This design comes from an exercise in tuning for small area on the open sky130 flow, not from production work. At most, simulation tests tie the RTL to the original design; equivalence was not proved. Some runs may be left out. An edit can pass the tests and still lose a function that they never use. For runs 4 and 5, only the layout was checked, not whether the RTL still works.

==> design.v <==
module Font_Rom (
    input  logic [4:0] g,
    input  logic [3:0] r,
    output logic [7:0] main_row,
    output logic [7:0] text_row
);
    always_comb begin
        case ({g, r})
            9'd3: {text_row, main_row} = 16'h3C00;
            9'd4: {text_row, main_row} = 16'h7E3C;
            9'd5: {text_row, main_row} = 16'hFF42;
            9'd6: {text_row, main_row} = 16'hE742;
            9'd7: {text_row, main_row} = 16'hE742;
            9'd8: {text_row, main_row} = 16'hE742;
            9'd9: {text_row, main_row} = 16'hE742;
            9'd10: {text_row, main_row} = 16'hFF42;
            9'd11: {text_row, main_row} = 16'h7E3C;
            9'd12: {text_row, main_row} = 16'h3C00;
            9'd19: {text_row, main_row} = 16'h0800;
            9'd20: {text_row, main_row} = 16'h1C08;
            9'd21: {text_row, main_row} = 16'h3C18;
            9'd22: {text_row, main_row} = 16'h7C28;
            9'd23: {text_row, main_row} = 16'h3C08;
            9'd24: {text_row, main_row} = 16'h1C08;
            9'd25: {text_row, main_row} = 16'h1C08;
            9'd26: {text_row, main_row} = 16'h3E08;
            9'd27: {text_row, main_row} = 16'h7F3E;
            9'd28: {text_row, main_row} = 16'h3E00;
            9'd35: {text_row, main_row} = 16'h3C00;
            9'd36: {text_row, main_row} = 16'h7E3C;
            9'd37: {text_row, main_row} = 16'hFF42;
            9'd38: {text_row, main_row} = 16'h4F02;
            9'd39: {text_row, main_row} = 16'h3E0C;
            9'd40: {text_row, main_row} = 16'h7C30;
            9'd41: {text_row, main_row} = 16'hF240;
            9'd42: {text_row, main_row} = 16'hFF42;
            9'd43: {text_row, main_row} = 16'hFF7E;
            9'd44: {text_row, main_row} = 16'h7E00;
            9'd51: {text_row, main_row} = 16'h3C00;
            9'd52: {text_row, main_row} = 16'h7E3C;
            9'd53: {text_row, main_row} = 16'hFF42;
            9'd54: {text_row, main_row} = 16'h5F02;
            9'd55: {text_row, main_row} = 16'h3E1C;
            9'd56: {text_row, main_row} = 16'h1F02;
            9'd57: {text_row, main_row} = 16'h4702;
            9'd58: {text_row, main_row} = 16'hFF42;
            9'd59: {text_row, main_row} = 16'h7E3C;
            9'd60: {text_row, main_row} = 16'h3C00;
            9'd67: {text_row, main_row} = 16'h0400;
            9'd68: {text_row, main_row} = 16'h0E04;
            9'd69: {text_row, main_row} = 16'h1E0C;
            9'd70: {text_row, main_row} = 16'h3E14;
            9'd71: {text_row, main_row} = 16'h7E24;
            9'd72: {text_row, main_row} = 16'hFE44;
            9'd73: {text_row, main_row} = 16'hFF7E;
            9'd74: {text_row, main_row} = 16'h7E04;
            9'd75: {text_row, main_row} = 16'h0E04;
            9'd76: {text_row, main_row} = 16'h0400;
            9'd83: {text_row, main_row} = 16'h7E00;
            9'd84: {text_row, main_row} = 16'hFF7E;
            9'd85: {text_row, main_row} = 16'hFE40;
            9'd86: {text_row, main_row} = 16'hFC40;
            9'd87: {text_row, main_row} = 16'hFE7C;
            9'd88: {text_row, main_row} = 16'h7F02;
            9'd89: {text_row, main_row} = 16'h4702;
            9'd90: {text_row, main_row} = 16'hFF42;
            9'd91: {text_row, main_row} = 16'h7E3C;
            9'd92: {text_row, main_row} = 16'h3C00;
            9'd99: {text_row, main_row} = 16'h3C00;
            9'd100: {text_row, main_row} = 16'h7E3C;
            9'd101: {text_row, main_row} = 16'hFC40;
            9'd102: {text_row, main_row} = 16'hFC40;
            9'd103: {text_row, main_row} = 16'hFE7C;
            9'd104: {text_row, main_row} = 16'hFF42;
            9'd105: {text_row, main_row} = 16'hE742;
            9'd106: {text_row, main_row} = 16'hFF42;
            9'd107: {text_row, main_row} = 16'h7E3C;
            9'd108: {text_row, main_row} = 16'h3C00;
            9'd115: {text_row, main_row} = 16'h7E00;
            9'd116: {text_row, main_row} = 16'hFF7E;
            9'd117: {text_row, main_row} = 16'h7F02;
            9'd118: {text_row, main_row} = 16'h0E04;
            9'd119: {text_row, main_row} = 16'h1C08;
            9'd120: {text_row, main_row} = 16'h3810;
            9'd121: {text_row, main_row} = 16'h3810;
            9'd122: {text_row, main_row} = 16'h3810;
            9'd123: {text_row, main_row} = 16'h3810;
            9'd124: {text_row, main_row} = 16'h1000;
            9'd131: {text_row, main_row} = 16'h3C00;
            9'd132: {text_row, main_row} = 16'h7E3C;
            9'd133: {text_row, main_row} = 16'hFF42;
            9'd134: {text_row, main_row} = 16'hFF42;
            9'd135: {text_row, main_row} = 16'h7E3C;
            9'd136: {text_row, main_row} = 16'hFF42;
            9'd137: {text_row, main_row} = 16'hE742;
            9'd138: {text_row, main_row} = 16'hFF42;
            9'd139: {text_row, main_row} = 16'h7E3C;
            9'd140: {text_row, main_row} = 16'h3C00;
            9'd147: {text_row, main_row} = 16'h3C00;
            9'd148: {text_row, main_row} = 16'h7E3C;
            9'd149: {text_row, main_row} = 16'hFF42;
            9'd150: {text_row, main_row} = 16'hFF42;
            9'd151: {text_row, main_row} = 16'h7F3E;
            9'd152: {text_row, main_row} = 16'h3F02;
            9'd153: {text_row, main_row} = 16'h4702;
            9'd154: {text_row, main_row} = 16'hFF42;
            9'd155: {text_row, main_row} = 16'h7E3C;
            9'd156: {text_row, main_row} = 16'h3C00;
            9'd165: {text_row, main_row} = 16'h1800;
            9'd166: {text_row, main_row} = 16'h3C18;
            9'd167: {text_row, main_row} = 16'h3C18;
            9'd168: {text_row, main_row} = 16'h1800;
            9'd169: {text_row, main_row} = 16'h3C18;
            9'd170: {text_row, main_row} = 16'h3C18;
            9'd171: {text_row, main_row} = 16'h1800;
            9'd243: {text_row, main_row} = 16'h3C00;
            9'd244: {text_row, main_row} = 16'h7E3C;
            9'd245: {text_row, main_row} = 16'hFF42;
            9'd246: {text_row, main_row} = 16'h4702;
            9'd247: {text_row, main_row} = 16'h0E04;
            9'd248: {text_row, main_row} = 16'h1C08;
            9'd249: {text_row, main_row} = 16'h0800;
            9'd250: {text_row, main_row} = 16'h0800;
            9'd251: {text_row, main_row} = 16'h1C08;
            9'd252: {text_row, main_row} = 16'h0800;
            9'd259: {text_row, main_row} = 16'h7C00;
            9'd260: {text_row, main_row} = 16'hFE7C;
            9'd261: {text_row, main_row} = 16'hFF42;
            9'd262: {text_row, main_row} = 16'hFF42;
            9'd263: {text_row, main_row} = 16'hFE7C;
            9'd264: {text_row, main_row} = 16'hFC40;
            9'd265: {text_row, main_row} = 16'hE040;
            9'd266: {text_row, main_row} = 16'hE040;
            9'd267: {text_row, main_row} = 16'hE040;
            9'd268: {text_row, main_row} = 16'h4000;
            9'd275: {text_row, main_row} = 16'h4000;
            9'd276: {text_row, main_row} = 16'hE040;
            9'd277: {text_row, main_row} = 16'hE040;
            9'd278: {text_row, main_row} = 16'hE040;
            9'd279: {text_row, main_row} = 16'hE040;
            9'd280: {text_row, main_row} = 16'hE040;
            9'd281: {text_row, main_row} = 16'hE040;
            9'd282: {text_row, main_row} = 16'hFE40;
            9'd283: {text_row, main_row} = 16'hFF7E;
            9'd284: {text_row, main_row} = 16'h7E00;
            9'd291: {text_row, main_row} = 16'h1800;
            9'd292: {text_row, main_row} = 16'h3C18;
            9'd293: {text_row, main_row} = 16'h7E24;
            9'd294: {text_row, main_row} = 16'hE742;
            9'd295: {text_row, main_row} = 16'hFF42;
            9'd296: {text_row, main_row} = 16'hFF7E;
            9'd297: {text_row, main_row} = 16'hFF42;
            9'd298: {text_row, main_row} = 16'hE742;
            9'd299: {text_row, main_row} = 16'hE742;
            9'd300: {text_row, main_row} = 16'h4200;
            9'd307: {text_row, main_row} = 16'h8200;
            9'd308: {text_row, main_row} = 16'hC782;
            9'd309: {text_row, main_row} = 16'hEE44;
            9'd310: {text_row, main_row} = 16'h7C28;
            9'd311: {text_row, main_row} = 16'h3810;
            9'd312: {text_row, main_row} = 16'h3810;
            9'd313: {text_row, main_row} = 16'h3810;
            9'd314: {text_row, main_row} = 16'h3810;
            9'd315: {text_row, main_row} = 16'h3810;
            9'd316: {text_row, main_row} = 16'h1000;
            9'd323: {text_row, main_row} = 16'h7E00;
            9'd324: {text_row, main_row} = 16'hFF7E;
            9'd325: {text_row, main_row} = 16'hFE40;
            9'd326: {text_row, main_row} = 16'hFC40;
            9'd327: {text_row, main_row} = 16'hFE7C;
            9'd328: {text_row, main_row} = 16'hFC40;
            9'd329: {text_row, main_row} = 16'hE040;
            9'd330: {text_row, main_row} = 16'hFE40;
            9'd331: {text_row, main_row} = 16'hFF7E;
            9'd332: {text_row, main_row} = 16'h7E00;
            9'd339: {text_row, main_row} = 16'h7C00;
            9'd340: {text_row, main_row} = 16'hFE7C;
            9'd341: {text_row, main_row} = 16'hFF42;
            9'd342: {text_row, main_row} = 16'hFF42;
            9'd343: {text_row, main_row} = 16'hFE7C;
            9'd344: {text_row, main_row} = 16'hFE44;
            9'd345: {text_row, main_row} = 16'hE742;
            9'd346: {text_row, main_row} = 16'hE742;
            9'd347: {text_row, main_row} = 16'hE742;
            9'd348: {text_row, main_row} = 16'h4200;
            9'd355: {text_row, main_row} = 16'h7E00;
            9'd356: {text_row, main_row} = 16'hFF7E;
            9'd357: {text_row, main_row} = 16'h7E18;
            9'd358: {text_row, main_row} = 16'h3C18;
            9'd359: {text_row, main_row} = 16'h3C18;
            9'd360: {text_row, main_row} = 16'h3C18;
            9'd361: {text_row, main_row} = 16'h3C18;
            9'd362: {text_row, main_row} = 16'h3C18;
            9'd363: {text_row, main_row} = 16'h3C18;
            9'd364: {text_row, main_row} = 16'h1800;
            9'd371: {text_row, main_row} = 16'h4200;
            9'd372: {text_row, main_row} = 16'hE742;
            9'd373: {text_row, main_row} = 16'hE742;
            9'd374: {text_row, main_row} = 16'hE742;
            9'd375: {text_row, main_row} = 16'hE742;
            9'd376: {text_row, main_row} = 16'hE742;
            9'd377: {text_row, main_row} = 16'hE742;
            9'd378: {text_row, main_row} = 16'hFF42;
            9'd379: {text_row, main_row} = 16'h7E3C;
            9'd380: {text_row, main_row} = 16'h3C00;
            9'd387: {text_row, main_row} = 16'h4200;
            9'd388: {text_row, main_row} = 16'hE742;
            9'd389: {text_row, main_row} = 16'hF762;
            9'd390: {text_row, main_row} = 16'hFF52;
            9'd391: {text_row, main_row} = 16'hFF4A;
            9'd392: {text_row, main_row} = 16'hEF46;
            9'd393: {text_row, main_row} = 16'hE742;
            9'd394: {text_row, main_row} = 16'hE742;
            9'd395: {text_row, main_row} = 16'hE742;
            9'd396: {text_row, main_row} = 16'h4200;
            9'd403: {text_row, main_row} = 16'h3C00;
            9'd404: {text_row, main_row} = 16'h7E3C;
            9'd405: {text_row, main_row} = 16'hFF42;
            9'd406: {text_row, main_row} = 16'hFE40;
            9'd407: {text_row, main_row} = 16'h7E3C;
            9'd408: {text_row, main_row} = 16'h7F02;
            9'd409: {text_row, main_row} = 16'hE742;
            9'd410: {text_row, main_row} = 16'hFF42;
            9'd411: {text_row, main_row} = 16'h7E3C;
            9'd412: {text_row, main_row} = 16'h3C00;
            9'd419: {text_row, main_row} = 16'h3C00;
            9'd420: {text_row, main_row} = 16'h7E3C;
            9'd421: {text_row, main_row} = 16'hFF42;
            9'd422: {text_row, main_row} = 16'hE240;
            9'd423: {text_row, main_row} = 16'hEE40;
            9'd424: {text_row, main_row} = 16'hFF4E;
            9'd425: {text_row, main_row} = 16'hEF42;
            9'd426: {text_row, main_row} = 16'hFF42;
            9'd427: {text_row, main_row} = 16'h7E3C;
            9'd428: {text_row, main_row} = 16'h3C00;
            9'd435: {text_row, main_row} = 16'h4200;
            9'd436: {text_row, main_row} = 16'hE742;
            9'd437: {text_row, main_row} = 16'hFF66;
            9'd438: {text_row, main_row} = 16'hFF5A;
            9'd439: {text_row, main_row} = 16'hFF42;
            9'd440: {text_row, main_row} = 16'hE742;
            9'd441: {text_row, main_row} = 16'hE742;
            9'd442: {text_row, main_row} = 16'hE742;
            9'd443: {text_row, main_row} = 16'hE742;
            9'd444: {text_row, main_row} = 16'h4200;
            9'd451: {text_row, main_row} = 16'h7800;
            9'd452: {text_row, main_row} = 16'hFC78;
            9'd453: {text_row, main_row} = 16'hFE44;
            9'd454: {text_row, main_row} = 16'hE742;
            9'd455: {text_row, main_row} = 16'hE742;
            9'd456: {text_row, main_row} = 16'hE742;
            9'd457: {text_row, main_row} = 16'hE742;
            9'd458: {text_row, main_row} = 16'hFE44;
            9'd459: {text_row, main_row} = 16'hFC78;
            9'd460: {text_row, main_row} = 16'h7800;
            9'd467: {text_row, main_row} = 16'h3C00;
            9'd468: {text_row, main_row} = 16'h7E3C;
            9'd469: {text_row, main_row} = 16'h3C18;
            9'd470: {text_row, main_row} = 16'h3C18;
            9'd471: {text_row, main_row} = 16'h3C18;
            9'd472: {text_row, main_row} = 16'h3C18;
            9'd473: {text_row, main_row} = 16'h3C18;
            9'd474: {text_row, main_row} = 16'h3C18;
            9'd475: {text_row, main_row} = 16'h7E3C;
            9'd476: {text_row, main_row} = 16'h3C00;
            9'd483: {text_row, main_row} = 16'h3C00;
            9'd484: {text_row, main_row} = 16'h7E3C;
            9'd485: {text_row, main_row} = 16'hFF42;
            9'd486: {text_row, main_row} = 16'hE742;
            9'd487: {text_row, main_row} = 16'hE742;
            9'd488: {text_row, main_row} = 16'hE742;
            9'd489: {text_row, main_row} = 16'hE742;
            9'd490: {text_row, main_row} = 16'hFF42;
            9'd491: {text_row, main_row} = 16'h7E3C;
            9'd492: {text_row, main_row} = 16'h3C00;
            9'd499: {text_row, main_row} = 16'h4200;
            9'd500: {text_row, main_row} = 16'hE742;
            9'd501: {text_row, main_row} = 16'hE742;
            9'd502: {text_row, main_row} = 16'hE742;
            9'd503: {text_row, main_row} = 16'hE742;
            9'd504: {text_row, main_row} = 16'hE742;
            9'd505: {text_row, main_row} = 16'h7E24;
            9'd506: {text_row, main_row} = 16'h7E24;
            9'd507: {text_row, main_row} = 16'h3C18;
            9'd508: {text_row, main_row} = 16'h1800;
            default: {text_row, main_row} = 16'h0000;
        endcase
    end
endmodule
`timescale 1ns / 1ps
module Text_Display (
    input  logic [9:0] x,
    input  logic [9:0] y,
    input  logic [3:0] min10, min1,
    input  logic [3:0] sec10, sec1,
    input  logic [2:0] state,
    input  logic       wait_p1,
    input  logic       wait_p2,
    input  logic [1:0] score_p1,
    input  logic [1:0] score_p2,
    output logic       is_text,    
    output logic       is_main     
);
    localparam logic [4:0] G_COL = 5'd10, G_SP = 5'd11, G_Q = 5'd15;
    localparam logic [4:0] G_P = 5'd16, G_L = 5'd17, G_A = 5'd18, G_Y = 5'd19,
                           G_E = 5'd20, G_R = 5'd21, G_T = 5'd22, G_U = 5'd23,
                           G_N = 5'd24, G_S = 5'd25, G_G = 5'd26, G_M = 5'd27,
                           G_D = 5'd28, G_I = 5'd29, G_O = 5'd30, G_V = 5'd31;
    wire row1 = (y[9:5] == 5'd1);
    wire row2 = (y[9:5] == 5'd2);
    wire [6:0] xs = x[9:3];   
    wire in_score  = row1 && (x >= 10'd200) && (x < 10'd280);
    wire in_timer  = row1 && (x[9:4] >= 6'd20) && (x[9:4] < 6'd25);
    wire in_player = row1 && (x[9:4] >= 6'd26) && (x[9:4] < 6'd39);
    wire in_state  = row2 && (x[9:4] >= 6'd20) && (x[9:4] < 6'd31);
    wire [6:0] sx = x[9:3] - 7'd25;           
    wire [2:0] score_cell = sx[3:1];
    wire [3:0] ccell = x[7:4] - 4'd4;          
    wire [3:0] pcell = x[7:4] - 4'd10;        
    logic [4:0] g;
    always_comb begin
        g = G_SP;
        if (in_score) begin
            case (score_cell)
                3'd0: g = {3'b000, score_p1};
                3'd2: g = G_COL;
                3'd4: g = {3'b000, score_p2};
                default: g = G_SP;
            endcase
        end else if (in_timer) begin
            case (ccell[2:0])
                3'd0: g = {1'b0, min10};
                3'd1: g = {1'b0, min1};
                3'd2: g = G_COL;
                3'd3: g = {1'b0, sec10};
                default: g = {1'b0, sec1};
            endcase
        end else if (in_player) begin
            case (pcell)
                4'd0: g = G_P;  4'd1: g = G_L;  4'd2: g = G_A;  4'd3: g = G_Y;
                4'd4: g = G_E;  4'd5: g = G_R;
                4'd7: g = wait_p1 ? 5'd1 : wait_p2 ? 5'd2 : G_SP;
                4'd9: g = G_T;  4'd10: g = G_U; 4'd11: g = G_R; 4'd12: g = G_N;
                default: g = G_SP;
            endcase
        end else if (in_state) begin
            case (state)
                3'd0: case (ccell)   
                    4'd0: g = G_S; 4'd1: g = G_T; 4'd2: g = G_A; 4'd3: g = G_R; 4'd4: g = G_T;
                    4'd6: g = G_G; 4'd7: g = G_A; 4'd8: g = G_M; 4'd9: g = G_E; 4'd10: g = G_Q;
                    default: g = G_SP;
                endcase
                3'd1: case (ccell)   
                    4'd0: g = G_R; 4'd1: g = G_E; 4'd2: g = G_A; 4'd3: g = G_D; 4'd4: g = G_Y;
                    4'd5: g = G_Q;
                    default: g = G_SP;
                endcase
                3'd2: case (ccell)   
                    4'd0: g = G_R; 4'd1: g = G_U; 4'd2: g = G_N; 4'd3: g = G_N; 4'd4: g = G_I;
                    4'd5: g = G_N; 4'd6: g = G_G;
                    default: g = G_SP;
                endcase
                3'd3: case (ccell)   
                    4'd0: g = G_P; 4'd1: g = G_A; 4'd2: g = G_U; 4'd3: g = G_S; 4'd4: g = G_E;
                    default: g = G_SP;
                endcase
                3'd4: case (ccell)   
                    4'd0: g = G_T; 4'd1: g = G_I; 4'd2: g = G_M; 4'd3: g = G_E;
                    4'd5: g = G_O; 4'd6: g = G_V; 4'd7: g = G_E; 4'd8: g = G_R;
                    default: g = G_SP;
                endcase
                3'd5: case (ccell)   
                    4'd0: g = G_G; 4'd1: g = G_A; 4'd2: g = G_M; 4'd3: g = G_E;
                    4'd5: g = G_E; 4'd6: g = G_N; 4'd7: g = G_D;
                    default: g = G_SP;
                endcase
                3'd6: case (ccell)   
                    4'd0: g = G_R; 4'd1: g = G_E; 4'd2: g = G_S; 4'd3: g = G_T;
                    4'd4: g = G_A; 4'd5: g = G_R; 4'd6: g = G_T;
                    default: g = G_SP;
                endcase
                default: g = G_SP;
            endcase
        end
    end
    wire [2:0] col = x[3:1] ^ {in_score, 2'b00};
    logic [7:0] main_row, text_row;
    Font_Rom U_FONT (.g(g), .r(y[4:1]), .main_row(main_row), .text_row(text_row));
    assign is_main = main_row[3'd7 - col];
    assign is_text = text_row[3'd7 - col];
endmodule
`timescale 1ns / 1ps
module Game_Piece_Display (
    input  logic       iClk,
    input  logic       iRst,
    input  logic [9:0] iX,
    input  logic [9:0] iY,
    input  logic [5:0] iP1_Pos,
    input  logic [5:0] iP2_Pos,
    output logic       oIs_P1,
    output logic       oIs_P2
);
    function automatic logic [10:0] sub10(input logic [9:0] a, input logic [9:0] b);
        logic c;
        c = 1'b1;
        for (int i = 0; i < 10; i++) begin
            sub10[i] = a[i] ^ ~b[i] ^ c;
            c = (a[i] & ~b[i]) | (c & (a[i] | ~b[i]));
        end
        sub10[10] = ~c;
    endfunction
    function automatic logic in_win(input logic [10:0] d, input logic [10:0] lo,
                                    input logic [10:0] hi);
        in_win = ((d ^ 11'h400) >= (lo ^ 11'h400)) && ((d ^ 11'h400) <= (hi ^ 11'h400));
    endfunction
    function automatic logic hit1(input logic [10:0] d, input logic [9:0] p, input logic close);
        if (!close)          hit1 = (p >= 10'd10) && in_win(d, 11'h7F6, 11'd10);
        else if (p >= 10'd8) hit1 = (p >= 10'd18) && in_win(d, 11'h7EE, 11'd2);
        else                 hit1 = in_win(d, 11'd1006, 11'd1023);
    endfunction
    function automatic logic hit2(input logic [10:0] d, input logic [9:0] p, input logic close);
        if (!close) hit2 = (p >= 10'd10) && in_win(d, 11'h7F6, 11'd10);
        else        hit2 = (p >= 10'd2) && in_win(d, -11'd2, 11'd18);
    endfunction
    logic [5:0] speed_cnt;
    wire move_tick = (speed_cnt == 6'd51);
    always_ff @(posedge iClk) begin
        if (iRst) speed_cnt <= 6'd0;
        else      speed_cnt <= move_tick ? 6'd1 : speed_cnt + 6'd1;
    end
    logic [9:0] p1_x, p1_y, p2_x, p2_y;
    Piece_Motion_Ctrl U_P1_MOTION (
        .iClk(iClk), .iRst(iRst), .iTick(move_tick), .iTarget_Pos(iP1_Pos),
        .oDraw_X(p1_x), .oDraw_Y(p1_y)
    );
    Piece_Motion_Ctrl U_P2_MOTION (
        .iClk(iClk), .iRst(iRst), .iTick(move_tick), .iTarget_Pos(iP2_Pos),
        .oDraw_X(p2_x), .oDraw_Y(p2_y)
    );
    wire [10:0] dx = sub10(p1_x, p2_x);
    wire [10:0] dy = sub10(p1_y, p2_y);
    wire close = in_win(dx, 11'h7FC, 11'd4) && in_win(dy, 11'h7FC, 11'd4);
    assign oIs_P1 = hit1(sub10(iX, p1_x), p1_x, close) && hit1(sub10(iY, p1_y), p1_y, close);
    assign oIs_P2 = hit2(sub10(iX, p2_x), p2_x, close) && hit2(sub10(iY, p2_y), p2_y, close);
endmodule
module Piece_Motion_Ctrl (
    input  logic       iClk,
    input  logic       iRst,
    input  logic       iTick,
    input  logic [5:0] iTarget_Pos,
    output logic [9:0] oDraw_X,
    output logic [9:0] oDraw_Y
);
    function automatic logic [10:0] sub10(input logic [9:0] a, input logic [9:0] b);
        logic c;
        c = 1'b1;
        for (int i = 0; i < 10; i++) begin
            sub10[i] = a[i] ^ ~b[i] ^ c;
            c = (a[i] & ~b[i]) | (c & (a[i] | ~b[i]));
        end
        sub10[10] = ~c;
    endfunction
    function automatic logic [9:0] step10(input logic [9:0] a, input logic up);
        logic t;
        t = 1'b1;
        for (int i = 0; i < 10; i++) begin
            step10[i] = a[i] ^ t;
            t = t & (a[i] ~^ up);
        end
    endfunction
    function automatic logic [5:0] step6(input logic [5:0] a, input logic up);
        logic t;
        t = 1'b1;
        for (int i = 0; i < 6; i++) begin
            step6[i] = a[i] ^ t;
            t = t & (a[i] ~^ up);
        end
    endfunction
    function automatic logic [19:0] get_coord(input logic [5:0] pos);
        logic [9:0] x, y;
        x[0] = (pos[5] & ~pos[4] & ~pos[3]) | (~pos[5] & ~pos[4] & pos[3] & pos[1]) | (~pos[5] & pos[4] & ~pos[3] & ~pos[2]) | (~pos[5] & pos[4] & pos[3] & pos[2]) | (~pos[5] & ~pos[4] & pos[3] & ~pos[2]) | (~pos[5] & pos[3] & pos[1] & pos[0]) | (~pos[5] & ~pos[4] & pos[3] & ~pos[0]) | (pos[5] & ~pos[4] & ~pos[2] & ~pos[1] & ~pos[0]) | (~pos[4] & ~pos[3] & pos[2] & pos[1] & pos[0]);
        x[1] = (~pos[5] & pos[4] & ~pos[2]) | (pos[5] & ~pos[4] & ~pos[3] & pos[2]) | (~pos[5] & pos[4] & ~pos[3] & pos[0]) | (~pos[5] & ~pos[4] & pos[3] & pos[2] & pos[0]) | (~pos[5] & pos[4] & ~pos[3] & pos[1]) | (pos[5] & ~pos[4] & ~pos[3] & pos[1] & pos[0]) | (~pos[5] & ~pos[4] & pos[3] & pos[2] & pos[1]) | (pos[5] & ~pos[4] & pos[3] & ~pos[2] & ~pos[1] & ~pos[0]);
        x[2] = (~pos[5] & pos[4] & ~pos[3] & pos[2] & pos[0]) | (~pos[5] & pos[4] & pos[3] & ~pos[2] & ~pos[1]) | (~pos[5] & ~pos[3] & pos[2] & pos[1] & ~pos[0]) | (~pos[5] & pos[4] & pos[3] & ~pos[2] & ~pos[0]) | (pos[5] & ~pos[4] & ~pos[3] & ~pos[2] & pos[1] & ~pos[0]) | (~pos[5] & ~pos[4] & pos[3] & pos[2] & ~pos[1] & pos[0]);
        x[3] = (~pos[5] & ~pos[3] & ~pos[2]) | (pos[5] & ~pos[4] & ~pos[3] & pos[2]) | (~pos[5] & ~pos[3] & ~pos[1] & ~pos[0]) | (~pos[4] & ~pos[3] & ~pos[2] & pos[1]) | (~pos[5] & ~pos[4] & pos[2] & ~pos[1] & pos[0]) | (~pos[5] & ~pos[4] & pos[3] & pos[2] & pos[1]) | (pos[5] & ~pos[4] & pos[3] & ~pos[2] & ~pos[1] & ~pos[0]);
        x[4] = (~pos[5] & ~pos[4] & ~pos[1]) | (~pos[5] & ~pos[4] & ~pos[2]) | (pos[5] & ~pos[4] & ~pos[3] & pos[2]) | (~pos[4] & ~pos[3] & pos[1] & pos[0]) | (~pos[5] & ~pos[3] & pos[2] & ~pos[1] & ~pos[0]) | (~pos[5] & pos[3] & ~pos[2] & pos[1] & pos[0]) | (~pos[4] & pos[3] & ~pos[2] & ~pos[1] & ~pos[0]);
        x[5] = (~pos[5] & ~pos[4] & pos[3] & ~pos[2]) | (~pos[5] & pos[4] & ~pos[3] & pos[2]) | (~pos[5] & pos[3] & ~pos[2] & ~pos[1]) | (~pos[5] & pos[3] & ~pos[2] & ~pos[0]) | (~pos[5] & ~pos[4] & pos[3] & ~pos[1] & ~pos[0]) | (~pos[5] & ~pos[3] & pos[2] & pos[1] & pos[0]) | (pos[5] & ~pos[4] & ~pos[3] & ~pos[2] & pos[1] & ~pos[0]);
        x[6] = (~pos[5] & pos[4] & pos[2] & pos[0]) | (~pos[5] & ~pos[4] & ~pos[3] & ~pos[2]) | (~pos[5] & pos[4] & pos[3] & ~pos[0]) | (~pos[5] & pos[2] & ~pos[1] & pos[0]) | (~pos[4] & ~pos[3] & ~pos[2] & ~pos[0]) | (~pos[5] & ~pos[4] & ~pos[3] & ~pos[1]) | (~pos[5] & pos[4] & pos[2] & pos[1]) | (~pos[5] & pos[4] & pos[3] & ~pos[1]) | (~pos[4] & ~pos[3] & ~pos[2] & ~pos[1]);
        x[7] = (~pos[5] & pos[3] & pos[2] & ~pos[1]) | (~pos[5] & ~pos[4] & pos[3] & ~pos[2]) | (~pos[5] & pos[4] & pos[3] & pos[2]) | (pos[5] & ~pos[4] & ~pos[3] & ~pos[2] & ~pos[1]) | (~pos[5] & ~pos[4] & ~pos[3] & pos[2] & pos[1]) | (~pos[5] & pos[3] & ~pos[2] & pos[1] & pos[0]) | (pos[5] & ~pos[4] & ~pos[3] & ~pos[2] & ~pos[0]);
        x[8] = (~pos[5] & pos[4]) | (~pos[5] & pos[3] & pos[2] & pos[1]) | (pos[5] & ~pos[4] & ~pos[3] & ~pos[2] & ~pos[1]) | (pos[5] & ~pos[4] & ~pos[3] & ~pos[2] & ~pos[0]);
        x[9] = (pos[5] & ~pos[4] & ~pos[3] & pos[2]) | (pos[5] & ~pos[4] & ~pos[3] & pos[1] & pos[0]) | (pos[5] & ~pos[4] & pos[3] & ~pos[2] & ~pos[1] & ~pos[0]);
        y[0] = 1'b0;
        y[1] = 1'b0;
        y[2] = (~pos[5] & ~pos[2] & ~pos[0]) | (~pos[5] & pos[3] & ~pos[0]) | (~pos[4] & ~pos[3] & ~pos[1] & ~pos[0]) | (~pos[5] & pos[4] & pos[1] & ~pos[0]) | (~pos[4] & ~pos[2] & ~pos[1] & ~pos[0]) | (~pos[5] & ~pos[4] & pos[3] & pos[2] & ~pos[1]) | (~pos[5] & pos[4] & pos[3] & ~pos[2] & pos[1]) | (pos[5] & ~pos[4] & ~pos[3] & pos[2] & ~pos[0]);
        y[3] = (~pos[5] & pos[2] & ~pos[1]) | (~pos[5] & ~pos[4] & pos[2]) | (pos[5] & ~pos[4] & ~pos[3] & ~pos[2]) | (~pos[5] & pos[4] & ~pos[2] & pos[1]) | (~pos[4] & ~pos[2] & ~pos[1] & ~pos[0]) | (~pos[4] & ~pos[3] & ~pos[1] & ~pos[0]) | (~pos[4] & ~pos[3] & ~pos[2] & ~pos[1]) | (~pos[5] & ~pos[3] & pos[2] & ~pos[0]) | (pos[5] & ~pos[4] & ~pos[3] & pos[1] & pos[0]) | (~pos[5] & pos[3] & ~pos[2] & pos[1] & pos[0]) | (~pos[5] & pos[4] & pos[3] & ~pos[2] & pos[0]);
        y[4] = (~pos[4] & ~pos[3] & pos[1] & ~pos[0]) | (~pos[5] & pos[4] & ~pos[1] & ~pos[0]) | (~pos[5] & pos[3] & pos[1] & ~pos[0]) | (~pos[5] & pos[4] & ~pos[2] & pos[1] & pos[0]) | (~pos[5] & ~pos[4] & pos[3] & pos[2] & ~pos[1]) | (pos[5] & ~pos[4] & ~pos[3] & ~pos[2] & pos[0]) | (~pos[5] & ~pos[3] & pos[2] & ~pos[1] & pos[0]) | (~pos[5] & ~pos[3] & ~pos[2] & ~pos[1] & ~pos[0]) | (~pos[5] & ~pos[4] & ~pos[3] & pos[2] & pos[1]) | (pos[5] & ~pos[4] & pos[3] & ~pos[2] & ~pos[1] & ~pos[0]);
        y[5] = (~pos[4] & ~pos[3] & ~pos[2] & pos[1]) | (~pos[5] & ~pos[3] & pos[2] & pos[0]) | (~pos[5] & pos[4] & ~pos[3] & ~pos[1]) | (~pos[4] & ~pos[3] & pos[1] & ~pos[0]) | (~pos[5] & pos[4] & pos[3] & pos[2] & pos[1]) | (pos[5] & ~pos[4] & ~pos[3] & ~pos[1] & pos[0]) | (~pos[5] & ~pos[3] & pos[1] & pos[0]) | (~pos[5] & pos[4] & ~pos[2] & ~pos[1] & ~pos[0]) | (~pos[5] & ~pos[4] & ~pos[2] & pos[1] & ~pos[0]) | (~pos[5] & ~pos[4] & pos[3] & ~pos[2] & ~pos[1] & pos[0]);
        y[6] = (~pos[5] & ~pos[4] & pos[3] & pos[2] & ~pos[1]) | (~pos[5] & pos[4] & pos[3] & ~pos[2] & pos[1]) | (~pos[5] & pos[4] & pos[2] & pos[1] & pos[0]) | (~pos[5] & pos[3] & pos[2] & ~pos[1] & ~pos[0]) | (~pos[5] & ~pos[4] & pos[3] & pos[2] & ~pos[0]) | (~pos[5] & ~pos[4] & pos[3] & ~pos[1] & pos[0]) | (pos[5] & ~pos[4] & ~pos[3] & pos[2] & ~pos[1] & pos[0]) | (~pos[5] & ~pos[4] & ~pos[3] & ~pos[2] & ~pos[1] & ~pos[0]) | (~pos[5] & pos[4] & ~pos[3] & ~pos[2] & ~pos[1] & pos[0]) | (pos[5] & ~pos[4] & pos[3] & ~pos[2] & ~pos[1] & ~pos[0]) | (~pos[5] & ~pos[4] & ~pos[3] & ~pos[2] & pos[1] & pos[0]);
        y[7] = (~pos[5] & ~pos[4] & pos[2] & ~pos[0]) | (~pos[5] & pos[4] & ~pos[2] & pos[1]) | (~pos[4] & ~pos[2] & ~pos[1] & ~pos[0]) | (pos[5] & ~pos[4] & ~pos[3] & ~pos[2]) | (~pos[5] & ~pos[3] & pos[2] & ~pos[1]) | (~pos[4] & ~pos[3] & ~pos[1] & ~pos[0]) | (~pos[5] & ~pos[4] & ~pos[3] & pos[2]) | (~pos[5] & ~pos[4] & pos[2] & ~pos[1]) | (~pos[5] & ~pos[3] & pos[2] & ~pos[0]) | (~pos[5] & pos[2] & ~pos[1] & ~pos[0]);
        y[8] = (~pos[4] & ~pos[3] & pos[2]) | (~pos[5] & pos[4] & ~pos[3]) | (~pos[4] & ~pos[3] & pos[1]) | (~pos[5] & pos[3] & ~pos[2] & ~pos[1]) | (~pos[4] & ~pos[3] & pos[0]) | (~pos[5] & pos[4] & pos[2] & pos[0]) | (~pos[5] & ~pos[4] & pos[3] & ~pos[2]) | (pos[5] & ~pos[4] & ~pos[3]) | (~pos[5] & pos[4] & pos[2] & pos[1]) | (~pos[5] & pos[2] & pos[1] & pos[0]);
        y[9] = 1'b0;
        get_coord = {x, y};
    endfunction
    function automatic logic is_special_move(input logic [5:0] from, input logic [5:0] to);
        is_special_move = (from == 6'd3 && to == 6'd10) || (from == 6'd8 && to == 6'd17) ||
                          (from == 6'd23 && to == 6'd30) || (from == 6'd11 && to == 6'd0) ||
                          (from == 6'd35 && to == 6'd32) || (from == 6'd26 && to == 6'd14);
    endfunction
    localparam logic [1:0] IDLE = 2'd0, CALC_NEXT = 2'd1, SLIDING = 2'd2;
    logic [1:0] state;
    logic [5:0] curr_pos;
    logic [9:0] curr_x, curr_y;
    assign oDraw_X = curr_x;
    assign oDraw_Y = curr_y;
    logic [9:0] dest_x, dest_y;
    assign {dest_x, dest_y} = get_coord(curr_pos);
    wire [10:0] ddx = sub10(curr_x, dest_x);
    wire [10:0] ddy = sub10(curr_y, dest_y);
    wire x_lt = ddx[10];
    wire y_lt = ddy[10];
    wire x_eq = (ddx == 11'd0);
    wire y_eq = (ddy == 11'd0);
    wire x_near = (ddx[10:1] == 10'd0) || (ddx == 11'h7FF);
    wire y_near = (ddy[10:1] == 10'd0) || (ddy == 11'h7FF);
    logic pos_lt;
    always_comb begin
        pos_lt = 1'b0;
        for (int i = 0; i < 6; i++)
            pos_lt = (~curr_pos[i] & iTarget_Pos[i]) | (pos_lt & ~(curr_pos[i] ^ iTarget_Pos[i]));
    end
    wire at_target = (curr_pos == iTarget_Pos);
    always_ff @(posedge iClk) begin
        if (iRst) begin
            state    <= IDLE;
            curr_pos <= 6'd0;
            curr_x   <= 10'd88;
            curr_y   <= 10'd220;
        end else begin
            case (state)
                IDLE: if (!at_target) state <= CALC_NEXT;
                CALC_NEXT: begin
                    if (is_special_move(curr_pos, iTarget_Pos)) curr_pos <= iTarget_Pos;
                    else if (!at_target)                        curr_pos <= step6(curr_pos, pos_lt);
                    state <= SLIDING;
                end
                SLIDING: if (iTick) begin
                    if (x_near && y_near) begin
                        curr_x <= dest_x;
                        curr_y <= dest_y;
                        state  <= at_target ? IDLE : CALC_NEXT;
                    end else begin
                        if (!x_eq) curr_x <= step10(curr_x, x_lt);
                        if (!y_eq) curr_y <= step10(curr_y, y_lt);
                    end
                end
                default: ;
            endcase
        end
    end
endmodule
`timescale 1ns / 1ps
module Display_Top (
    input  logic       iClk,
    input  logic       iRst,
    input  logic [9:0] iX_Pixel,
    input  logic [9:0] iY_Pixel,
    input  logic       iDE,
    input  logic [3:0] iCam_R,
    input  logic [3:0] iCam_G,
    input  logic [3:0] iCam_B,
    input  logic       iIs_Cam_Region,
    input  logic [11:0] iBg_RGB,
    input  logic [5:0] iP1_Pos,
    input  logic [5:0] iP2_Pos,
    input  logic [3:0] iMin10,
    input  logic [3:0] iMin1,
    input  logic [3:0] iSec10,
    input  logic [3:0] iSec1,
    input  logic [2:0] iGame_State,
    input  logic       iWait_P1,
    input  logic       iWait_P2,
    input  logic [1:0] score_p1,
    input  logic [1:0] score_p2,
    output logic [3:0] oFinal_R,
    output logic [3:0] oFinal_G,
    output logic [3:0] oFinal_B
);
    logic is_text, is_main;
    Text_Display U_TEXT (
        .x       (iX_Pixel),
        .y       (iY_Pixel),
        .min10   (iMin10),
        .min1    (iMin1),
        .sec10   (iSec10),
        .sec1    (iSec1),
        .state   (iGame_State),
        .wait_p1 (iWait_P1),
        .wait_p2 (iWait_P2),
        .score_p1(score_p1),
        .score_p2(score_p2),
        .is_text (is_text),
        .is_main (is_main)
    );
    logic is_p1, is_p2;
    Game_Piece_Display U_PIECE (
        .iClk   (iClk),
        .iRst   (iRst),
        .iX     (iX_Pixel),
        .iY     (iY_Pixel),
        .iP1_Pos(iP1_Pos),
        .iP2_Pos(iP2_Pos),
        .oIs_P1 (is_p1),
        .oIs_P2 (is_p2)
    );
    always_comb begin
        if (!iDE)                 {oFinal_R, oFinal_G, oFinal_B} = 12'h000;
        else if (is_text)         {oFinal_R, oFinal_G, oFinal_B} = is_main ? 12'hfff : 12'h000;
        else if (is_p1)           {oFinal_R, oFinal_G, oFinal_B} = 12'hf00;
        else if (is_p2)           {oFinal_R, oFinal_G, oFinal_B} = 12'h00f;
        else if (iIs_Cam_Region)  {oFinal_R, oFinal_G, oFinal_B} = {iCam_R, iCam_G, iCam_B};
        else                      {oFinal_R, oFinal_G, oFinal_B} = iBg_RGB;
    end
endmodule
==> run.sh <==
#!/bin/bash
# synth_recipe.tcl (not shown) runs the flow's synth.tcl, then flattens the netlist and writes it again
# the make line also repeats each setting of config.mk as NAME=value (left out here)
make -C /OpenROAD-flow-scripts/flow DESIGN_CONFIG=/design/flow/config.mk WORK_HOME=/design/flow/orfs CLKGATE_MAP_FILE= SYNTH_SCRIPT=/design/flow/synth_recipe.tcl finish
==> config.mk <==
export PLATFORM = sky130hd
export DESIGN_NAME = Display_Top
export DESIGN_NICKNAME = Display_Top
export VERILOG_FILES = /design/flow/design.v
export SDC_FILE = /design/flow/constraint.sdc
export NUM_CORES = 4
export LEC_CHECK = 0
export CAP_MARGIN = 20
export CORE_MARGIN = 2
export CORE_UTILIZATION = 40
export PLACE_DENSITY = 0.6
export SLEW_MARGIN = 20
export SYNTH_MEMORY_MAX_BITS = 16384
==> constraint.sdc <==
create_clock -name core_clock -period 15.0 [get_ports {iClk}]
set_input_delay 3.0000 -clock core_clock [delete_from_list [all_inputs] [get_ports {iClk}]]
set_output_delay 3.0000 -clock core_clock [all_outputs]
set_load 0.01 [all_outputs]
run_1/gate_families.png
Drawn at 2 px/um.
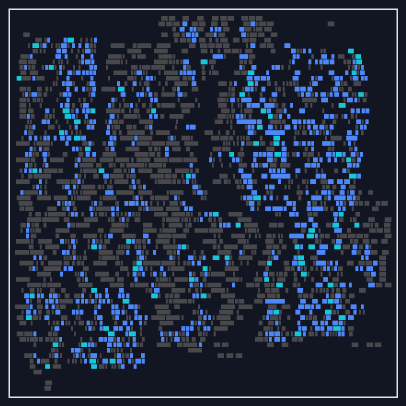
Key: blue = inverting AOI/OAI gates [cells 672, where spread over the die]; cyan = AND-OR and OR-AND gates [cells 85, where spread over the die]
fraction of standard cell area in multi-input logic: 76.6%
commonest non-fill, non-tap cell in the layout: nor2_1
fin cells: 2521

run_1/final_placement.png
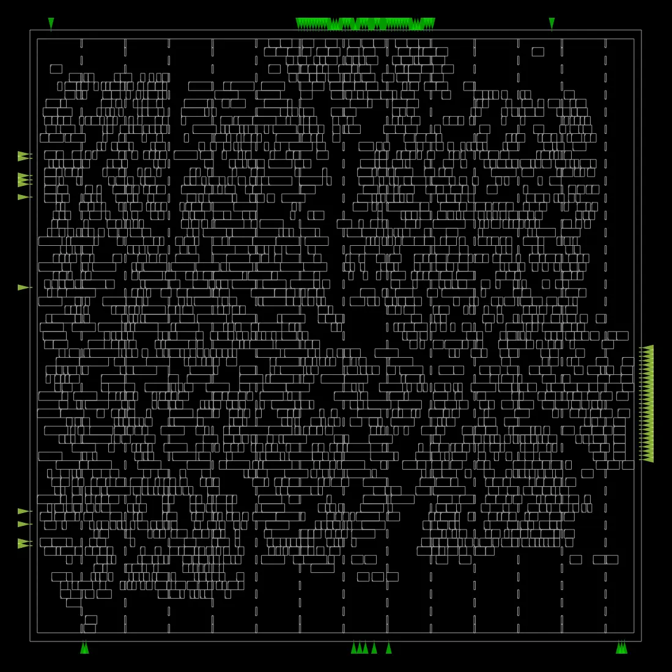
num rows: 69
core area: 35400 um^2
Seq area share: 7.91%
sequential cell count: 62

==> metrics.md, run 1 <==
| Metric | Value |
|---|---|
| Worst path max stage delay | ~960 ps |
| Final setup violation count | 0 |
| DRC viols | 0 |
| Post-DP HPWL | roughly 40 mm |
| Status | complete, no violations |
| Fin nets | between 2000 and 2500 |
| GRT busiest layer | met2 |
| Critical path cell sequence | clkdlybuf4s50_1 > fa_1 > fa_1 > fa_1 > fa_1 > fa_1 > fa_1 > fa_1 > fa_1 > fa_1 > nor4_1 > nand3b_1 > nor2b_1 > nor2_1 > o41ai_1 > a211oi_1 > o21ai_1 > clkdlybuf4s50_1 |
| Post-synth top flop | dfxtp_1 |
| Mapped cell area | around 14000 um^2 |
| Share of cells above drive strength 1 | 5.58% |
| Worst hold margin | about 470 ps |
| Drt first pass iters | 8 |
| Crit Path Max Fanout | 7 |
| Dominant class by area | multi-input combinational cells |
| Clock latency (worst-skew pair) | 340 ps |
| Total Wirelength | 53.9 mm |
| Synth area leaders | fa_1, dfxtp_1, a21oi_1 |
| Sequential fraction of the synthesis area | under 10% |
| Fillers | around 3700 |
| Crit path depth | 18 |
| Cells after Synth | between 2000 and 2500 |
| Reg area | about 1200 um^2 |
| Met2 WL | 24.2 mm |
| Num tapcells | around 460 |
| Synth area leader | fa_1 |
| Resized Gates After CTS | 0 |
| Worst Hold Path Cells | 1 |
| Max clock buf depth | 2 |
| Critical path type | in2out |
| Buffer and inverter count on the worst path | 2 |
| Yosys reg bits | between 60 and 70 |
| Max-slew violation count | 0 |
| Largest family of logic cells by synthesized area | compound AO/OA/AOI/OAI gates |
| Most frequent cells in the layout | nor2_1, a21oi_1, nand2_1 |
| Starting DRT DRC Count | 2194 |
| Worst setup path startpoint | iY_Pixel[1] |
| Detail-routed via count per cell | between 6 and 7 |
| Reg-to-Reg End | U_PIECE.U_P2_MOTION.curr_x[8]$_SDFFE_PP0P_ |
run_1/pins.png
Drawn at 2 px/um. Pins as bars across the die edge, other pins in grey.
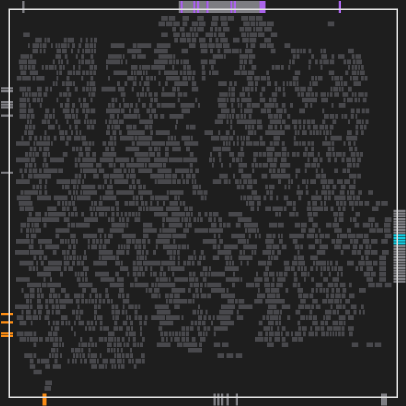
Key: orange = iP2_Pos [pins 6, direction input, edge 4 left, 2 bottom]; cyan = iSec1 [pins 4, direction input, edge right]; purple = iY_Pixel [pins 10, direction input, edge top]
All pins by edge: 49 top, 27 right, 11 left, 10 bottom.
die width: 193 um
Port Buffers: 96
die height: 193 um

run_1/port_nets.png
Drawn at 2 px/um.
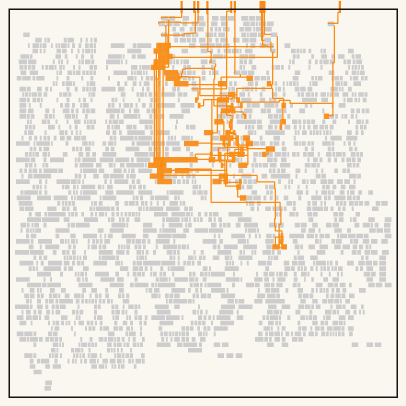

## Run 2: what changed since run 1
--- a/design.v
+++ b/design.v
@@ -544,12 +544,7 @@
                 end
                 SLIDING: if (iTick) begin
-                    if (x_near && y_near) begin
-                        curr_x <= dest_x;
-                        curr_y <= dest_y;
-                        state  <= at_target ? IDLE : CALC_NEXT;
-                    end else begin
-                        if (!x_eq) curr_x <= step10(curr_x, x_lt);
-                        if (!y_eq) curr_y <= step10(curr_y, y_lt);
-                    end
+                    if (!x_eq) curr_x <= step10(curr_x, x_lt);
+                    if (!y_eq) curr_y <= step10(curr_y, y_lt);
+                    if (x_near && y_near) state <= at_target ? IDLE : CALC_NEXT;
                 end
                 default: ;
--- a/config.mk
+++ b/config.mk
@@ -8,6 +8,6 @@
 export CAP_MARGIN = 20
 export CORE_MARGIN = 2
-export CORE_UTILIZATION = 40
-export PLACE_DENSITY = 0.6
+export CORE_UTILIZATION = 60
+export PLACE_DENSITY = 0.75
 export SLEW_MARGIN = 20
 export SYNTH_MEMORY_MAX_BITS = 16384
run_2/port_nets.png
Drawn at 2 px/um.
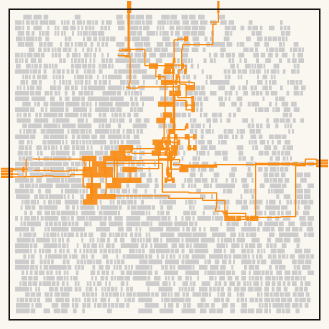
Key: orange = iY_Pixel [direction input, end cells 83, wire 1310 um]
Boundary Pins: 97

==> run 2 against run 1 <==
Via count down 6.3%; setup slack worse by 240 ps; critical path depth unchanged; global-route usage grew 12 points; largest cell class unchanged.
==> metrics.md, run 2 <==
| Metric | Value |
|---|---|
| Reg area | 1240 um^2 (unchanged) |
| Crit Path Max Fanout | 9 (+2) |
| Sequential cell count | 62 (unchanged) |
| Area after DPL | between 10000 and 15000 um^2 |
| Worst hold margin | 463 ps (-6.65 ps) |
| Met2 WL | 21.7 mm (-10%) |
| Clock Skew | approximately 12 ps |
| Initial antenna violation count | 1 |
| Mapped cell area | 13600 um^2 (-5.1%) |
| Crit path depth | 18 (unchanged) |
| Resized Gates After CTS | 0 (unchanged) |
| ANT nets after route | 0 |
| Max-slew violation count | 0 (unchanged) |
| Share of cells above drive strength 1 | 5.99% (+0.41 points) |
| Fin cells | 2205 (-13%) |
| GRT busiest layer | met2 |
| Cells after Synth | 1914 (-7.8%) |
| Drt first pass iters | 9 (+1) |
| Reg-to-Reg End | U_PIECE.U_P1_MOTION.state[0]$_SDFFE_PP0P_ |
| Yosys reg bits | 62 (unchanged) |
| Starting Density | between 60% and 70% |
| Synth area leaders | fa_1, dfxtp_1, nor2_1 |
| Worst path max stage delay | 930 ps (-30 ps) |
| Port Buffers | 96 (unchanged) |
| Num tapcells | 285 (-38%) |
| Slowest CP cell | o41ai_2 |
| Critical path type | in2out |
| Buffer and inverter count on the worst path | 2 (unchanged) |
| Max clock buf depth | 2 (unchanged) |
| Fin nets | 2138 (-6.3%) |
| Die width | 155 um (-20%) |
| Die height | 155 um (-20%) |
| Most frequent cells in the layout | nor2_1, nand2_1, a21oi_1 |
| Status | complete, no violations |
| Total Wirelength | 48.0 mm (-11%) |
| Clock latency (worst-skew pair) | 350 ps (about the same) |
| Post-synth top flop | dfxtp_1 |
| DRC viols | 0 (unchanged) |
| Met1 WL | 19.1 mm |
| Sequential fraction of the synthesis area | 9.13% (+0.47 points) |
| Combined area of the multi-input logic cells | 11400 um^2 |
| Fillers | 1970 (-47%) |
| Post-DP HPWL | 35.8 mm (-10%) |
| Core area | 22400 um^2 (-37%) |
| Dominant class by area | multi-input combinational cells |
| Avg Synthesized Cell Area | around 7.1 um^2 |
| Fraction of standard cell area in multi-input logic | 76.5% (-0.094 points) |
| Worst Hold Path Cells | 1 (unchanged) |
| Critical path cell sequence | clkdlybuf4s50_1 > fa_1 > fa_1 > fa_1 > fa_1 > fa_1 > fa_1 > fa_1 > fa_1 > fa_1 > and3_1 > nand3_1 > nor4_1 > a21oi_1 > o41ai_2 > a21oi_1 > a211oi_2 > clkdlybuf4s50_1 |
| Synth area leader | fa_1 |
| Overall Global Routing Usage | slightly below 40% |
| Final-layout clock buffer total | 9 |
| Detail-routed via count per cell | 7.07 (+7.1%) |
| Starting DRT DRC Count | 2110 (-3.8%) |
run_2/cell_classes.png
Drawn at 3 px/um.
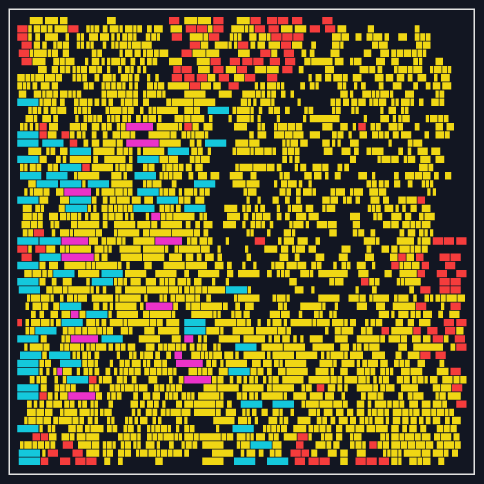
Key: magenta = clock drivers and dummy loads [cells 16, share of their area 2.2%]; yellow = all other logic [cells 1719, share of their area 81%]; cyan = flops [cells 62, share of their area 8.6%]; red = other buffers and delay cells [cells 122, share of their area 7.9%]
Seq area share: 8.36%
num rows: 55
Final Util: 66.2%

run_2/final_placement.png
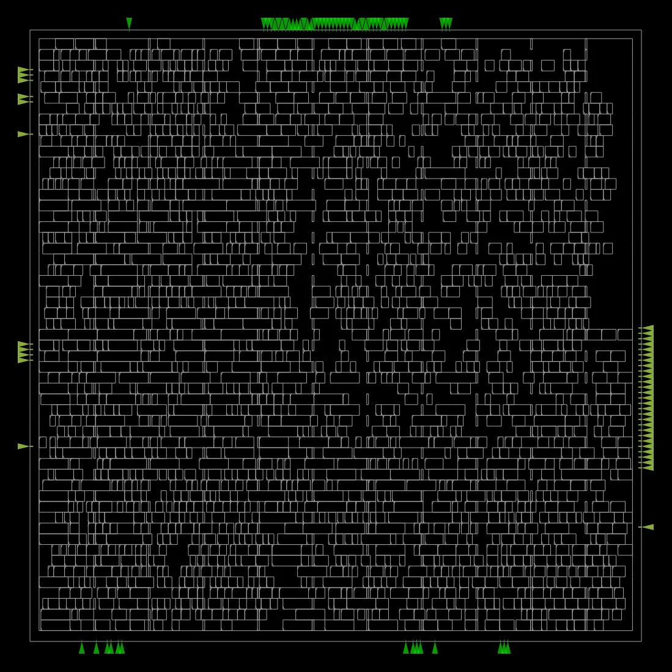

## Run 3: what changed since run 2
==> flow/run.sh (new file) <==
#!/bin/bash
# Own layout flow: the standard layout (standard.sh) with an area-oriented ABC script
# in synthesis. Each step's full output goes to a log file in this folder.
set -euo pipefail
W=$(pwd)
sed "s#@ABC_SCRIPT@#$W/flow/abc_area.script#" flow/abc_proc.tcl > own_synth.tcl
cat synth_recipe.tcl >> own_synth.tcl
bash standard.sh SYNTH_SCRIPT="$W/own_synth.tcl" finish > layout.log 2>&1
==> flow/abc_area.script (new file) <==
strash
&get -n
&deepsyn -J 20
&put
dch -f
map -a
topo
==> flow/abc_proc.tcl (new file) <==
# Own flow: the standard synthesis (synth_recipe.tcl, appended below) with ORFS's
# delay-oriented ABC mapping replaced by an area-oriented one. Only the combinational
# logic between the registers is re-mapped; the registers are those of the standard synthesis.
proc abc {args} {
  set kept {}
  set skip 0
  foreach a $args {
    if {$skip} { set skip 0; continue }
    if {$a in {-script -constr -D}} { set skip 1; continue }
    lappend kept $a
  }
  yosys abc -script @ABC_SCRIPT@ {*}$kept
}
==> standard.sh (new file) <==
#!/bin/bash
# synth_recipe.tcl (not shown) runs the flow's synth.tcl, then flattens the netlist and writes it again
# the make line also repeats each setting of config.mk as NAME=value (left out here)
make -C /OpenROAD-flow-scripts/flow DESIGN_CONFIG=/design/flow/config.mk WORK_HOME=/design/flow/orfs CLKGATE_MAP_FILE= SYNTH_SCRIPT=/design/flow/synth_recipe.tcl "${@:-finish}"
removed: run.sh
run_3/final_placement.png
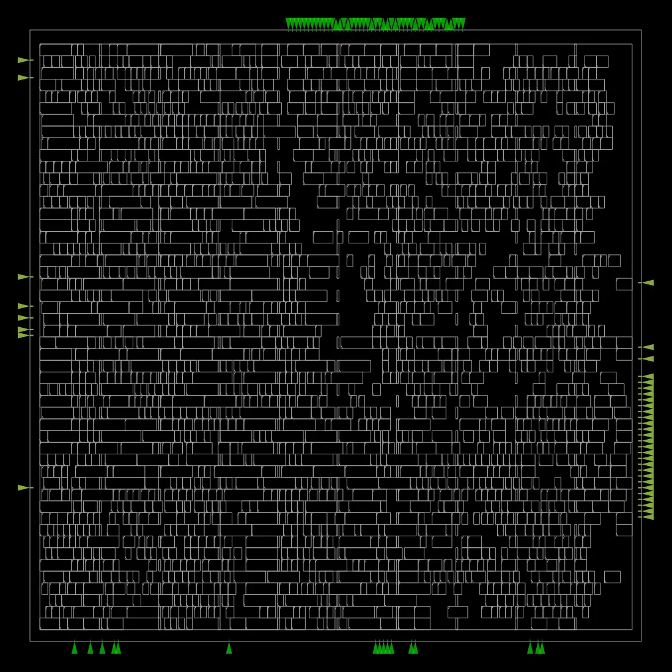
core area: 18700 um^2
Final Util: 70.3%
Seq area share: 9.44%
Fillers: 1562

==> run 3 against run 2 <==
Still clean; first-iteration DRC count grew 1.9%; register-to-register slack worse by 690 ps; sequential share of layout area grew 1.1 points; critical path type unchanged; largest cell class unchanged; highest routed layer is now met4.
==> metrics.md, run 3 <==
| Metric | Value |
|---|---|
| Area grow syn2layout | 15.0% |
| Max-slew violation count | 0 (unchanged) |
| Initial antenna violation count | 0 (-1) |
| GRT busiest layer | met2 |
| RSZ-0062 raised after global routing | no |
| Reg2reg path depth | 31 |
| Crit Path Max Fanout | 24 (+15) |
| Port Buffers | 96 (unchanged) |
| Multi-input combinational cell count | about 1500 |
| Placement Setup Slack | roughly 1600 ps |
| Hold Crit Endpoint | U_PIECE.U_P1_MOTION.state[1]$_SDFFE_PP0P_ |
| Critical path type | in2out |
| Max clock buf depth | 2 (unchanged) |
| Tmin final | ~14000 ps |
| Die height | 142 um (-8.1%) |
| Fmax | 72.9 MHz |
| Yosys reg bits | 62 (unchanged) |
| Delay-heaviest family, CP | buffers and inverters |
| Drt first pass iters | 7 (-2) |
| Inverter count | around 320 |
| Post-DP HPWL | 34.2 mm (-4.3%) |
| Combined area of the multi-input logic cells | 9000 um^2 (-21%) |
| Num tapcells | 234 (-18%) |
| DRC viols | 0 (unchanged) |
| Final-layout clock buffer total | 11 (+2) |
| Synth area leaders | fa_1, nor2_1, dfxtp_1 |
| Critical path endpoint | oFinal_R[0] |
| Avg Synthesized Cell Area | 6.25 um^2 (-12%) |
| Starting Density | 61.1% (+0.49 points) |
| Sequential cell count | 62 (unchanged) |
| Synth async-reset ratio | 0% |
| Status | complete, no violations |
| Num rows | 50 (-9.1%) |
| Buffer and inverter count on the worst path | 10 (+8) |
| Detail-routed via count per cell | 6.68 (-5.4%) |
| CTS Hold Bufs | 0 |
| Crit path depth | 36 (+18) |
| Fin nets | 2177 (+1.8%) |
| Met2 WL | 19.5 mm (-10%) |
| Share of cells above drive strength 1 | 2.86% (-3.1 points) |
| Hold Violations, Final | 0 |
| Met1 WL | 16.1 mm (-15%) |
| Worst Hold Launch | U_PIECE.U_P1_MOTION.state[0]$_SDFFE_PP0P_ |
| Cells after Synth | 1829 (-4.4%) |
| Worst slew margin | about 34% |
| Reg-to-Reg End | U_PIECE.U_P2_MOTION.curr_x[9]$_SDFFE_PP0P_ |
| HP Class | reg2reg |
| Sequential fraction of the synthesis area | 10.9% (+1.7 points) |
| Die width | 142 um (-8.1%) |
| CP Capture Type | output pin |
| Vias in the first global route | 13900 |
| Boundary Pins | 97 (unchanged) |
| Total Wirelength | 43.5 mm (-9.3%) |
| Worst path max stage delay | 620 ps (-310 ps) |
| Clock Skew | 6.65 ps (-4.89 ps) |
| Simple-gate share of the synthesized area | between 20% and 30% |
| Final non-clock buffer share | about 8.3% |
| Dominant class by area | multi-input combinational cells |
| Clock latency (worst-skew pair) | 340 ps (about the same) |
| Worst hold margin | 479 ps (+15.2 ps) |
| Root Buffer | clkbuf_16 |
| Largest net degree at the start of global routing | 34 |
| ANT nets after route | 0 (unchanged) |
| Post-Synth XOR/XNOR Area | less than 1% |
| Overall Global Routing Usage | 43.0% (+4.1 points) |
| Reg area | 1240 um^2 (unchanged) |
| Setup TNS | 0 ps |
| Synth top area share | between 10 and 15% |
| FF-to-FF setup slack | approximately 7000 ps |
| Mapped cell area | 11400 um^2 (-16%) |
| Synth area leader | fa_1 |
| Area after DPL | 12800 um^2 (-12%) |
| Post-synth top flop | dfxtp_1 |
| Slowest CP cell | clkdlybuf4s50_1 |
| Most frequent cells in the layout | nor2_1, clkinv_1, nand2_1 |
| Starting DRT DRC Count | 2151 (+1.9%) |
| Resized Gates After CTS | 0 (unchanged) |
| Compound-Gate Fraction of Synth Area | approximately 28% |
| Worst Hold Path Cells | 2 (+1) |
| Total inserted antenna cells | 0 |
| Placed Cells incl. Taps | approximately 2200 |
run_3/gate_families.png
Drawn at 3 px/um.
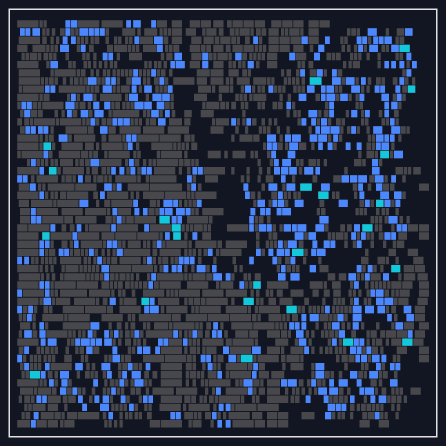
Key: cyan = AND-OR and OR-AND gates [cells 24]; blue = inverting AOI/OAI gates [cells 484, where spread over the die]
fin cells: 2192
fraction of standard cell area in multi-input logic: 68.5%

run_3/pins.png
Drawn at 3 px/um. Pins as bars across the die edge, other pins in grey.
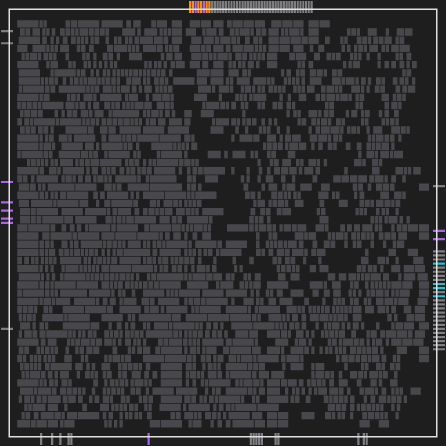

## Run 4: files that changed since run 3, shown whole
removed: flow/run.sh
removed: flow/abc_area.script
removed: flow/abc_proc.tcl
removed: standard.sh
==> design.v <==
module Font_Rom (
    input  logic [4:0] g,
    input  logic [3:0] r,
    output logic [7:0] main_row,
    output logic [7:0] text_row
);
    always_comb begin
        case ({g, r})
            9'd3: {text_row, main_row} = 16'h3C00;
            9'd4: {text_row, main_row} = 16'h7E3C;
            9'd5: {text_row, main_row} = 16'hFF42;
            9'd6: {text_row, main_row} = 16'hE742;
            9'd7: {text_row, main_row} = 16'hE742;
            9'd8: {text_row, main_row} = 16'hE742;
            9'd9: {text_row, main_row} = 16'hE742;
            9'd10: {text_row, main_row} = 16'hFF42;
            9'd11: {text_row, main_row} = 16'h7E3C;
            9'd12: {text_row, main_row} = 16'h3C00;
            9'd19: {text_row, main_row} = 16'h0800;
            9'd20: {text_row, main_row} = 16'h1C08;
            9'd21: {text_row, main_row} = 16'h3C18;
            9'd22: {text_row, main_row} = 16'h7C28;
            9'd23: {text_row, main_row} = 16'h3C08;
            9'd24: {text_row, main_row} = 16'h1C08;
            9'd25: {text_row, main_row} = 16'h1C08;
            9'd26: {text_row, main_row} = 16'h3E08;
            9'd27: {text_row, main_row} = 16'h7F3E;
            9'd28: {text_row, main_row} = 16'h3E00;
            9'd35: {text_row, main_row} = 16'h3C00;
            9'd36: {text_row, main_row} = 16'h7E3C;
            9'd37: {text_row, main_row} = 16'hFF42;
            9'd38: {text_row, main_row} = 16'h4F02;
            9'd39: {text_row, main_row} = 16'h3E0C;
            9'd40: {text_row, main_row} = 16'h7C30;
            9'd41: {text_row, main_row} = 16'hF240;
            9'd42: {text_row, main_row} = 16'hFF42;
            9'd43: {text_row, main_row} = 16'hFF7E;
            9'd44: {text_row, main_row} = 16'h7E00;
            9'd51: {text_row, main_row} = 16'h3C00;
            9'd52: {text_row, main_row} = 16'h7E3C;
            9'd53: {text_row, main_row} = 16'hFF42;
            9'd54: {text_row, main_row} = 16'h5F02;
            9'd55: {text_row, main_row} = 16'h3E1C;
            9'd56: {text_row, main_row} = 16'h1F02;
            9'd57: {text_row, main_row} = 16'h4702;
            9'd58: {text_row, main_row} = 16'hFF42;
            9'd59: {text_row, main_row} = 16'h7E3C;
            9'd60: {text_row, main_row} = 16'h3C00;
            9'd67: {text_row, main_row} = 16'h0400;
            9'd68: {text_row, main_row} = 16'h0E04;
            9'd69: {text_row, main_row} = 16'h1E0C;
            9'd70: {text_row, main_row} = 16'h3E14;
            9'd71: {text_row, main_row} = 16'h7E24;
            9'd72: {text_row, main_row} = 16'hFE44;
            9'd73: {text_row, main_row} = 16'hFF7E;
            9'd74: {text_row, main_row} = 16'h7E04;
            9'd75: {text_row, main_row} = 16'h0E04;
            9'd76: {text_row, main_row} = 16'h0400;
            9'd83: {text_row, main_row} = 16'h7E00;
            9'd84: {text_row, main_row} = 16'hFF7E;
            9'd85: {text_row, main_row} = 16'hFE40;
            9'd86: {text_row, main_row} = 16'hFC40;
            9'd87: {text_row, main_row} = 16'hFE7C;
            9'd88: {text_row, main_row} = 16'h7F02;
            9'd89: {text_row, main_row} = 16'h4702;
            9'd90: {text_row, main_row} = 16'hFF42;
            9'd91: {text_row, main_row} = 16'h7E3C;
            9'd92: {text_row, main_row} = 16'h3C00;
            9'd99: {text_row, main_row} = 16'h3C00;
            9'd100: {text_row, main_row} = 16'h7E3C;
            9'd101: {text_row, main_row} = 16'hFC40;
            9'd102: {text_row, main_row} = 16'hFC40;
            9'd103: {text_row, main_row} = 16'hFE7C;
            9'd104: {text_row, main_row} = 16'hFF42;
            9'd105: {text_row, main_row} = 16'hE742;
            9'd106: {text_row, main_row} = 16'hFF42;
            9'd107: {text_row, main_row} = 16'h7E3C;
            9'd108: {text_row, main_row} = 16'h3C00;
            9'd115: {text_row, main_row} = 16'h7E00;
            9'd116: {text_row, main_row} = 16'hFF7E;
            9'd117: {text_row, main_row} = 16'h7F02;
            9'd118: {text_row, main_row} = 16'h0E04;
            9'd119: {text_row, main_row} = 16'h1C08;
            9'd120: {text_row, main_row} = 16'h3810;
            9'd121: {text_row, main_row} = 16'h3810;
            9'd122: {text_row, main_row} = 16'h3810;
            9'd123: {text_row, main_row} = 16'h3810;
            9'd124: {text_row, main_row} = 16'h1000;
            9'd131: {text_row, main_row} = 16'h3C00;
            9'd132: {text_row, main_row} = 16'h7E3C;
            9'd133: {text_row, main_row} = 16'hFF42;
            9'd134: {text_row, main_row} = 16'hFF42;
            9'd135: {text_row, main_row} = 16'h7E3C;
            9'd136: {text_row, main_row} = 16'hFF42;
            9'd137: {text_row, main_row} = 16'hE742;
            9'd138: {text_row, main_row} = 16'hFF42;
            9'd139: {text_row, main_row} = 16'h7E3C;
            9'd140: {text_row, main_row} = 16'h3C00;
            9'd147: {text_row, main_row} = 16'h3C00;
            9'd148: {text_row, main_row} = 16'h7E3C;
            9'd149: {text_row, main_row} = 16'hFF42;
            9'd150: {text_row, main_row} = 16'hFF42;
            9'd151: {text_row, main_row} = 16'h7F3E;
            9'd152: {text_row, main_row} = 16'h3F02;
            9'd153: {text_row, main_row} = 16'h4702;
            9'd154: {text_row, main_row} = 16'hFF42;
            9'd155: {text_row, main_row} = 16'h7E3C;
            9'd156: {text_row, main_row} = 16'h3C00;
            9'd165: {text_row, main_row} = 16'h1800;
            9'd166: {text_row, main_row} = 16'h3C18;
            9'd167: {text_row, main_row} = 16'h3C18;
            9'd168: {text_row, main_row} = 16'h1800;
            9'd169: {text_row, main_row} = 16'h3C18;
            9'd170: {text_row, main_row} = 16'h3C18;
            9'd171: {text_row, main_row} = 16'h1800;
            9'd243: {text_row, main_row} = 16'h3C00;
            9'd244: {text_row, main_row} = 16'h7E3C;
            9'd245: {text_row, main_row} = 16'hFF42;
            9'd246: {text_row, main_row} = 16'h4702;
            9'd247: {text_row, main_row} = 16'h0E04;
            9'd248: {text_row, main_row} = 16'h1C08;
            9'd249: {text_row, main_row} = 16'h0800;
            9'd250: {text_row, main_row} = 16'h0800;
            9'd251: {text_row, main_row} = 16'h1C08;
            9'd252: {text_row, main_row} = 16'h0800;
            9'd259: {text_row, main_row} = 16'h7C00;
            9'd260: {text_row, main_row} = 16'hFE7C;
            9'd261: {text_row, main_row} = 16'hFF42;
            9'd262: {text_row, main_row} = 16'hFF42;
            9'd263: {text_row, main_row} = 16'hFE7C;
            9'd264: {text_row, main_row} = 16'hFC40;
            9'd265: {text_row, main_row} = 16'hE040;
            9'd266: {text_row, main_row} = 16'hE040;
            9'd267: {text_row, main_row} = 16'hE040;
            9'd268: {text_row, main_row} = 16'h4000;
            9'd275: {text_row, main_row} = 16'h4000;
            9'd276: {text_row, main_row} = 16'hE040;
            9'd277: {text_row, main_row} = 16'hE040;
            9'd278: {text_row, main_row} = 16'hE040;
            9'd279: {text_row, main_row} = 16'hE040;
            9'd280: {text_row, main_row} = 16'hE040;
            9'd281: {text_row, main_row} = 16'hE040;
            9'd282: {text_row, main_row} = 16'hFE40;
            9'd283: {text_row, main_row} = 16'hFF7E;
            9'd284: {text_row, main_row} = 16'h7E00;
            9'd291: {text_row, main_row} = 16'h1800;
            9'd292: {text_row, main_row} = 16'h3C18;
            9'd293: {text_row, main_row} = 16'h7E24;
            9'd294: {text_row, main_row} = 16'hE742;
            9'd295: {text_row, main_row} = 16'hFF42;
            9'd296: {text_row, main_row} = 16'hFF7E;
            9'd297: {text_row, main_row} = 16'hFF42;
            9'd298: {text_row, main_row} = 16'hE742;
            9'd299: {text_row, main_row} = 16'hE742;
            9'd300: {text_row, main_row} = 16'h4200;
            9'd307: {text_row, main_row} = 16'h8200;
            9'd308: {text_row, main_row} = 16'hC782;
            9'd309: {text_row, main_row} = 16'hEE44;
            9'd310: {text_row, main_row} = 16'h7C28;
            9'd311: {text_row, main_row} = 16'h3810;
            9'd312: {text_row, main_row} = 16'h3810;
            9'd313: {text_row, main_row} = 16'h3810;
            9'd314: {text_row, main_row} = 16'h3810;
            9'd315: {text_row, main_row} = 16'h3810;
            9'd316: {text_row, main_row} = 16'h1000;
            9'd323: {text_row, main_row} = 16'h7E00;
            9'd324: {text_row, main_row} = 16'hFF7E;
            9'd325: {text_row, main_row} = 16'hFE40;
            9'd326: {text_row, main_row} = 16'hFC40;
            9'd327: {text_row, main_row} = 16'hFE7C;
            9'd328: {text_row, main_row} = 16'hFC40;
            9'd329: {text_row, main_row} = 16'hE040;
            9'd330: {text_row, main_row} = 16'hFE40;
            9'd331: {text_row, main_row} = 16'hFF7E;
            9'd332: {text_row, main_row} = 16'h7E00;
            9'd339: {text_row, main_row} = 16'h7C00;
            9'd340: {text_row, main_row} = 16'hFE7C;
            9'd341: {text_row, main_row} = 16'hFF42;
            9'd342: {text_row, main_row} = 16'hFF42;
            9'd343: {text_row, main_row} = 16'hFE7C;
            9'd344: {text_row, main_row} = 16'hFE44;
            9'd345: {text_row, main_row} = 16'hE742;
            9'd346: {text_row, main_row} = 16'hE742;
            9'd347: {text_row, main_row} = 16'hE742;
            9'd348: {text_row, main_row} = 16'h4200;
            9'd355: {text_row, main_row} = 16'h7E00;
            9'd356: {text_row, main_row} = 16'hFF7E;
            9'd357: {text_row, main_row} = 16'h7E18;
            9'd358: {text_row, main_row} = 16'h3C18;
            9'd359: {text_row, main_row} = 16'h3C18;
            9'd360: {text_row, main_row} = 16'h3C18;
            9'd361: {text_row, main_row} = 16'h3C18;
            9'd362: {text_row, main_row} = 16'h3C18;
            9'd363: {text_row, main_row} = 16'h3C18;
            9'd364: {text_row, main_row} = 16'h1800;
            9'd371: {text_row, main_row} = 16'h4200;
            9'd372: {text_row, main_row} = 16'hE742;
            9'd373: {text_row, main_row} = 16'hE742;
            9'd374: {text_row, main_row} = 16'hE742;
            9'd375: {text_row, main_row} = 16'hE742;
            9'd376: {text_row, main_row} = 16'hE742;
            9'd377: {text_row, main_row} = 16'hE742;
            9'd378: {text_row, main_row} = 16'hFF42;
            9'd379: {text_row, main_row} = 16'h7E3C;
            9'd380: {text_row, main_row} = 16'h3C00;
            9'd387: {text_row, main_row} = 16'h4200;
            9'd388: {text_row, main_row} = 16'hE742;
            9'd389: {text_row, main_row} = 16'hF762;
            9'd390: {text_row, main_row} = 16'hFF52;
            9'd391: {text_row, main_row} = 16'hFF4A;
            9'd392: {text_row, main_row} = 16'hEF46;
            9'd393: {text_row, main_row} = 16'hE742;
            9'd394: {text_row, main_row} = 16'hE742;
            9'd395: {text_row, main_row} = 16'hE742;
            9'd396: {text_row, main_row} = 16'h4200;
            9'd403: {text_row, main_row} = 16'h3C00;
            9'd404: {text_row, main_row} = 16'h7E3C;
            9'd405: {text_row, main_row} = 16'hFF42;
            9'd406: {text_row, main_row} = 16'hFE40;
            9'd407: {text_row, main_row} = 16'h7E3C;
            9'd408: {text_row, main_row} = 16'h7F02;
            9'd409: {text_row, main_row} = 16'hE742;
            9'd410: {text_row, main_row} = 16'hFF42;
            9'd411: {text_row, main_row} = 16'h7E3C;
            9'd412: {text_row, main_row} = 16'h3C00;
            9'd419: {text_row, main_row} = 16'h3C00;
            9'd420: {text_row, main_row} = 16'h7E3C;
            9'd421: {text_row, main_row} = 16'hFF42;
            9'd422: {text_row, main_row} = 16'hE240;
            9'd423: {text_row, main_row} = 16'hEE40;
            9'd424: {text_row, main_row} = 16'hFF4E;
            9'd425: {text_row, main_row} = 16'hEF42;
            9'd426: {text_row, main_row} = 16'hFF42;
            9'd427: {text_row, main_row} = 16'h7E3C;
            9'd428: {text_row, main_row} = 16'h3C00;
            9'd435: {text_row, main_row} = 16'h4200;
            9'd436: {text_row, main_row} = 16'hE742;
            9'd437: {text_row, main_row} = 16'hFF66;
            9'd438: {text_row, main_row} = 16'hFF5A;
            9'd439: {text_row, main_row} = 16'hFF42;
            9'd440: {text_row, main_row} = 16'hE742;
            9'd441: {text_row, main_row} = 16'hE742;
            9'd442: {text_row, main_row} = 16'hE742;
            9'd443: {text_row, main_row} = 16'hE742;
            9'd444: {text_row, main_row} = 16'h4200;
            9'd451: {text_row, main_row} = 16'h7800;
            9'd452: {text_row, main_row} = 16'hFC78;
            9'd453: {text_row, main_row} = 16'hFE44;
            9'd454: {text_row, main_row} = 16'hE742;
            9'd455: {text_row, main_row} = 16'hE742;
            9'd456: {text_row, main_row} = 16'hE742;
            9'd457: {text_row, main_row} = 16'hE742;
            9'd458: {text_row, main_row} = 16'hFE44;
            9'd459: {text_row, main_row} = 16'hFC78;
            9'd460: {text_row, main_row} = 16'h7800;
            9'd467: {text_row, main_row} = 16'h3C00;
            9'd468: {text_row, main_row} = 16'h7E3C;
            9'd469: {text_row, main_row} = 16'h3C18;
            9'd470: {text_row, main_row} = 16'h3C18;
            9'd471: {text_row, main_row} = 16'h3C18;
            9'd472: {text_row, main_row} = 16'h3C18;
            9'd473: {text_row, main_row} = 16'h3C18;
            9'd474: {text_row, main_row} = 16'h3C18;
            9'd475: {text_row, main_row} = 16'h7E3C;
            9'd476: {text_row, main_row} = 16'h3C00;
            9'd483: {text_row, main_row} = 16'h3C00;
            9'd484: {text_row, main_row} = 16'h7E3C;
            9'd485: {text_row, main_row} = 16'hFF42;
            9'd486: {text_row, main_row} = 16'hE742;
            9'd487: {text_row, main_row} = 16'hE742;
            9'd488: {text_row, main_row} = 16'hE742;
            9'd489: {text_row, main_row} = 16'hE742;
            9'd490: {text_row, main_row} = 16'hFF42;
            9'd491: {text_row, main_row} = 16'h7E3C;
            9'd492: {text_row, main_row} = 16'h3C00;
            9'd499: {text_row, main_row} = 16'h4200;
            9'd500: {text_row, main_row} = 16'hE742;
            9'd501: {text_row, main_row} = 16'hE742;
            9'd502: {text_row, main_row} = 16'hE742;
            9'd503: {text_row, main_row} = 16'hE742;
            9'd504: {text_row, main_row} = 16'hE742;
            9'd505: {text_row, main_row} = 16'h7E24;
            9'd506: {text_row, main_row} = 16'h7E24;
            9'd507: {text_row, main_row} = 16'h3C18;
            9'd508: {text_row, main_row} = 16'h1800;
            default: {text_row, main_row} = 16'h0000;
        endcase
    end
endmodule
`timescale 1ns / 1ps
module Text_Display (
    input  logic [9:0] x,
    input  logic [9:0] y,
    input  logic [3:0] min10, min1,
    input  logic [3:0] sec10, sec1,
    input  logic [2:0] state,
    input  logic       wait_p1,
    input  logic       wait_p2,
    input  logic [1:0] score_p1,
    input  logic [1:0] score_p2,
    output logic       is_text,    
    output logic       is_main     
);
    localparam logic [4:0] G_COL = 5'd10, G_SP = 5'd11, G_Q = 5'd15;
    localparam logic [4:0] G_P = 5'd16, G_L = 5'd17, G_A = 5'd18, G_Y = 5'd19,
                           G_E = 5'd20, G_R = 5'd21, G_T = 5'd22, G_U = 5'd23,
                           G_N = 5'd24, G_S = 5'd25, G_G = 5'd26, G_M = 5'd27,
                           G_D = 5'd28, G_I = 5'd29, G_O = 5'd30, G_V = 5'd31;
    wire row1 = (y[9:5] == 5'd1);
    wire row2 = (y[9:5] == 5'd2);
    wire [6:0] xs = x[9:3];   
    wire in_score  = row1 && (x >= 10'd200) && (x < 10'd280);
    wire in_timer  = row1 && (x[9:4] >= 6'd20) && (x[9:4] < 6'd25);
    wire in_player = row1 && (x[9:4] >= 6'd26) && (x[9:4] < 6'd39);
    wire in_state  = row2 && (x[9:4] >= 6'd20) && (x[9:4] < 6'd31);
    wire [6:0] sx = x[9:3] - 7'd25;           
    wire [2:0] score_cell = sx[3:1];
    wire [3:0] ccell = x[7:4] - 4'd4;          
    wire [3:0] pcell = x[7:4] - 4'd10;        
    logic [4:0] g;
    always_comb begin
        g = G_SP;
        if (in_score) begin
            case (score_cell)
                3'd0: g = {3'b000, score_p1};
                3'd2: g = G_COL;
                3'd4: g = {3'b000, score_p2};
                default: g = G_SP;
            endcase
        end else if (in_timer) begin
            case (ccell[2:0])
                3'd0: g = {1'b0, min10};
                3'd1: g = {1'b0, min1};
                3'd2: g = G_COL;
                3'd3: g = {1'b0, sec10};
                default: g = {1'b0, sec1};
            endcase
        end else if (in_player) begin
            case (pcell)
                4'd0: g = G_P;  4'd1: g = G_L;  4'd2: g = G_A;  4'd3: g = G_Y;
                4'd4: g = G_E;  4'd5: g = G_R;
                4'd7: g = wait_p1 ? 5'd1 : wait_p2 ? 5'd2 : G_SP;
                4'd9: g = G_T;  4'd10: g = G_U; 4'd11: g = G_R; 4'd12: g = G_N;
                default: g = G_SP;
            endcase
        end else if (in_state) begin
            case (state)
                3'd0: case (ccell)   
                    4'd0: g = G_S; 4'd1: g = G_T; 4'd2: g = G_A; 4'd3: g = G_R; 4'd4: g = G_T;
                    4'd6: g = G_G; 4'd7: g = G_A; 4'd8: g = G_M; 4'd9: g = G_E; 4'd10: g = G_Q;
                    default: g = G_SP;
                endcase
                3'd1: case (ccell)   
                    4'd0: g = G_R; 4'd1: g = G_E; 4'd2: g = G_A; 4'd3: g = G_D; 4'd4: g = G_Y;
                    4'd5: g = G_Q;
                    default: g = G_SP;
                endcase
                3'd2: case (ccell)   
                    4'd0: g = G_R; 4'd1: g = G_U; 4'd2: g = G_N; 4'd3: g = G_N; 4'd4: g = G_I;
                    4'd5: g = G_N; 4'd6: g = G_G;
                    default: g = G_SP;
                endcase
                3'd3: case (ccell)   
                    4'd0: g = G_P; 4'd1: g = G_A; 4'd2: g = G_U; 4'd3: g = G_S; 4'd4: g = G_E;
                    default: g = G_SP;
                endcase
                3'd4: case (ccell)   
                    4'd0: g = G_T; 4'd1: g = G_I; 4'd2: g = G_M; 4'd3: g = G_E;
                    4'd5: g = G_O; 4'd6: g = G_V; 4'd7: g = G_E; 4'd8: g = G_R;
                    default: g = G_SP;
                endcase
                3'd5: case (ccell)   
                    4'd0: g = G_G; 4'd1: g = G_A; 4'd2: g = G_M; 4'd3: g = G_E;
                    4'd5: g = G_E; 4'd6: g = G_N; 4'd7: g = G_D;
                    default: g = G_SP;
                endcase
                3'd6: case (ccell)   
                    4'd0: g = G_R; 4'd1: g = G_E; 4'd2: g = G_S; 4'd3: g = G_T;
                    4'd4: g = G_A; 4'd5: g = G_R; 4'd6: g = G_T;
                    default: g = G_SP;
                endcase
                default: g = G_SP;
            endcase
        end
    end
    wire [2:0] col = x[3:1] ^ {in_score, 2'b00};
    logic [7:0] main_row, text_row;
    Font_Rom U_FONT (.g(g), .r(y[4:1]), .main_row(main_row), .text_row(text_row));
    assign is_main = main_row[3'd7 - col];
    assign is_text = text_row[3'd7 - col];
endmodule
`timescale 1ns / 1ps
module Game_Piece_Display (
    input  logic       iClk,
    input  logic       iRst,
    input  logic [9:0] iX,
    input  logic [9:0] iY,
    input  logic [5:0] iP1_Pos,
    input  logic [5:0] iP2_Pos,
    output logic       oIs_P1,
    output logic       oIs_P2
);
    logic [5:0] speed_cnt;
    wire move_tick = (speed_cnt == 6'd51);
    always_ff @(posedge iClk) begin
        if (iRst) speed_cnt <= 6'd0;
        else      speed_cnt <= move_tick ? 6'd1 : speed_cnt + 6'd1;
    end
    logic [9:0] p1_x, p1_y, p2_x, p2_y;
    Piece_Motion_Ctrl U_P1_MOTION (
        .iClk(iClk), .iRst(iRst), .iTick(move_tick), .iTarget_Pos(iP1_Pos),
        .oDraw_X(p1_x), .oDraw_Y(p1_y)
    );
    Piece_Motion_Ctrl U_P2_MOTION (
        .iClk(iClk), .iRst(iRst), .iTick(move_tick), .iTarget_Pos(iP2_Pos),
        .oDraw_X(p2_x), .oDraw_Y(p2_y)
    );
    wire [10:0] dx = {1'b0, p1_x} - {1'b0, p2_x};
    wire [10:0] dy = {1'b0, p1_y} - {1'b0, p2_y};
    wire near_x = ($signed(dx) < 11'sd5) && ($signed(dx) > -11'sd5);
    wire near_y = ($signed(dy) < 11'sd5) && ($signed(dy) > -11'sd5);
    wire close = near_x && near_y;
    wire [9:0] cX1 = close ? p1_x - 10'd8 : p1_x;
    wire [9:0] cY1 = close ? p1_y - 10'd8 : p1_y;
    wire [9:0] cX2 = close ? p2_x + 10'd8 : p2_x;
    wire [9:0] cY2 = close ? p2_y + 10'd8 : p2_y;
    function automatic logic hit(input logic [9:0] v, input logic [9:0] c);
        logic [10:0] d;
        d = {1'b0, v} - {1'b0, c} + 11'd10;
        hit = (c >= 10'd10) && (d <= 11'd20);
    endfunction
    assign oIs_P1 = hit(iX, cX1) && hit(iY, cY1);
    assign oIs_P2 = hit(iX, cX2) && hit(iY, cY2);
endmodule
module Piece_Motion_Ctrl (
    input  logic       iClk,
    input  logic       iRst,
    input  logic       iTick,
    input  logic [5:0] iTarget_Pos,
    output logic [9:0] oDraw_X,
    output logic [9:0] oDraw_Y
);
    function automatic logic [19:0] get_coord(input logic [5:0] pos);
        logic [9:0] x, y;
        case (pos)
            6'd0:    {x, y} = {10'd88, 10'd220};
            6'd1:    {x, y} = {10'd88, 10'd264};
            6'd2:    {x, y} = {10'd88, 10'd308};
            6'd3:    {x, y} = {10'd88, 10'd352};
            6'd4:    {x, y} = {10'd88, 10'd396};
            6'd5:    {x, y} = {10'd88, 10'd440};
            6'd6:    {x, y} = {10'd132, 10'd440};
            6'd7:    {x, y} = {10'd177, 10'd440};
            6'd8:    {x, y} = {10'd177, 10'd396};
            6'd9:    {x, y} = {10'd177, 10'd352};
            6'd10:   {x, y} = {10'd177, 10'd308};
            6'd11:   {x, y} = {10'd177, 10'd264};
            6'd12:   {x, y} = {10'd177, 10'd220};
            6'd13:   {x, y} = {10'd222, 10'd220};
            6'd14:   {x, y} = {10'd267, 10'd220};
            6'd15:   {x, y} = {10'd267, 10'd264};
            6'd16:   {x, y} = {10'd267, 10'd308};
            6'd17:   {x, y} = {10'd267, 10'd352};
            6'd18:   {x, y} = {10'd267, 10'd396};
            6'd19:   {x, y} = {10'd267, 10'd440};
            6'd20:   {x, y} = {10'd312, 10'd440};
            6'd21:   {x, y} = {10'd358, 10'd440};
            6'd22:   {x, y} = {10'd358, 10'd396};
            6'd23:   {x, y} = {10'd358, 10'd352};
            6'd24:   {x, y} = {10'd358, 10'd308};
            6'd25:   {x, y} = {10'd358, 10'd264};
            6'd26:   {x, y} = {10'd358, 10'd220};
            6'd27:   {x, y} = {10'd403, 10'd220};
            6'd28:   {x, y} = {10'd449, 10'd220};
            6'd29:   {x, y} = {10'd449, 10'd264};
            6'd30:   {x, y} = {10'd449, 10'd308};
            6'd31:   {x, y} = {10'd449, 10'd352};
            6'd32:   {x, y} = {10'd449, 10'd396};
            6'd33:   {x, y} = {10'd449, 10'd440};
            6'd34:   {x, y} = {10'd493, 10'd440};
            6'd35:   {x, y} = {10'd539, 10'd440};
            6'd36:   {x, y} = {10'd539, 10'd396};
            6'd37:   {x, y} = {10'd539, 10'd352};
            6'd38:   {x, y} = {10'd539, 10'd308};
            6'd39:   {x, y} = {10'd539, 10'd264};
            6'd40:   {x, y} = {10'd539, 10'd220};
            default: {x, y} = {10'd0, 10'd0};
        endcase
        get_coord = {x, y};
    endfunction
    function automatic logic is_special_move(input logic [5:0] from, input logic [5:0] to);
        is_special_move = (from == 6'd3 && to == 6'd10) || (from == 6'd8 && to == 6'd17) ||
                          (from == 6'd23 && to == 6'd30) || (from == 6'd11 && to == 6'd0) ||
                          (from == 6'd35 && to == 6'd32) || (from == 6'd26 && to == 6'd14);
    endfunction
    localparam logic [1:0] IDLE = 2'd0, CALC_NEXT = 2'd1, SLIDING = 2'd2;
    logic [1:0] state;
    logic [5:0] curr_pos;
    logic [9:0] curr_x, curr_y;
    assign oDraw_X = curr_x;
    assign oDraw_Y = curr_y;
    logic [9:0] dest_x, dest_y;
    assign {dest_x, dest_y} = get_coord(curr_pos);
    wire [10:0] ddx = {1'b0, curr_x} - {1'b0, dest_x};
    wire [10:0] ddy = {1'b0, curr_y} - {1'b0, dest_y};
    wire x_lt = ddx[10];
    wire x_gt = !ddx[10] && (ddx != 11'd0);
    wire y_lt = ddy[10];
    wire y_gt = !ddy[10] && (ddy != 11'd0);
    wire x_near = (ddx == 11'd0) || (ddx == 11'd1) || (ddx == 11'h7FF);
    wire y_near = (ddy == 11'd0) || (ddy == 11'd1) || (ddy == 11'h7FF);
    wire at_target = (curr_pos == iTarget_Pos);
    always_ff @(posedge iClk) begin
        if (iRst) begin
            state    <= IDLE;
            curr_pos <= 6'd0;
            curr_x   <= 10'd88;
            curr_y   <= 10'd220;
        end else begin
            case (state)
                IDLE: if (!at_target) state <= CALC_NEXT;
                CALC_NEXT: begin
                    if (is_special_move(curr_pos, iTarget_Pos)) curr_pos <= iTarget_Pos;
                    else if (curr_pos < iTarget_Pos)             curr_pos <= curr_pos + 6'd1;
                    else if (curr_pos > iTarget_Pos)             curr_pos <= curr_pos - 6'd1;
                    state <= SLIDING;
                end
                SLIDING: if (iTick) begin
                    if (x_near && y_near) begin
                        curr_x <= dest_x;
                        curr_y <= dest_y;
                        state  <= at_target ? IDLE : CALC_NEXT;
                    end else begin
                        if (x_lt) curr_x <= curr_x + 10'd1;
                        else if (x_gt) curr_x <= curr_x - 10'd1;
                        if (y_lt) curr_y <= curr_y + 10'd1;
                        else if (y_gt) curr_y <= curr_y - 10'd1;
                    end
                end
                default: ;
            endcase
        end
    end
endmodule
`timescale 1ns / 1ps
module Display_Top (
    input  logic       iClk,
    input  logic       iRst,
    input  logic [9:0] iX_Pixel,
    input  logic [9:0] iY_Pixel,
    input  logic       iDE,
    input  logic [3:0] iCam_R,
    input  logic [3:0] iCam_G,
    input  logic [3:0] iCam_B,
    input  logic       iIs_Cam_Region,
    input  logic [11:0] iBg_RGB,
    input  logic [5:0] iP1_Pos,
    input  logic [5:0] iP2_Pos,
    input  logic [3:0] iMin10,
    input  logic [3:0] iMin1,
    input  logic [3:0] iSec10,
    input  logic [3:0] iSec1,
    input  logic [2:0] iGame_State,
    input  logic       iWait_P1,
    input  logic       iWait_P2,
    input  logic [1:0] score_p1,
    input  logic [1:0] score_p2,
    output logic [3:0] oFinal_R,
    output logic [3:0] oFinal_G,
    output logic [3:0] oFinal_B
);
    logic is_text, is_main;
    Text_Display U_TEXT (
        .x       (iX_Pixel),
        .y       (iY_Pixel),
        .min10   (iMin10),
        .min1    (iMin1),
        .sec10   (iSec10),
        .sec1    (iSec1),
        .state   (iGame_State),
        .wait_p1 (iWait_P1),
        .wait_p2 (iWait_P2),
        .score_p1(score_p1),
        .score_p2(score_p2),
        .is_text (is_text),
        .is_main (is_main)
    );
    logic is_p1, is_p2;
    Game_Piece_Display U_PIECE (
        .iClk   (iClk),
        .iRst   (iRst),
        .iX     (iX_Pixel),
        .iY     (iY_Pixel),
        .iP1_Pos(iP1_Pos),
        .iP2_Pos(iP2_Pos),
        .oIs_P1 (is_p1),
        .oIs_P2 (is_p2)
    );
    always_comb begin
        if (!iDE)                 {oFinal_R, oFinal_G, oFinal_B} = 12'h000;
        else if (is_text)         {oFinal_R, oFinal_G, oFinal_B} = is_main ? 12'hfff : 12'h000;
        else if (is_p1)           {oFinal_R, oFinal_G, oFinal_B} = 12'hf00;
        else if (is_p2)           {oFinal_R, oFinal_G, oFinal_B} = 12'h00f;
        else if (iIs_Cam_Region)  {oFinal_R, oFinal_G, oFinal_B} = {iCam_R, iCam_G, iCam_B};
        else                      {oFinal_R, oFinal_G, oFinal_B} = iBg_RGB;
    end
endmodule
==> run.sh <==
#!/bin/bash
# synth_recipe.tcl (not shown) runs the flow's synth.tcl, then flattens the netlist and writes it again
# the make line also repeats each setting of config.mk as NAME=value (left out here)
make -C /OpenROAD-flow-scripts/flow DESIGN_CONFIG=/design/flow/config.mk WORK_HOME=/design/flow/orfs CLKGATE_MAP_FILE= SYNTH_SCRIPT=/design/flow/synth_recipe.tcl finish
==> config.mk <==
export PLATFORM = sky130hd
export DESIGN_NAME = Display_Top
export DESIGN_NICKNAME = Display_Top
export VERILOG_FILES = /design/flow/design.v
export SDC_FILE = /design/flow/constraint.sdc
export NUM_CORES = 4
export LEC_CHECK = 0
export CAP_MARGIN = 20
export CORE_MARGIN = 2
export CORE_UTILIZATION = 40
export PLACE_DENSITY = 0.6
export SLEW_MARGIN = 20
export SYNTH_MEMORY_MAX_BITS = 16384
run_4/pins.png
Drawn at 2 px/um. Pins as bars across the die edge, other pins in grey.
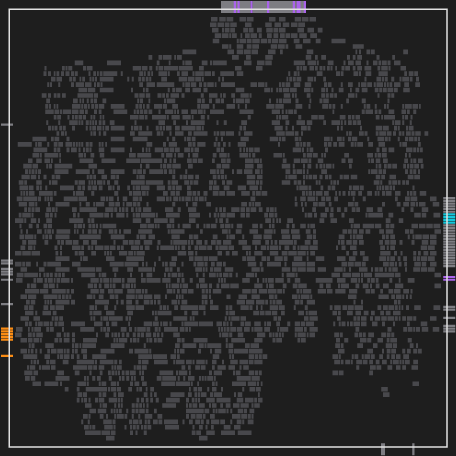
Key: purple = iY_Pixel [pins 10, direction input, edge 8 top, 2 right]; cyan = iSec1 [pins 4, direction input, edge right]; orange = iP2_Pos [pins 6, direction input, edge left]
All pins by edge: 46 top, 34 right, 14 left, 3 bottom.
die width: 218 um
die height: 218 um

==> run 4 against run 3 <==
Still clean on timing, DRC and antenna; register-to-register slack improved by 2900 ps; non-clock buffer count increased by 9; maximum frequency up 5.6%; critical path depth fell by 18; cell area is 52% higher; utilization down 26 points; via count rose by 35%; area after synthesis increased by 61%; critical path type unchanged; largest cell class unchanged.
==> metrics.md, run 4 <==
| Metric | Value |
|---|---|
| Status | complete, no violations |
| Synth area leader | ha_1 |
| Fin area | roughly 20000 um^2 |
| Boundary Pins | 97 (unchanged) |
| Placed Cells incl. Taps | 3179 (+46%) |
| Area grow syn2layout | 8.63% |
| Met1 WL | 26.3 mm (+63%) |
| Root Buffer | clkbuf_16 |
| Via count | ~20000 |
| Drt first pass iters | 8 (+1) |
| Worst Hold Launch | U_PIECE.speed_cnt[0]$_SDFF_PP0_ |
| Fin nets | 2923 (+34%) |
| Fillers | 4690 (+200%) |
| Resized Gates After CTS | 0 (unchanged) |
| Commonest cells post-synth | a21oi_1, ha_1, inv_1 |
| Sink Count | 96 |
| Crit path depth | 18 (-50%) |
| Yosys reg bits | 96 (+55%) |
| Placement Setup Slack | 1940 ps (+337 ps) |
| Post-Synth XOR/XNOR Area | 6.01% (+5.2 points) |
| Synth async-reset ratio | 0% (unchanged) |
| Core area | 45300 um^2 (+140%) |
| Sequential cell count | 96 (+55%) |
| Met2 WL | 28.1 mm (+44%) |
| Starting DRT DRC Count | 2026 (-5.8%) |
| Delay-heaviest family, CP | compound AO/OA/AOI/OAI gates |
| Dominant class by area | multi-input combinational cells |
| Setup TNS | 0 ps (unchanged) |
| Mapped cell area | 18300 um^2 (+61%) |
| Met1 Track Usage GR | around a third |
| Clock latency (worst-skew pair) | 370 ps (+30 ps) |
| Hold Violations, Final | 0 (unchanged) |
| Synth Warn # | 5 |
| Total Wirelength | 61.0 mm (+40%) |
| Synth top area share | 15.8% (+1.1 points) |
| Buffer and inverter count on the worst path | 4 (-6) |
| First-pass GRT wire length | approximately 100 mm |
| Vias in the first global route | 18800 (+35%) |
| RSZ-0062 raised after global routing | no |
| Num rows | 78 (+56%) |
| Grt met2 use | a little over two fifths |
| Crit Path Max Fanout | 32 (+33%) |
| Inverter count | 236 (-26%) |
| Fmax | 77.0 MHz (+5.6%) |
| Max-slew violation count | 0 (unchanged) |
| Largest net degree at the start of global routing | 50 (+47%) |
| DRC viols | 0 (unchanged) |
| CP Capture Type | output pin |
| Critical path type | in2out |
| WL met3 | 4.43 mm |
| HP Class | reg2reg |
| Clock Skew | 9.70 ps (+3.05 ps) |
| Most frequent cells in the layout | a21oi_1, inv_1, ha_1 |
| Worst path max stage delay | 920 ps (+300 ps) |
| CTS Hold Bufs | 0 (unchanged) |
| Area after DPL | 19600 um^2 (+53%) |
| DR top layer | met4 |
| Max-Cap Viols | 0 |
| Final-layout clock buffer total | 10 (-1) |
| Post-DP HPWL | 46.5 mm (+36%) |
| Multi-input combinational cell count | 2125 (+47%) |
| Sequential fraction of the synthesis area | 10.5% (-0.39 points) |
| Synth area leaders | ha_1, dfxtp_1, a21oi_1 |
| Synth unique cells | roughly 100 |
| Compound-Gate Fraction of Synth Area | 30.9% (+3.3 points) |
| Clk slew on worst S/H paths | about 60 ps |
| Share of cells above drive strength 1 | 4.01% (+1.2 points) |
| Avg Synthesized Cell Area | 7.06 um^2 (+13%) |
| Tmin final | 12990 ps (-730 ps) |
| Hold Crit Endpoint | U_PIECE.speed_cnt[0]$_SDFF_PP0_ |
| Starting Density | 40.5% (-21 points) |
| Reg2reg path depth | 19 (-39%) |
| GRT busiest layer | met2 |
| Critical path endpoint | oFinal_B[3] |
| ANT nets after route | 0 (unchanged) |
| CP Launch Type | input port |
| Detail-routed via count per cell | 6.20 (-7.2%) |
| Combined area of the multi-input logic cells | 14900 um^2 (+66%) |
| Worst Hold Path Cells | 1 (-1) |
| Seq area share | 9.64% (+0.20 points) |
| CTS tree | built |
| Reg area | 1920 um^2 (+55%) |
| Post-synth top flop | dfxtp_1 |
| Overall Global Routing Usage | 25.1% (-18 points) |
| Final Util | 44.0% (-26 points) |
| Worst setup path startpoint | iX_Pixel[5] |
| CP required | 12000 ps |
| Cells after Synth | 2597 (+42%) |
| Worst slew margin | 27.8% (-5.8 points) |
| Final non-clock buffer share | 5.78% (-2.5 points) |
| Total inserted antenna cells | 0 (unchanged) |
| Slowest CP cell | ha_1 |
| Initial antenna violation count | 0 (unchanged) |
| Max clock buf depth | 2 (unchanged) |
| Worst hold margin | 473 ps (-5.32 ps) |
| Num tapcells | 600 (+160%) |
| Port Buffers | 96 (unchanged) |
| Simple-gate share of the synthesized area | 21.9% (-7.5 points) |
| FF-to-FF setup slack | 9740 ps (+2900 ps) |
run_4/gate_families.png
Drawn at 1.5 px/um.
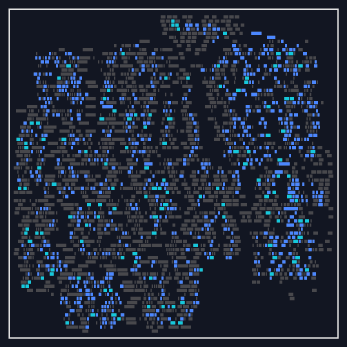
fraction of standard cell area in multi-input logic: 74.7%
fin cells: 3193

run_4/final_placement.png
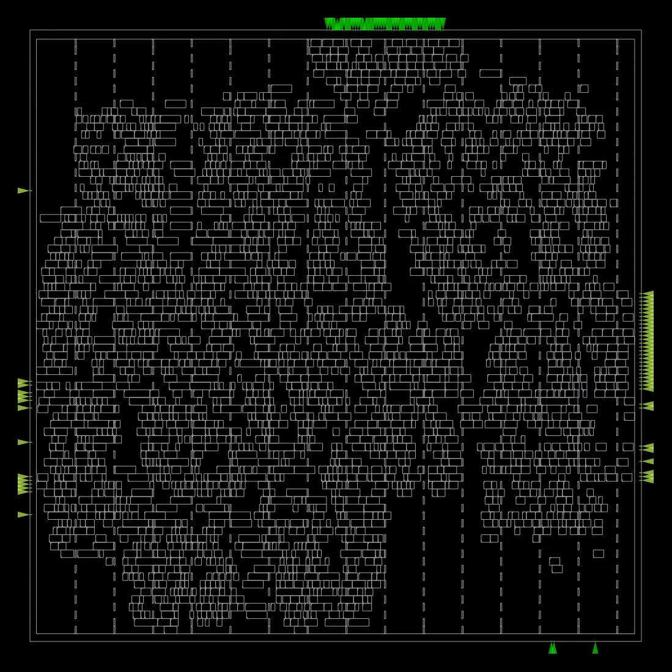

## Run 5: large edit since run 4, in outline
design.v: 607 -> 594 lines; modules unchanged: 0
  Font_Rom: edited, 289 -> 142 lines
  Text_Display: edited, 101 -> 154 lines
  Game_Piece_Display: edited, 42 -> 60 lines
  Piece_Motion_Ctrl: edited, 110 -> 158 lines
  Display_Top: edited, 62 -> 75 lines
==> module Game_Piece_Display as of run 5 <==
module Game_Piece_Display (
    input  logic       iClk,
    input  logic       iRst,
    input  logic [9:0] iX,
    input  logic [9:0] iY,
    input  logic [5:0] iP1_Pos,
    input  logic [5:0] iP2_Pos,
    output logic       oIs_P1,
    output logic       oIs_P2
);
    logic [9:0] p1_draw_x, p1_draw_y;
    logic [9:0] p2_draw_x, p2_draw_y;
    logic [5:0] p1_anim_pos, p2_anim_pos;
    Piece_Motion_Ctrl U_P1_MOTION (
        .iClk        (iClk),
        .iRst        (iRst),
        .iTarget_Pos (iP1_Pos),
        .oDraw_X     (p1_draw_x),
        .oDraw_Y     (p1_draw_y),
        .oCurrent_Pos(p1_anim_pos)
    );
    Piece_Motion_Ctrl U_P2_MOTION (
        .iClk        (iClk),
        .iRst        (iRst),
        .iTarget_Pos (iP2_Pos),
        .oDraw_X     (p2_draw_x),
        .oDraw_Y     (p2_draw_y),
        .oCurrent_Pos(p2_anim_pos)
    );
    logic [9:0] cX1, cY1;
    logic [9:0] cX2, cY2;
    localparam OFFSET = 8;
    localparam SIZE = 10;
    always_comb begin
        int diff_x, diff_y;
        diff_x = (p1_draw_x > p2_draw_x) ? (p1_draw_x - p2_draw_x) : (p2_draw_x - p1_draw_x);
        diff_y = (p1_draw_y > p2_draw_y) ? (p1_draw_y - p2_draw_y) : (p2_draw_y - p1_draw_y);
        if (diff_x < 5 && diff_y < 5) begin
            cX1 = p1_draw_x - OFFSET;
            cY1 = p1_draw_y - OFFSET;
            cX2 = p2_draw_x + OFFSET;
            cY2 = p2_draw_y + OFFSET;
        end else begin
            cX1 = p1_draw_x;
            cY1 = p1_draw_y;
            cX2 = p2_draw_x;
            cY2 = p2_draw_y;
        end
    end
    always_comb begin
        if (iX >= cX1 - SIZE && iX <= cX1 + SIZE &&
            iY >= cY1 - SIZE && iY <= cY1 + SIZE)
            oIs_P1 = 1;
        else oIs_P1 = 0;
        if (iX >= cX2 - SIZE && iX <= cX2 + SIZE &&
            iY >= cY2 - SIZE && iY <= cY2 + SIZE)
            oIs_P2 = 1;
        else oIs_P2 = 0;
    end
endmodule
==> module Display_Top as of run 5 <==
module Display_Top (
    input  logic       iClk,
    input  logic       iRst,
    input  logic [9:0] iX_Pixel,
    input  logic [9:0] iY_Pixel,
    input  logic       iDE,
    input  logic [3:0] iCam_R,
    input  logic [3:0] iCam_G,
    input  logic [3:0] iCam_B,
    input  logic       iIs_Cam_Region,
    input  logic [11:0] iBg_RGB,
    input  logic [5:0] iP1_Pos,
    input  logic [5:0] iP2_Pos,
    input  logic [3:0] iMin10,
    input  logic [3:0] iMin1,
    input  logic [3:0] iSec10,
    input  logic [3:0] iSec1,
    input  logic [2:0] iGame_State,
    input  logic       iWait_P1,
    input  logic       iWait_P2,
    input  logic [1:0] score_p1,         
    input  logic [1:0] score_p2,         
    output logic [3:0] oFinal_R,
    output logic [3:0] oFinal_G,
    output logic [3:0] oFinal_B
);
    logic [11:0] bg_rgb;
    assign bg_rgb = iBg_RGB;
    logic        is_text;
    logic [11:0] txt_rgb;
    Text_Display U_TEXT (
        .clk     (iClk),
        .x       (iX_Pixel),
        .y       (iY_Pixel),
        .min10   (iMin10),
        .min1    (iMin1),
        .sec10   (iSec10),
        .sec1    (iSec1),
        .state   (iGame_State),
        .wait_p1 (iWait_P1),
        .wait_p2 (iWait_P2),
        .score_p1(score_p1),
        .score_p2(score_p2),
        .is_text (is_text),
        .txt_rgb (txt_rgb)
    );
    logic is_p1, is_p2;
    Game_Piece_Display U_PIECE (
        .iClk   (iClk),
        .iRst   (iRst),
        .iX     (iX_Pixel),
        .iY     (iY_Pixel),
        .iP1_Pos(iP1_Pos),
        .iP2_Pos(iP2_Pos),
        .oIs_P1 (is_p1),
        .oIs_P2 (is_p2)
    );
    always_comb begin
        if (!iDE) begin
            {oFinal_R, oFinal_G, oFinal_B} = 12'h000;
        end else if (is_text) begin
            {oFinal_R, oFinal_G, oFinal_B} = txt_rgb;
        end else if (is_p1) begin
            {oFinal_R, oFinal_G, oFinal_B} = 12'hf00;   
        end else if (is_p2) begin
            {oFinal_R, oFinal_G, oFinal_B} = 12'h00f;   
        end else if (iIs_Cam_Region) begin
            {oFinal_R, oFinal_G, oFinal_B} = {
                iCam_R, iCam_G, iCam_B
            };   
        end else begin
            {oFinal_R, oFinal_G, oFinal_B} = bg_rgb;
        end
    end
endmodule
--- a/config.mk
+++ b/config.mk
@@ -11,3 +11,2 @@
 export PLACE_DENSITY = 0.6
 export SLEW_MARGIN = 20
-export SYNTH_MEMORY_MAX_BITS = 16384
run_5/final_placement.png
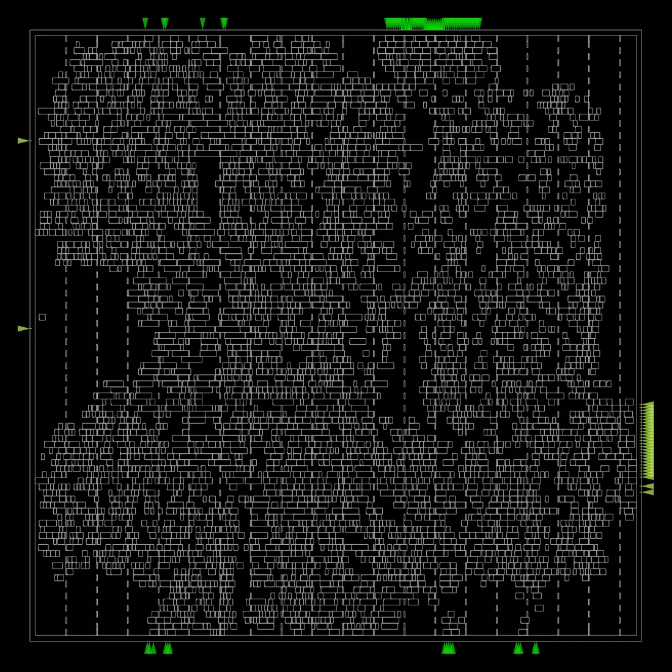
fin cells: 5226
Final Util: 43.7%
Fillers: 7646

run_5/gate_families.png
Drawn at 1.5 px/um.
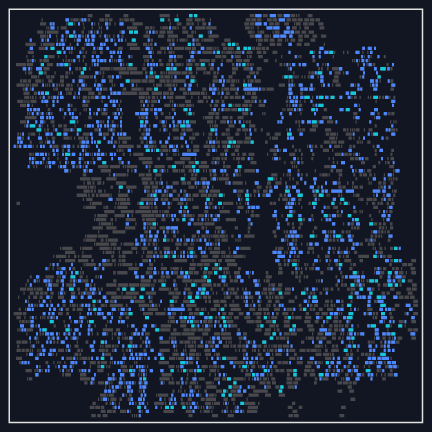
Key: cyan = AND-OR and OR-AND gates [cells 238, where spread over the die]; blue = inverting AOI/OAI gates [cells 1335, where spread over the die]
fraction of standard cell area in multi-input logic: 78.1%

==> run 5 against run 4 <==
Sequential cell count is 32 higher; sequential share of layout area is 1.6 points lower; clock-buffer cell count rose by 8; clock skew grew 1.4 ps; die area increased by 58%; via count is 72% higher; area after synthesis rose by 59%; wire length up 100%.
==> metrics.md, run 5 <==
| Metric | Value |
|---|---|
| RSZ-0062 raised after global routing | no |
| Critical path type | in2out |
| DRC viols | 0 (unchanged) |
| Max clock buf depth | 2 (unchanged) |
| Resized Gates After CTS | 0 (unchanged) |
| Area grow syn2layout | 8.57% (about the same) |
| Reg2reg path depth | 27 (+8) |
| Die height | 274 um (+26%) |
| Hold Crit Endpoint | U_PIECE.U_P2_MOTION.speed_cnt[0]$_SDFF_PP0_ |
| Worst hold margin | 461 ps (-12.6 ps) |
| Synth async-reset ratio | 0% (unchanged) |
| ANT nets after route | 0 (unchanged) |
| Worst setup path startpoint | iX_Pixel[6] |
| Status | complete, no violations |
| CTS Hold Bufs | 0 (unchanged) |
| Detail-routed via count per cell | 6.52 (+5.1%) |
| Fmax | 69.2 MHz (-10%) |
| Num rows | 99 (+27%) |
| Clock latency (worst-skew pair) | 430 ps (+60 ps) |
| Area after DPL | 31100 um^2 (+59%) |
| Sequential cell count | 128 (+33%) |
| Grt met2 use | 51.8% (+9.3 points) |
| Mapped cell area | 29300 um^2 (+59%) |
| Die width | 274 um (+26%) |
| Delay-heaviest family, CP | buffers and inverters |
| Core area | 72700 um^2 (+61%) |
| Setup TNS | 0 ps (unchanged) |
| Crit path depth | 29 (+11) |
| Fin area | 31800 um^2 (+59%) |
| Synth Warn # | 5 (unchanged) |
| Reg area | 2560 um^2 (+33%) |
| Combined area of the multi-input logic cells | 24800 um^2 (+66%) |
| Slowest CP cell | clkdlybuf4s50_1 |
| Max-Cap Viols | 0 (unchanged) |
| Avg Synthesized Cell Area | 6.78 um^2 (-4.1%) |
| Sequential fraction of the synthesis area | 8.76% (-1.7 points) |
| Port Buffers | 96 (unchanged) |
| Crit Path Max Fanout | 12 (-63%) |
| Clk slew on worst S/H paths | 60 ps (about the same) |
| Met2 WL | 56.0 mm (+99%) |
| Worst Hold Launch | U_PIECE.U_P2_MOTION.speed_cnt[0]$_SDFF_PP0_ |
| Num tapcells | 959 (+60%) |
| Final-layout clock buffer total | 18 (+8) |
| GRT busiest layer | met2 |
| Post-DP HPWL | 92.0 mm (+98%) |
| Compound-Gate Fraction of Synth Area | 35.9% (+5.0 points) |
| Share of cells above drive strength 1 | 5.88% (+1.9 points) |
| Dominant class by area | multi-input combinational cells |
| CP required | 12000 ps (about the same) |
| Vias in the first global route | 31100 (+66%) |
| Boundary Pins | 97 (unchanged) |
| Overall Global Routing Usage | 31.6% (+6.4 points) |
| Most frequent cell after synthesis | nor2_1 |
| Tmin final | 14440 ps (+1450 ps) |
| First-pass GRT wire length | 189 mm (+91%) |
| Starting Density | 40.2% (-0.28 points) |
| Buffer and inverter count on the worst path | 8 (+4) |
| Hold Violations, Final | 0 (unchanged) |
| Post-synth top flop | dfxtp_1 |
| Synth area leader | ha_1 |
| Critical path endpoint | oFinal_R[3] |
| Met1 Track Usage GR | 41.0% (+8.2 points) |
| CP Launch Type | input port |
| Final non-clock buffer share | 5.62% (-0.16 points) |
| EDFF count, synth | 0 |
| Total inserted antenna cells | 1 (+1) |
| Cells after Synth | 4317 (+66%) |
| Met1 WL | 51.1 mm (+94%) |
| Placement Setup Slack | 798 ps (-1140 ps) |
| Yosys reg bits | 128 (+33%) |
| Worst path max stage delay | 660 ps (-260 ps) |
| Max-slew violation count | 0 (unchanged) |
| Fin nets | 4689 (+60%) |
| Via count | 34100 (+72%) |
| WL met3 | 9.97 mm (+130%) |
| Simple-gate share of the synthesized area | 24.2% (+2.3 points) |
| Synth top area share | 14.4% (-1.5 points) |
| Root Buffer | clkbuf_16 |
| Starting DRT DRC Count | 4591 (+130%) |
| HP Class | reg2reg |
| Worst Hold Path Cells | 1 (unchanged) |
| Initial antenna violation count | 2 (+2) |
| Multi-input combinational cell count | 3688 (+74%) |
| Largest net degree at the start of global routing | 92 (+84%) |
| Most frequent cells in the layout | nor2_1, a21oi_1, nand2_1 |
| FF-to-FF setup slack | 8870 ps (-870 ps) |
| Clock Skew | 11.1 ps (+1.43 ps) |
| Placed Cells incl. Taps | 5194 (+63%) |
| Post-Synth XOR/XNOR Area | 6.07% (+0.064 points) |
| Total Wirelength | 123 mm (+100%) |
| CP Capture Type | output pin |
| Commonest cells post-synth | nor2_1, a21oi_1, nand2_1 |
| Inverter count | 213 (-9.7%) |
| DR top layer | met5 |
| Synth unique cells | 118 (+13%) |
| CTS tree | built |
| Synth area leaders | ha_1, dfxtp_1, a21oi_1 |
run_5/pins.png
Drawn at 1.5 px/um. Pins as bars across the die edge, other pins in grey.
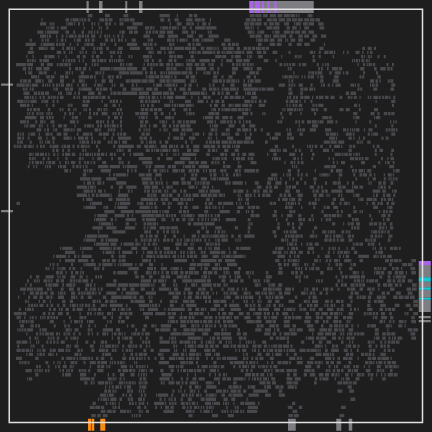

==> run 6: too many edits to list; what changed since run 5 <==
design.v: 594 -> 621 lines; modules unchanged: 0
  Font_Rom: edited, 142 -> 294 lines
  Text_Display: edited, 154 -> 98 lines
  Game_Piece_Display: edited, 60 -> 53 lines
  Piece_Motion_Ctrl: edited, 158 -> 111 lines
  Display_Top: edited, 75 -> 62 lines
==> module Game_Piece_Display as of run 6 <==
module Game_Piece_Display (
    input  logic       iClk,
    input  logic       iRst,
    input  logic [9:0] iX,
    input  logic [9:0] iY,
    input  logic [5:0] iP1_Pos,
    input  logic [5:0] iP2_Pos,
    output logic       oIs_P1,
    output logic       oIs_P2
);
    function automatic logic [10:0] sub10(input logic [9:0] a, input logic [9:0] b);
        logic c;
        c = 1'b1;
        for (int i = 0; i < 10; i++) begin
            sub10[i] = a[i] ^ ~b[i] ^ c;
            c = (a[i] & ~b[i]) | (c & (a[i] | ~b[i]));
        end
        sub10[10] = ~c;
    endfunction
    function automatic logic in_win(input logic [10:0] d, input logic [10:0] lo,
                                    input logic [10:0] hi);
        in_win = ((d ^ 11'h400) >= (lo ^ 11'h400)) && ((d ^ 11'h400) <= (hi ^ 11'h400));
    endfunction
    function automatic logic hit1(input logic [10:0] d, input logic [9:0] p, input logic close);
        if (!close)          hit1 = (p >= 10'd10) && in_win(d, 11'h7F6, 11'd10);
        else if (p >= 10'd8) hit1 = (p >= 10'd18) && in_win(d, 11'h7EE, 11'd2);
        else                 hit1 = in_win(d, 11'd1006, 11'd1023);
    endfunction
    function automatic logic hit2(input logic [10:0] d, input logic [9:0] p, input logic close);
        if (!close) hit2 = (p >= 10'd10) && in_win(d, 11'h7F6, 11'd10);
        else        hit2 = (p >= 10'd2) && in_win(d, -11'd2, 11'd18);
    endfunction
    logic [5:0] speed_cnt;
    wire move_tick = (speed_cnt == 6'd51);
    always_ff @(posedge iClk) begin
        if (iRst) speed_cnt <= 6'd0;
        else      speed_cnt <= move_tick ? 6'd1 : speed_cnt + 6'd1;
    end
    logic [9:0] p1_x, p1_y, p2_x, p2_y;
    Piece_Motion_Ctrl U_P1_MOTION (
        .iClk(iClk), .iRst(iRst), .iTick(move_tick), .iTarget_Pos(iP1_Pos),
        .oDraw_X(p1_x), .oDraw_Y(p1_y)
    );
    Piece_Motion_Ctrl U_P2_MOTION (
        .iClk(iClk), .iRst(iRst), .iTick(move_tick), .iTarget_Pos(iP2_Pos),
        .oDraw_X(p2_x), .oDraw_Y(p2_y)
    );
    wire [10:0] dx = sub10(p1_x, p2_x);
    wire [10:0] dy = sub10(p1_y, p2_y);
    wire close = in_win(dx, 11'h7FC, 11'd4) && in_win(dy, 11'h7FC, 11'd4);
    assign oIs_P1 = hit1(sub10(iX, p1_x), p1_x, close) && hit1(sub10(iY, p1_y), p1_y, close);
    assign oIs_P2 = hit2(sub10(iX, p2_x), p2_x, close) && hit2(sub10(iY, p2_y), p2_y, close);
endmodule
==> flow/run.sh (new file) <==
#!/bin/bash
# Own layout flow: the standard layout (standard.sh) with
#  - an area-oriented ABC script in synthesis, and no full/half-adder cell extraction
#    (ADDER_MAP_FILE empty) so that ABC maps all the logic;
#  - the smallest buffer (buf_1) on each port.
# Each step's full output goes to a log file in this folder.
set -euo pipefail
W=$(pwd)
sed "s#@ABC_SCRIPT@#$W/flow/abc_area.script#" flow/abc_proc.tcl > own_synth.tcl
cat synth_recipe.tcl >> own_synth.tcl
bash standard.sh SYNTH_SCRIPT="$W/own_synth.tcl" ADDER_MAP_FILE= \
  "BUFFER_PORTS_ARGS=-buffer_cell sky130_fd_sc_hd__buf_1" finish > layout.log 2>&1
==> flow/abc_area.script (new file) <==
strash
&get -n
&deepsyn -J 20
&put
dch -f
map -a
topo
==> flow/abc_proc.tcl (new file) <==
# Own flow: the standard synthesis (synth_recipe.tcl, appended below) with ORFS's
# delay-oriented ABC mapping replaced by an area-oriented one. Only the combinational
# logic between the registers is re-mapped; the registers are those of the standard synthesis.
proc abc {args} {
  set kept {}
  set skip 0
  foreach a $args {
    if {$skip} { set skip 0; continue }
    if {$a in {-script -constr -D}} { set skip 1; continue }
    lappend kept $a
  }
  yosys abc -script @ABC_SCRIPT@ {*}$kept
}
==> standard.sh (new file) <==
#!/bin/bash
# synth_recipe.tcl (not shown) runs the flow's synth.tcl, then flattens the netlist and writes it again
# the make line also repeats each setting of config.mk as NAME=value (left out here)
make -C /OpenROAD-flow-scripts/flow DESIGN_CONFIG=/design/flow/config.mk WORK_HOME=/design/flow/orfs CLKGATE_MAP_FILE= SYNTH_SCRIPT=/design/flow/synth_recipe.tcl "${@:-finish}"
--- a/config.mk
+++ b/config.mk
@@ -8,5 +8,7 @@
 export CAP_MARGIN = 20
 export CORE_MARGIN = 2
-export CORE_UTILIZATION = 40
-export PLACE_DENSITY = 0.6
+export CORE_UTILIZATION = 60
+export CTS_BUF_LIST = sky130_fd_sc_hd__clkbuf_8
+export PLACE_DENSITY = 0.75
 export SLEW_MARGIN = 20
+export SYNTH_MEMORY_MAX_BITS = 16384
removed: run.sh
run_6/pins.png
Drawn at 4 px/um. Pins as bars across the die edge, other pins in grey.
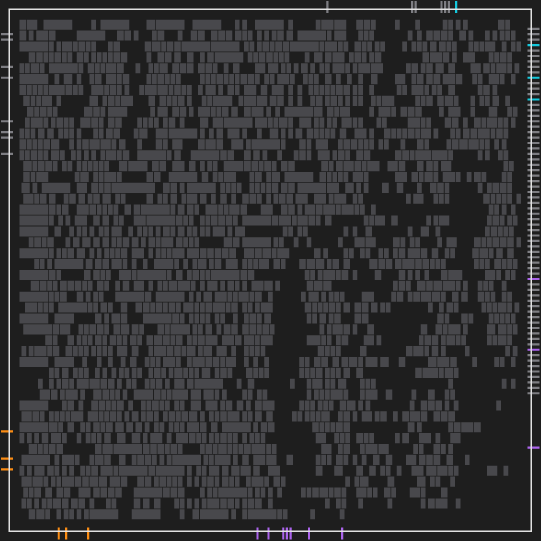
die width: 130 um
die height: 130 um

run_6/final_placement.png
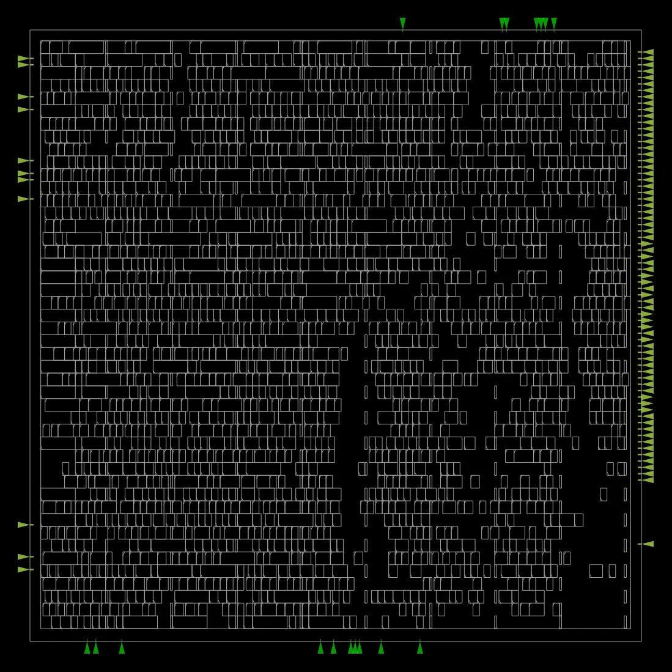
core area: 15700 um^2
Seq area share: 11.5%
sequential cell count: 60
Fillers: 1500

==> run 6 against run 5 <==
Still clean; area after synthesis is 67% lower; critical path depth increased by 6; setup slack better by 1500 ps; synthesized cell count is 58% lower; wire length fell by 68%; maximum frequency grew 12%; clock skew is 7.9 ps higher; utilization is 23 points higher; first-iteration DRC count shrank 51%; critical path type unchanged.
==> metrics.md, run 6 <==
| Metric | Value |
|---|---|
| Worst Hold Launch | U_PIECE.speed_cnt[0]$_SDFF_PP0_ |
| Synth top area share | 15.9% (+1.5 points) |
| Cells after Synth | 1810 (-58%) |
| Status | complete, no violations |
| Max-slew violation count | 0 (unchanged) |
| Setup TNS | 0 ps (unchanged) |
| Met1 WL | 14.3 mm (-72%) |
| Fmax | 77.3 MHz (+12%) |
| Max clock buf depth | 2 (unchanged) |
| Area grow syn2layout | 9.12% |
| Grt met2 use | 71.1% (+19 points) |
| CP Launch Type | input port |
| Worst setup path startpoint | iX_Pixel[5] |
| Met2 WL | 16.6 mm (-70%) |
| Synth async-reset ratio | 0% (unchanged) |
| Share of cells above drive strength 1 | 1.87% (-4.0 points) |
| Placement Setup Slack | 2410 ps (+1610 ps) |
| Clock latency (worst-skew pair) | 360 ps (-70 ps) |
| Buffer and inverter count on the worst path | 9 (+1) |
| Area after DPL | 10200 um^2 (-67%) |
| FF-to-FF setup slack | 7630 ps (-1240 ps) |
| Post-synth top flop | dfxtp_1 |
| Sequential fraction of the synthesis area | 12.6% (+3.8 points) |
| Compound-Gate Fraction of Synth Area | 36.6% (+0.70 points) |
| Synth unique cells | 43 (-64%) |
| Num tapcells | 216 (-77%) |
| Worst Hold Path Cells | 1 (unchanged) |
| Root Buffer | clkbuf_8 |
| Most frequent cells in the layout | nor2_1, clkinv_1, nand2_1 |
| Initial antenna violation count | 1 (-1) |
| Most frequent cell after synthesis | nor2_1 |
| Starting Density | 60.8% (+21 points) |
| Slowest CP cell | clkinv_1 |
| Crit Path Max Fanout | 20 (+8) |
| Mapped cell area | 9550 um^2 (-67%) |
| Detail-routed via count per cell | 6.65 (+2.0%) |
| GRT busiest layer | met2 |
| DRC viols | 0 (unchanged) |
| WL met3 | 5.37 mm (-46%) |
| Reg area | 1200 um^2 (-53%) |
| Total Wirelength | 39.7 mm (-68%) |
| Placed Cells incl. Taps | 2129 (-59%) |
| RSZ-0062 raised after global routing | no |
| Fraction of standard cell area in multi-input logic | 69.3% (-8.8 points) |
| Num rows | 46 (-54%) |
| DR top layer | met4 |
| HP Class | reg2reg |
| Final-layout clock buffer total | 9 (-9) |
| Synth Warn # | 5 (unchanged) |
| Combined area of the multi-input logic cells | 7220 um^2 (-71%) |
| Port Buffers | 96 (unchanged) |
| Total inserted antenna cells | 1 (unchanged) |
| Critical path endpoint | oFinal_G[1] |
| First-pass GRT wire length | 63.5 mm (-66%) |
| Synth area leaders | nor2_1, dfxtp_1, clkinv_1 |
| Simple-gate share of the synthesized area | 35.5% (+11 points) |
| CTS tree | built |
| Hold Violations, Final | 0 (unchanged) |
| Clock Skew | 19.0 ps (+7.89 ps) |
| Post-DP HPWL | 29.9 mm (-67%) |
| Vias in the first global route | 12800 (-59%) |
| Starting DRT DRC Count | 2271 (-51%) |
| EDFF count, synth | 0 (unchanged) |
| Inverter count | 300 (+41%) |

==> layout pictures side by side <==
Cells coloured by class.
(a)
Drawn at 2 px/um.
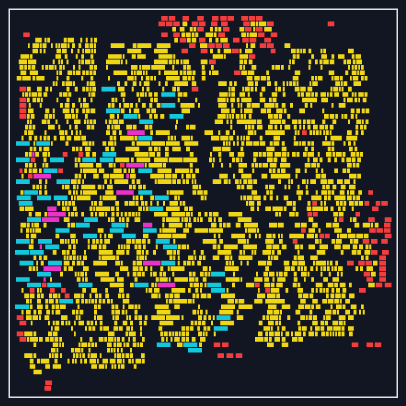
(b)
Drawn at 1.5 px/um.
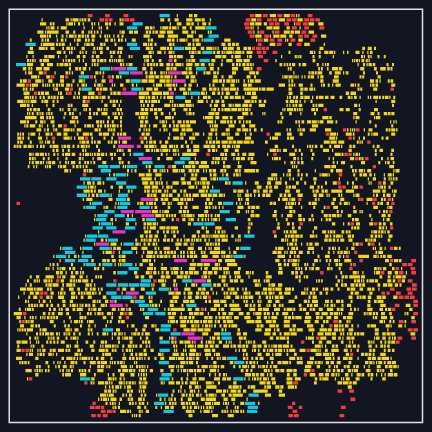
(c)
Drawn at 2 px/um.
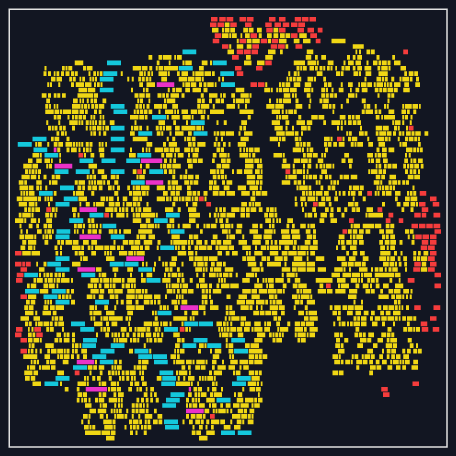
(d)
Drawn at 4 px/um.
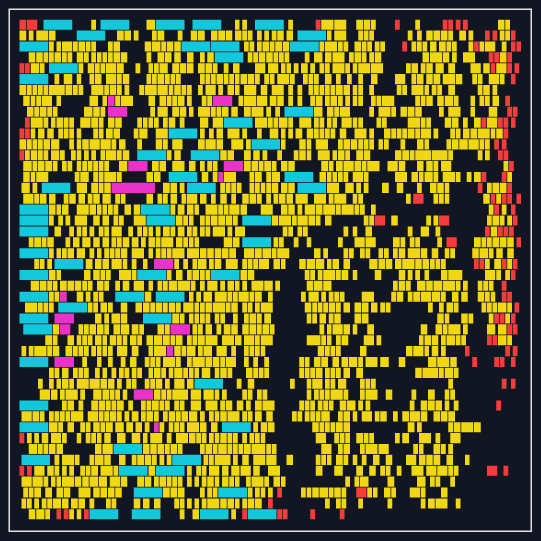
(e)
Drawn at 3 px/um.
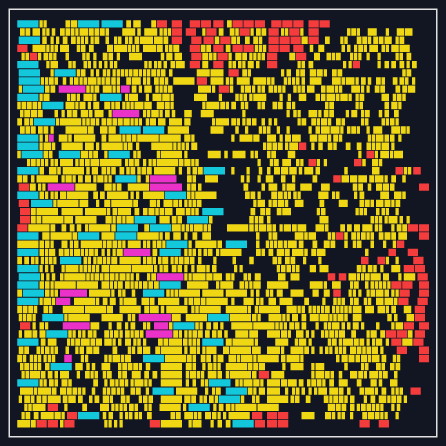
(d): run 6
(a): run 1
(b): run 5
(c): run 4
(e): run 3

Key to (d):
Key: magenta = clock drivers and dummy loads [cells 16, share of their area 1.8%]; cyan = flops [cells 60, share of their area 12%]; yellow = all other logic [cells 1750, share of their area 82%]; red = other buffers and delay cells [cells 103, share of their area 4.1%]


==> layout pictures side by side <==
I/O nets highlighted.
Plate I
Drawn at 3 px/um.
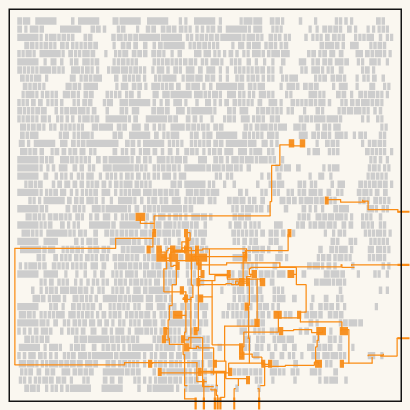
Plate II
Drawn at 1.5 px/um.
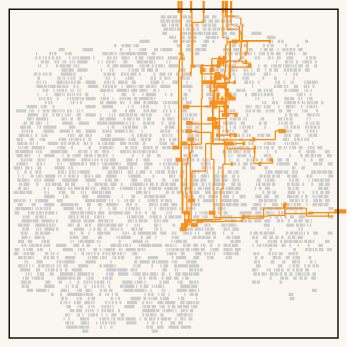
Plate III
Drawn at 3 px/um.
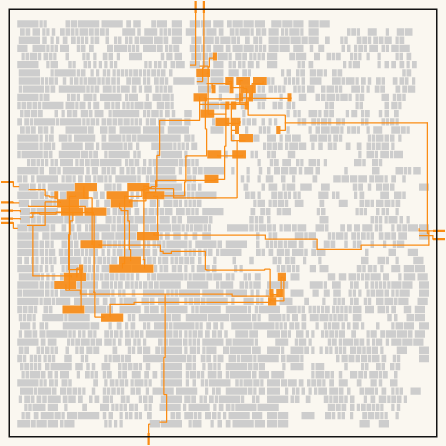
Plate IV
Drawn at 1.5 px/um.
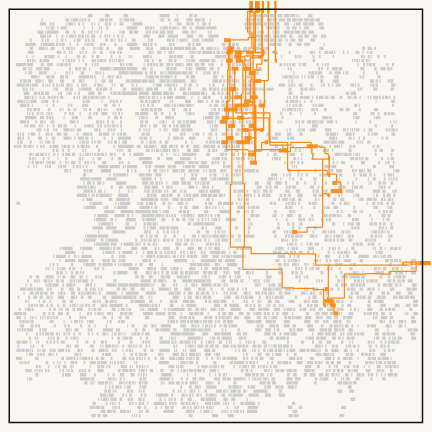
Plate III comes from run 3.
Plate II comes from run 4.
Plate I comes from run 6.
Plate IV comes from run 5.
- smallest die: Plate I
- most cells: Plate IV

Key to Plate III:
Key: orange = iY_Pixel [direction input, end cells 52, wire 1300 um]

## re-timing with driven ports
No port has a modelled driver above. Below, the same layouts with a new extraction and two added sets of constraints. Step 1, drivers: a clkbuf_16 drives iClk and a buf_2 each remaining input, both assumed. Step 2, shift: input delay + t, output delay - t, t = (earliest + latest rising clock arrival at the registers) / 2. This alone moves slack from input paths to output paths. a / b / c = ideal / step 1 / step 2; a / b = the first two.
run	t, ns	setup WS [ns]	worst hold slack (ns)	worst slew at a driven data input, ns
run 1	0.376	2.054 / 2.030 / 2.030	0.470 / 0.470 / 0.470	0.06
run 2	0.385	1.812 / 1.776 / 1.776	0.463 / 0.463 / 0.463	0.10
run 3	0.386	1.276 / 1.254 / 1.254	0.479 / 0.479 / 0.479	0.05
run 4	0.410	2.006 / 1.977 / 1.977	0.473 / 0.473 / 0.473	0.06
run 5	0.479	0.558 / 0.526 / 0.526	0.461 / 0.461 / 0.461	0.08
run 6	0.389	2.061 / 2.034 / 2.034	0.455 / 0.455 / 0.455	0.04
After both steps setup and hold are still met in every run listed. For run 2, which loses most, drivers alone change the setup slack by -0.036 ns; drivers and shift together by -0.036 ns.
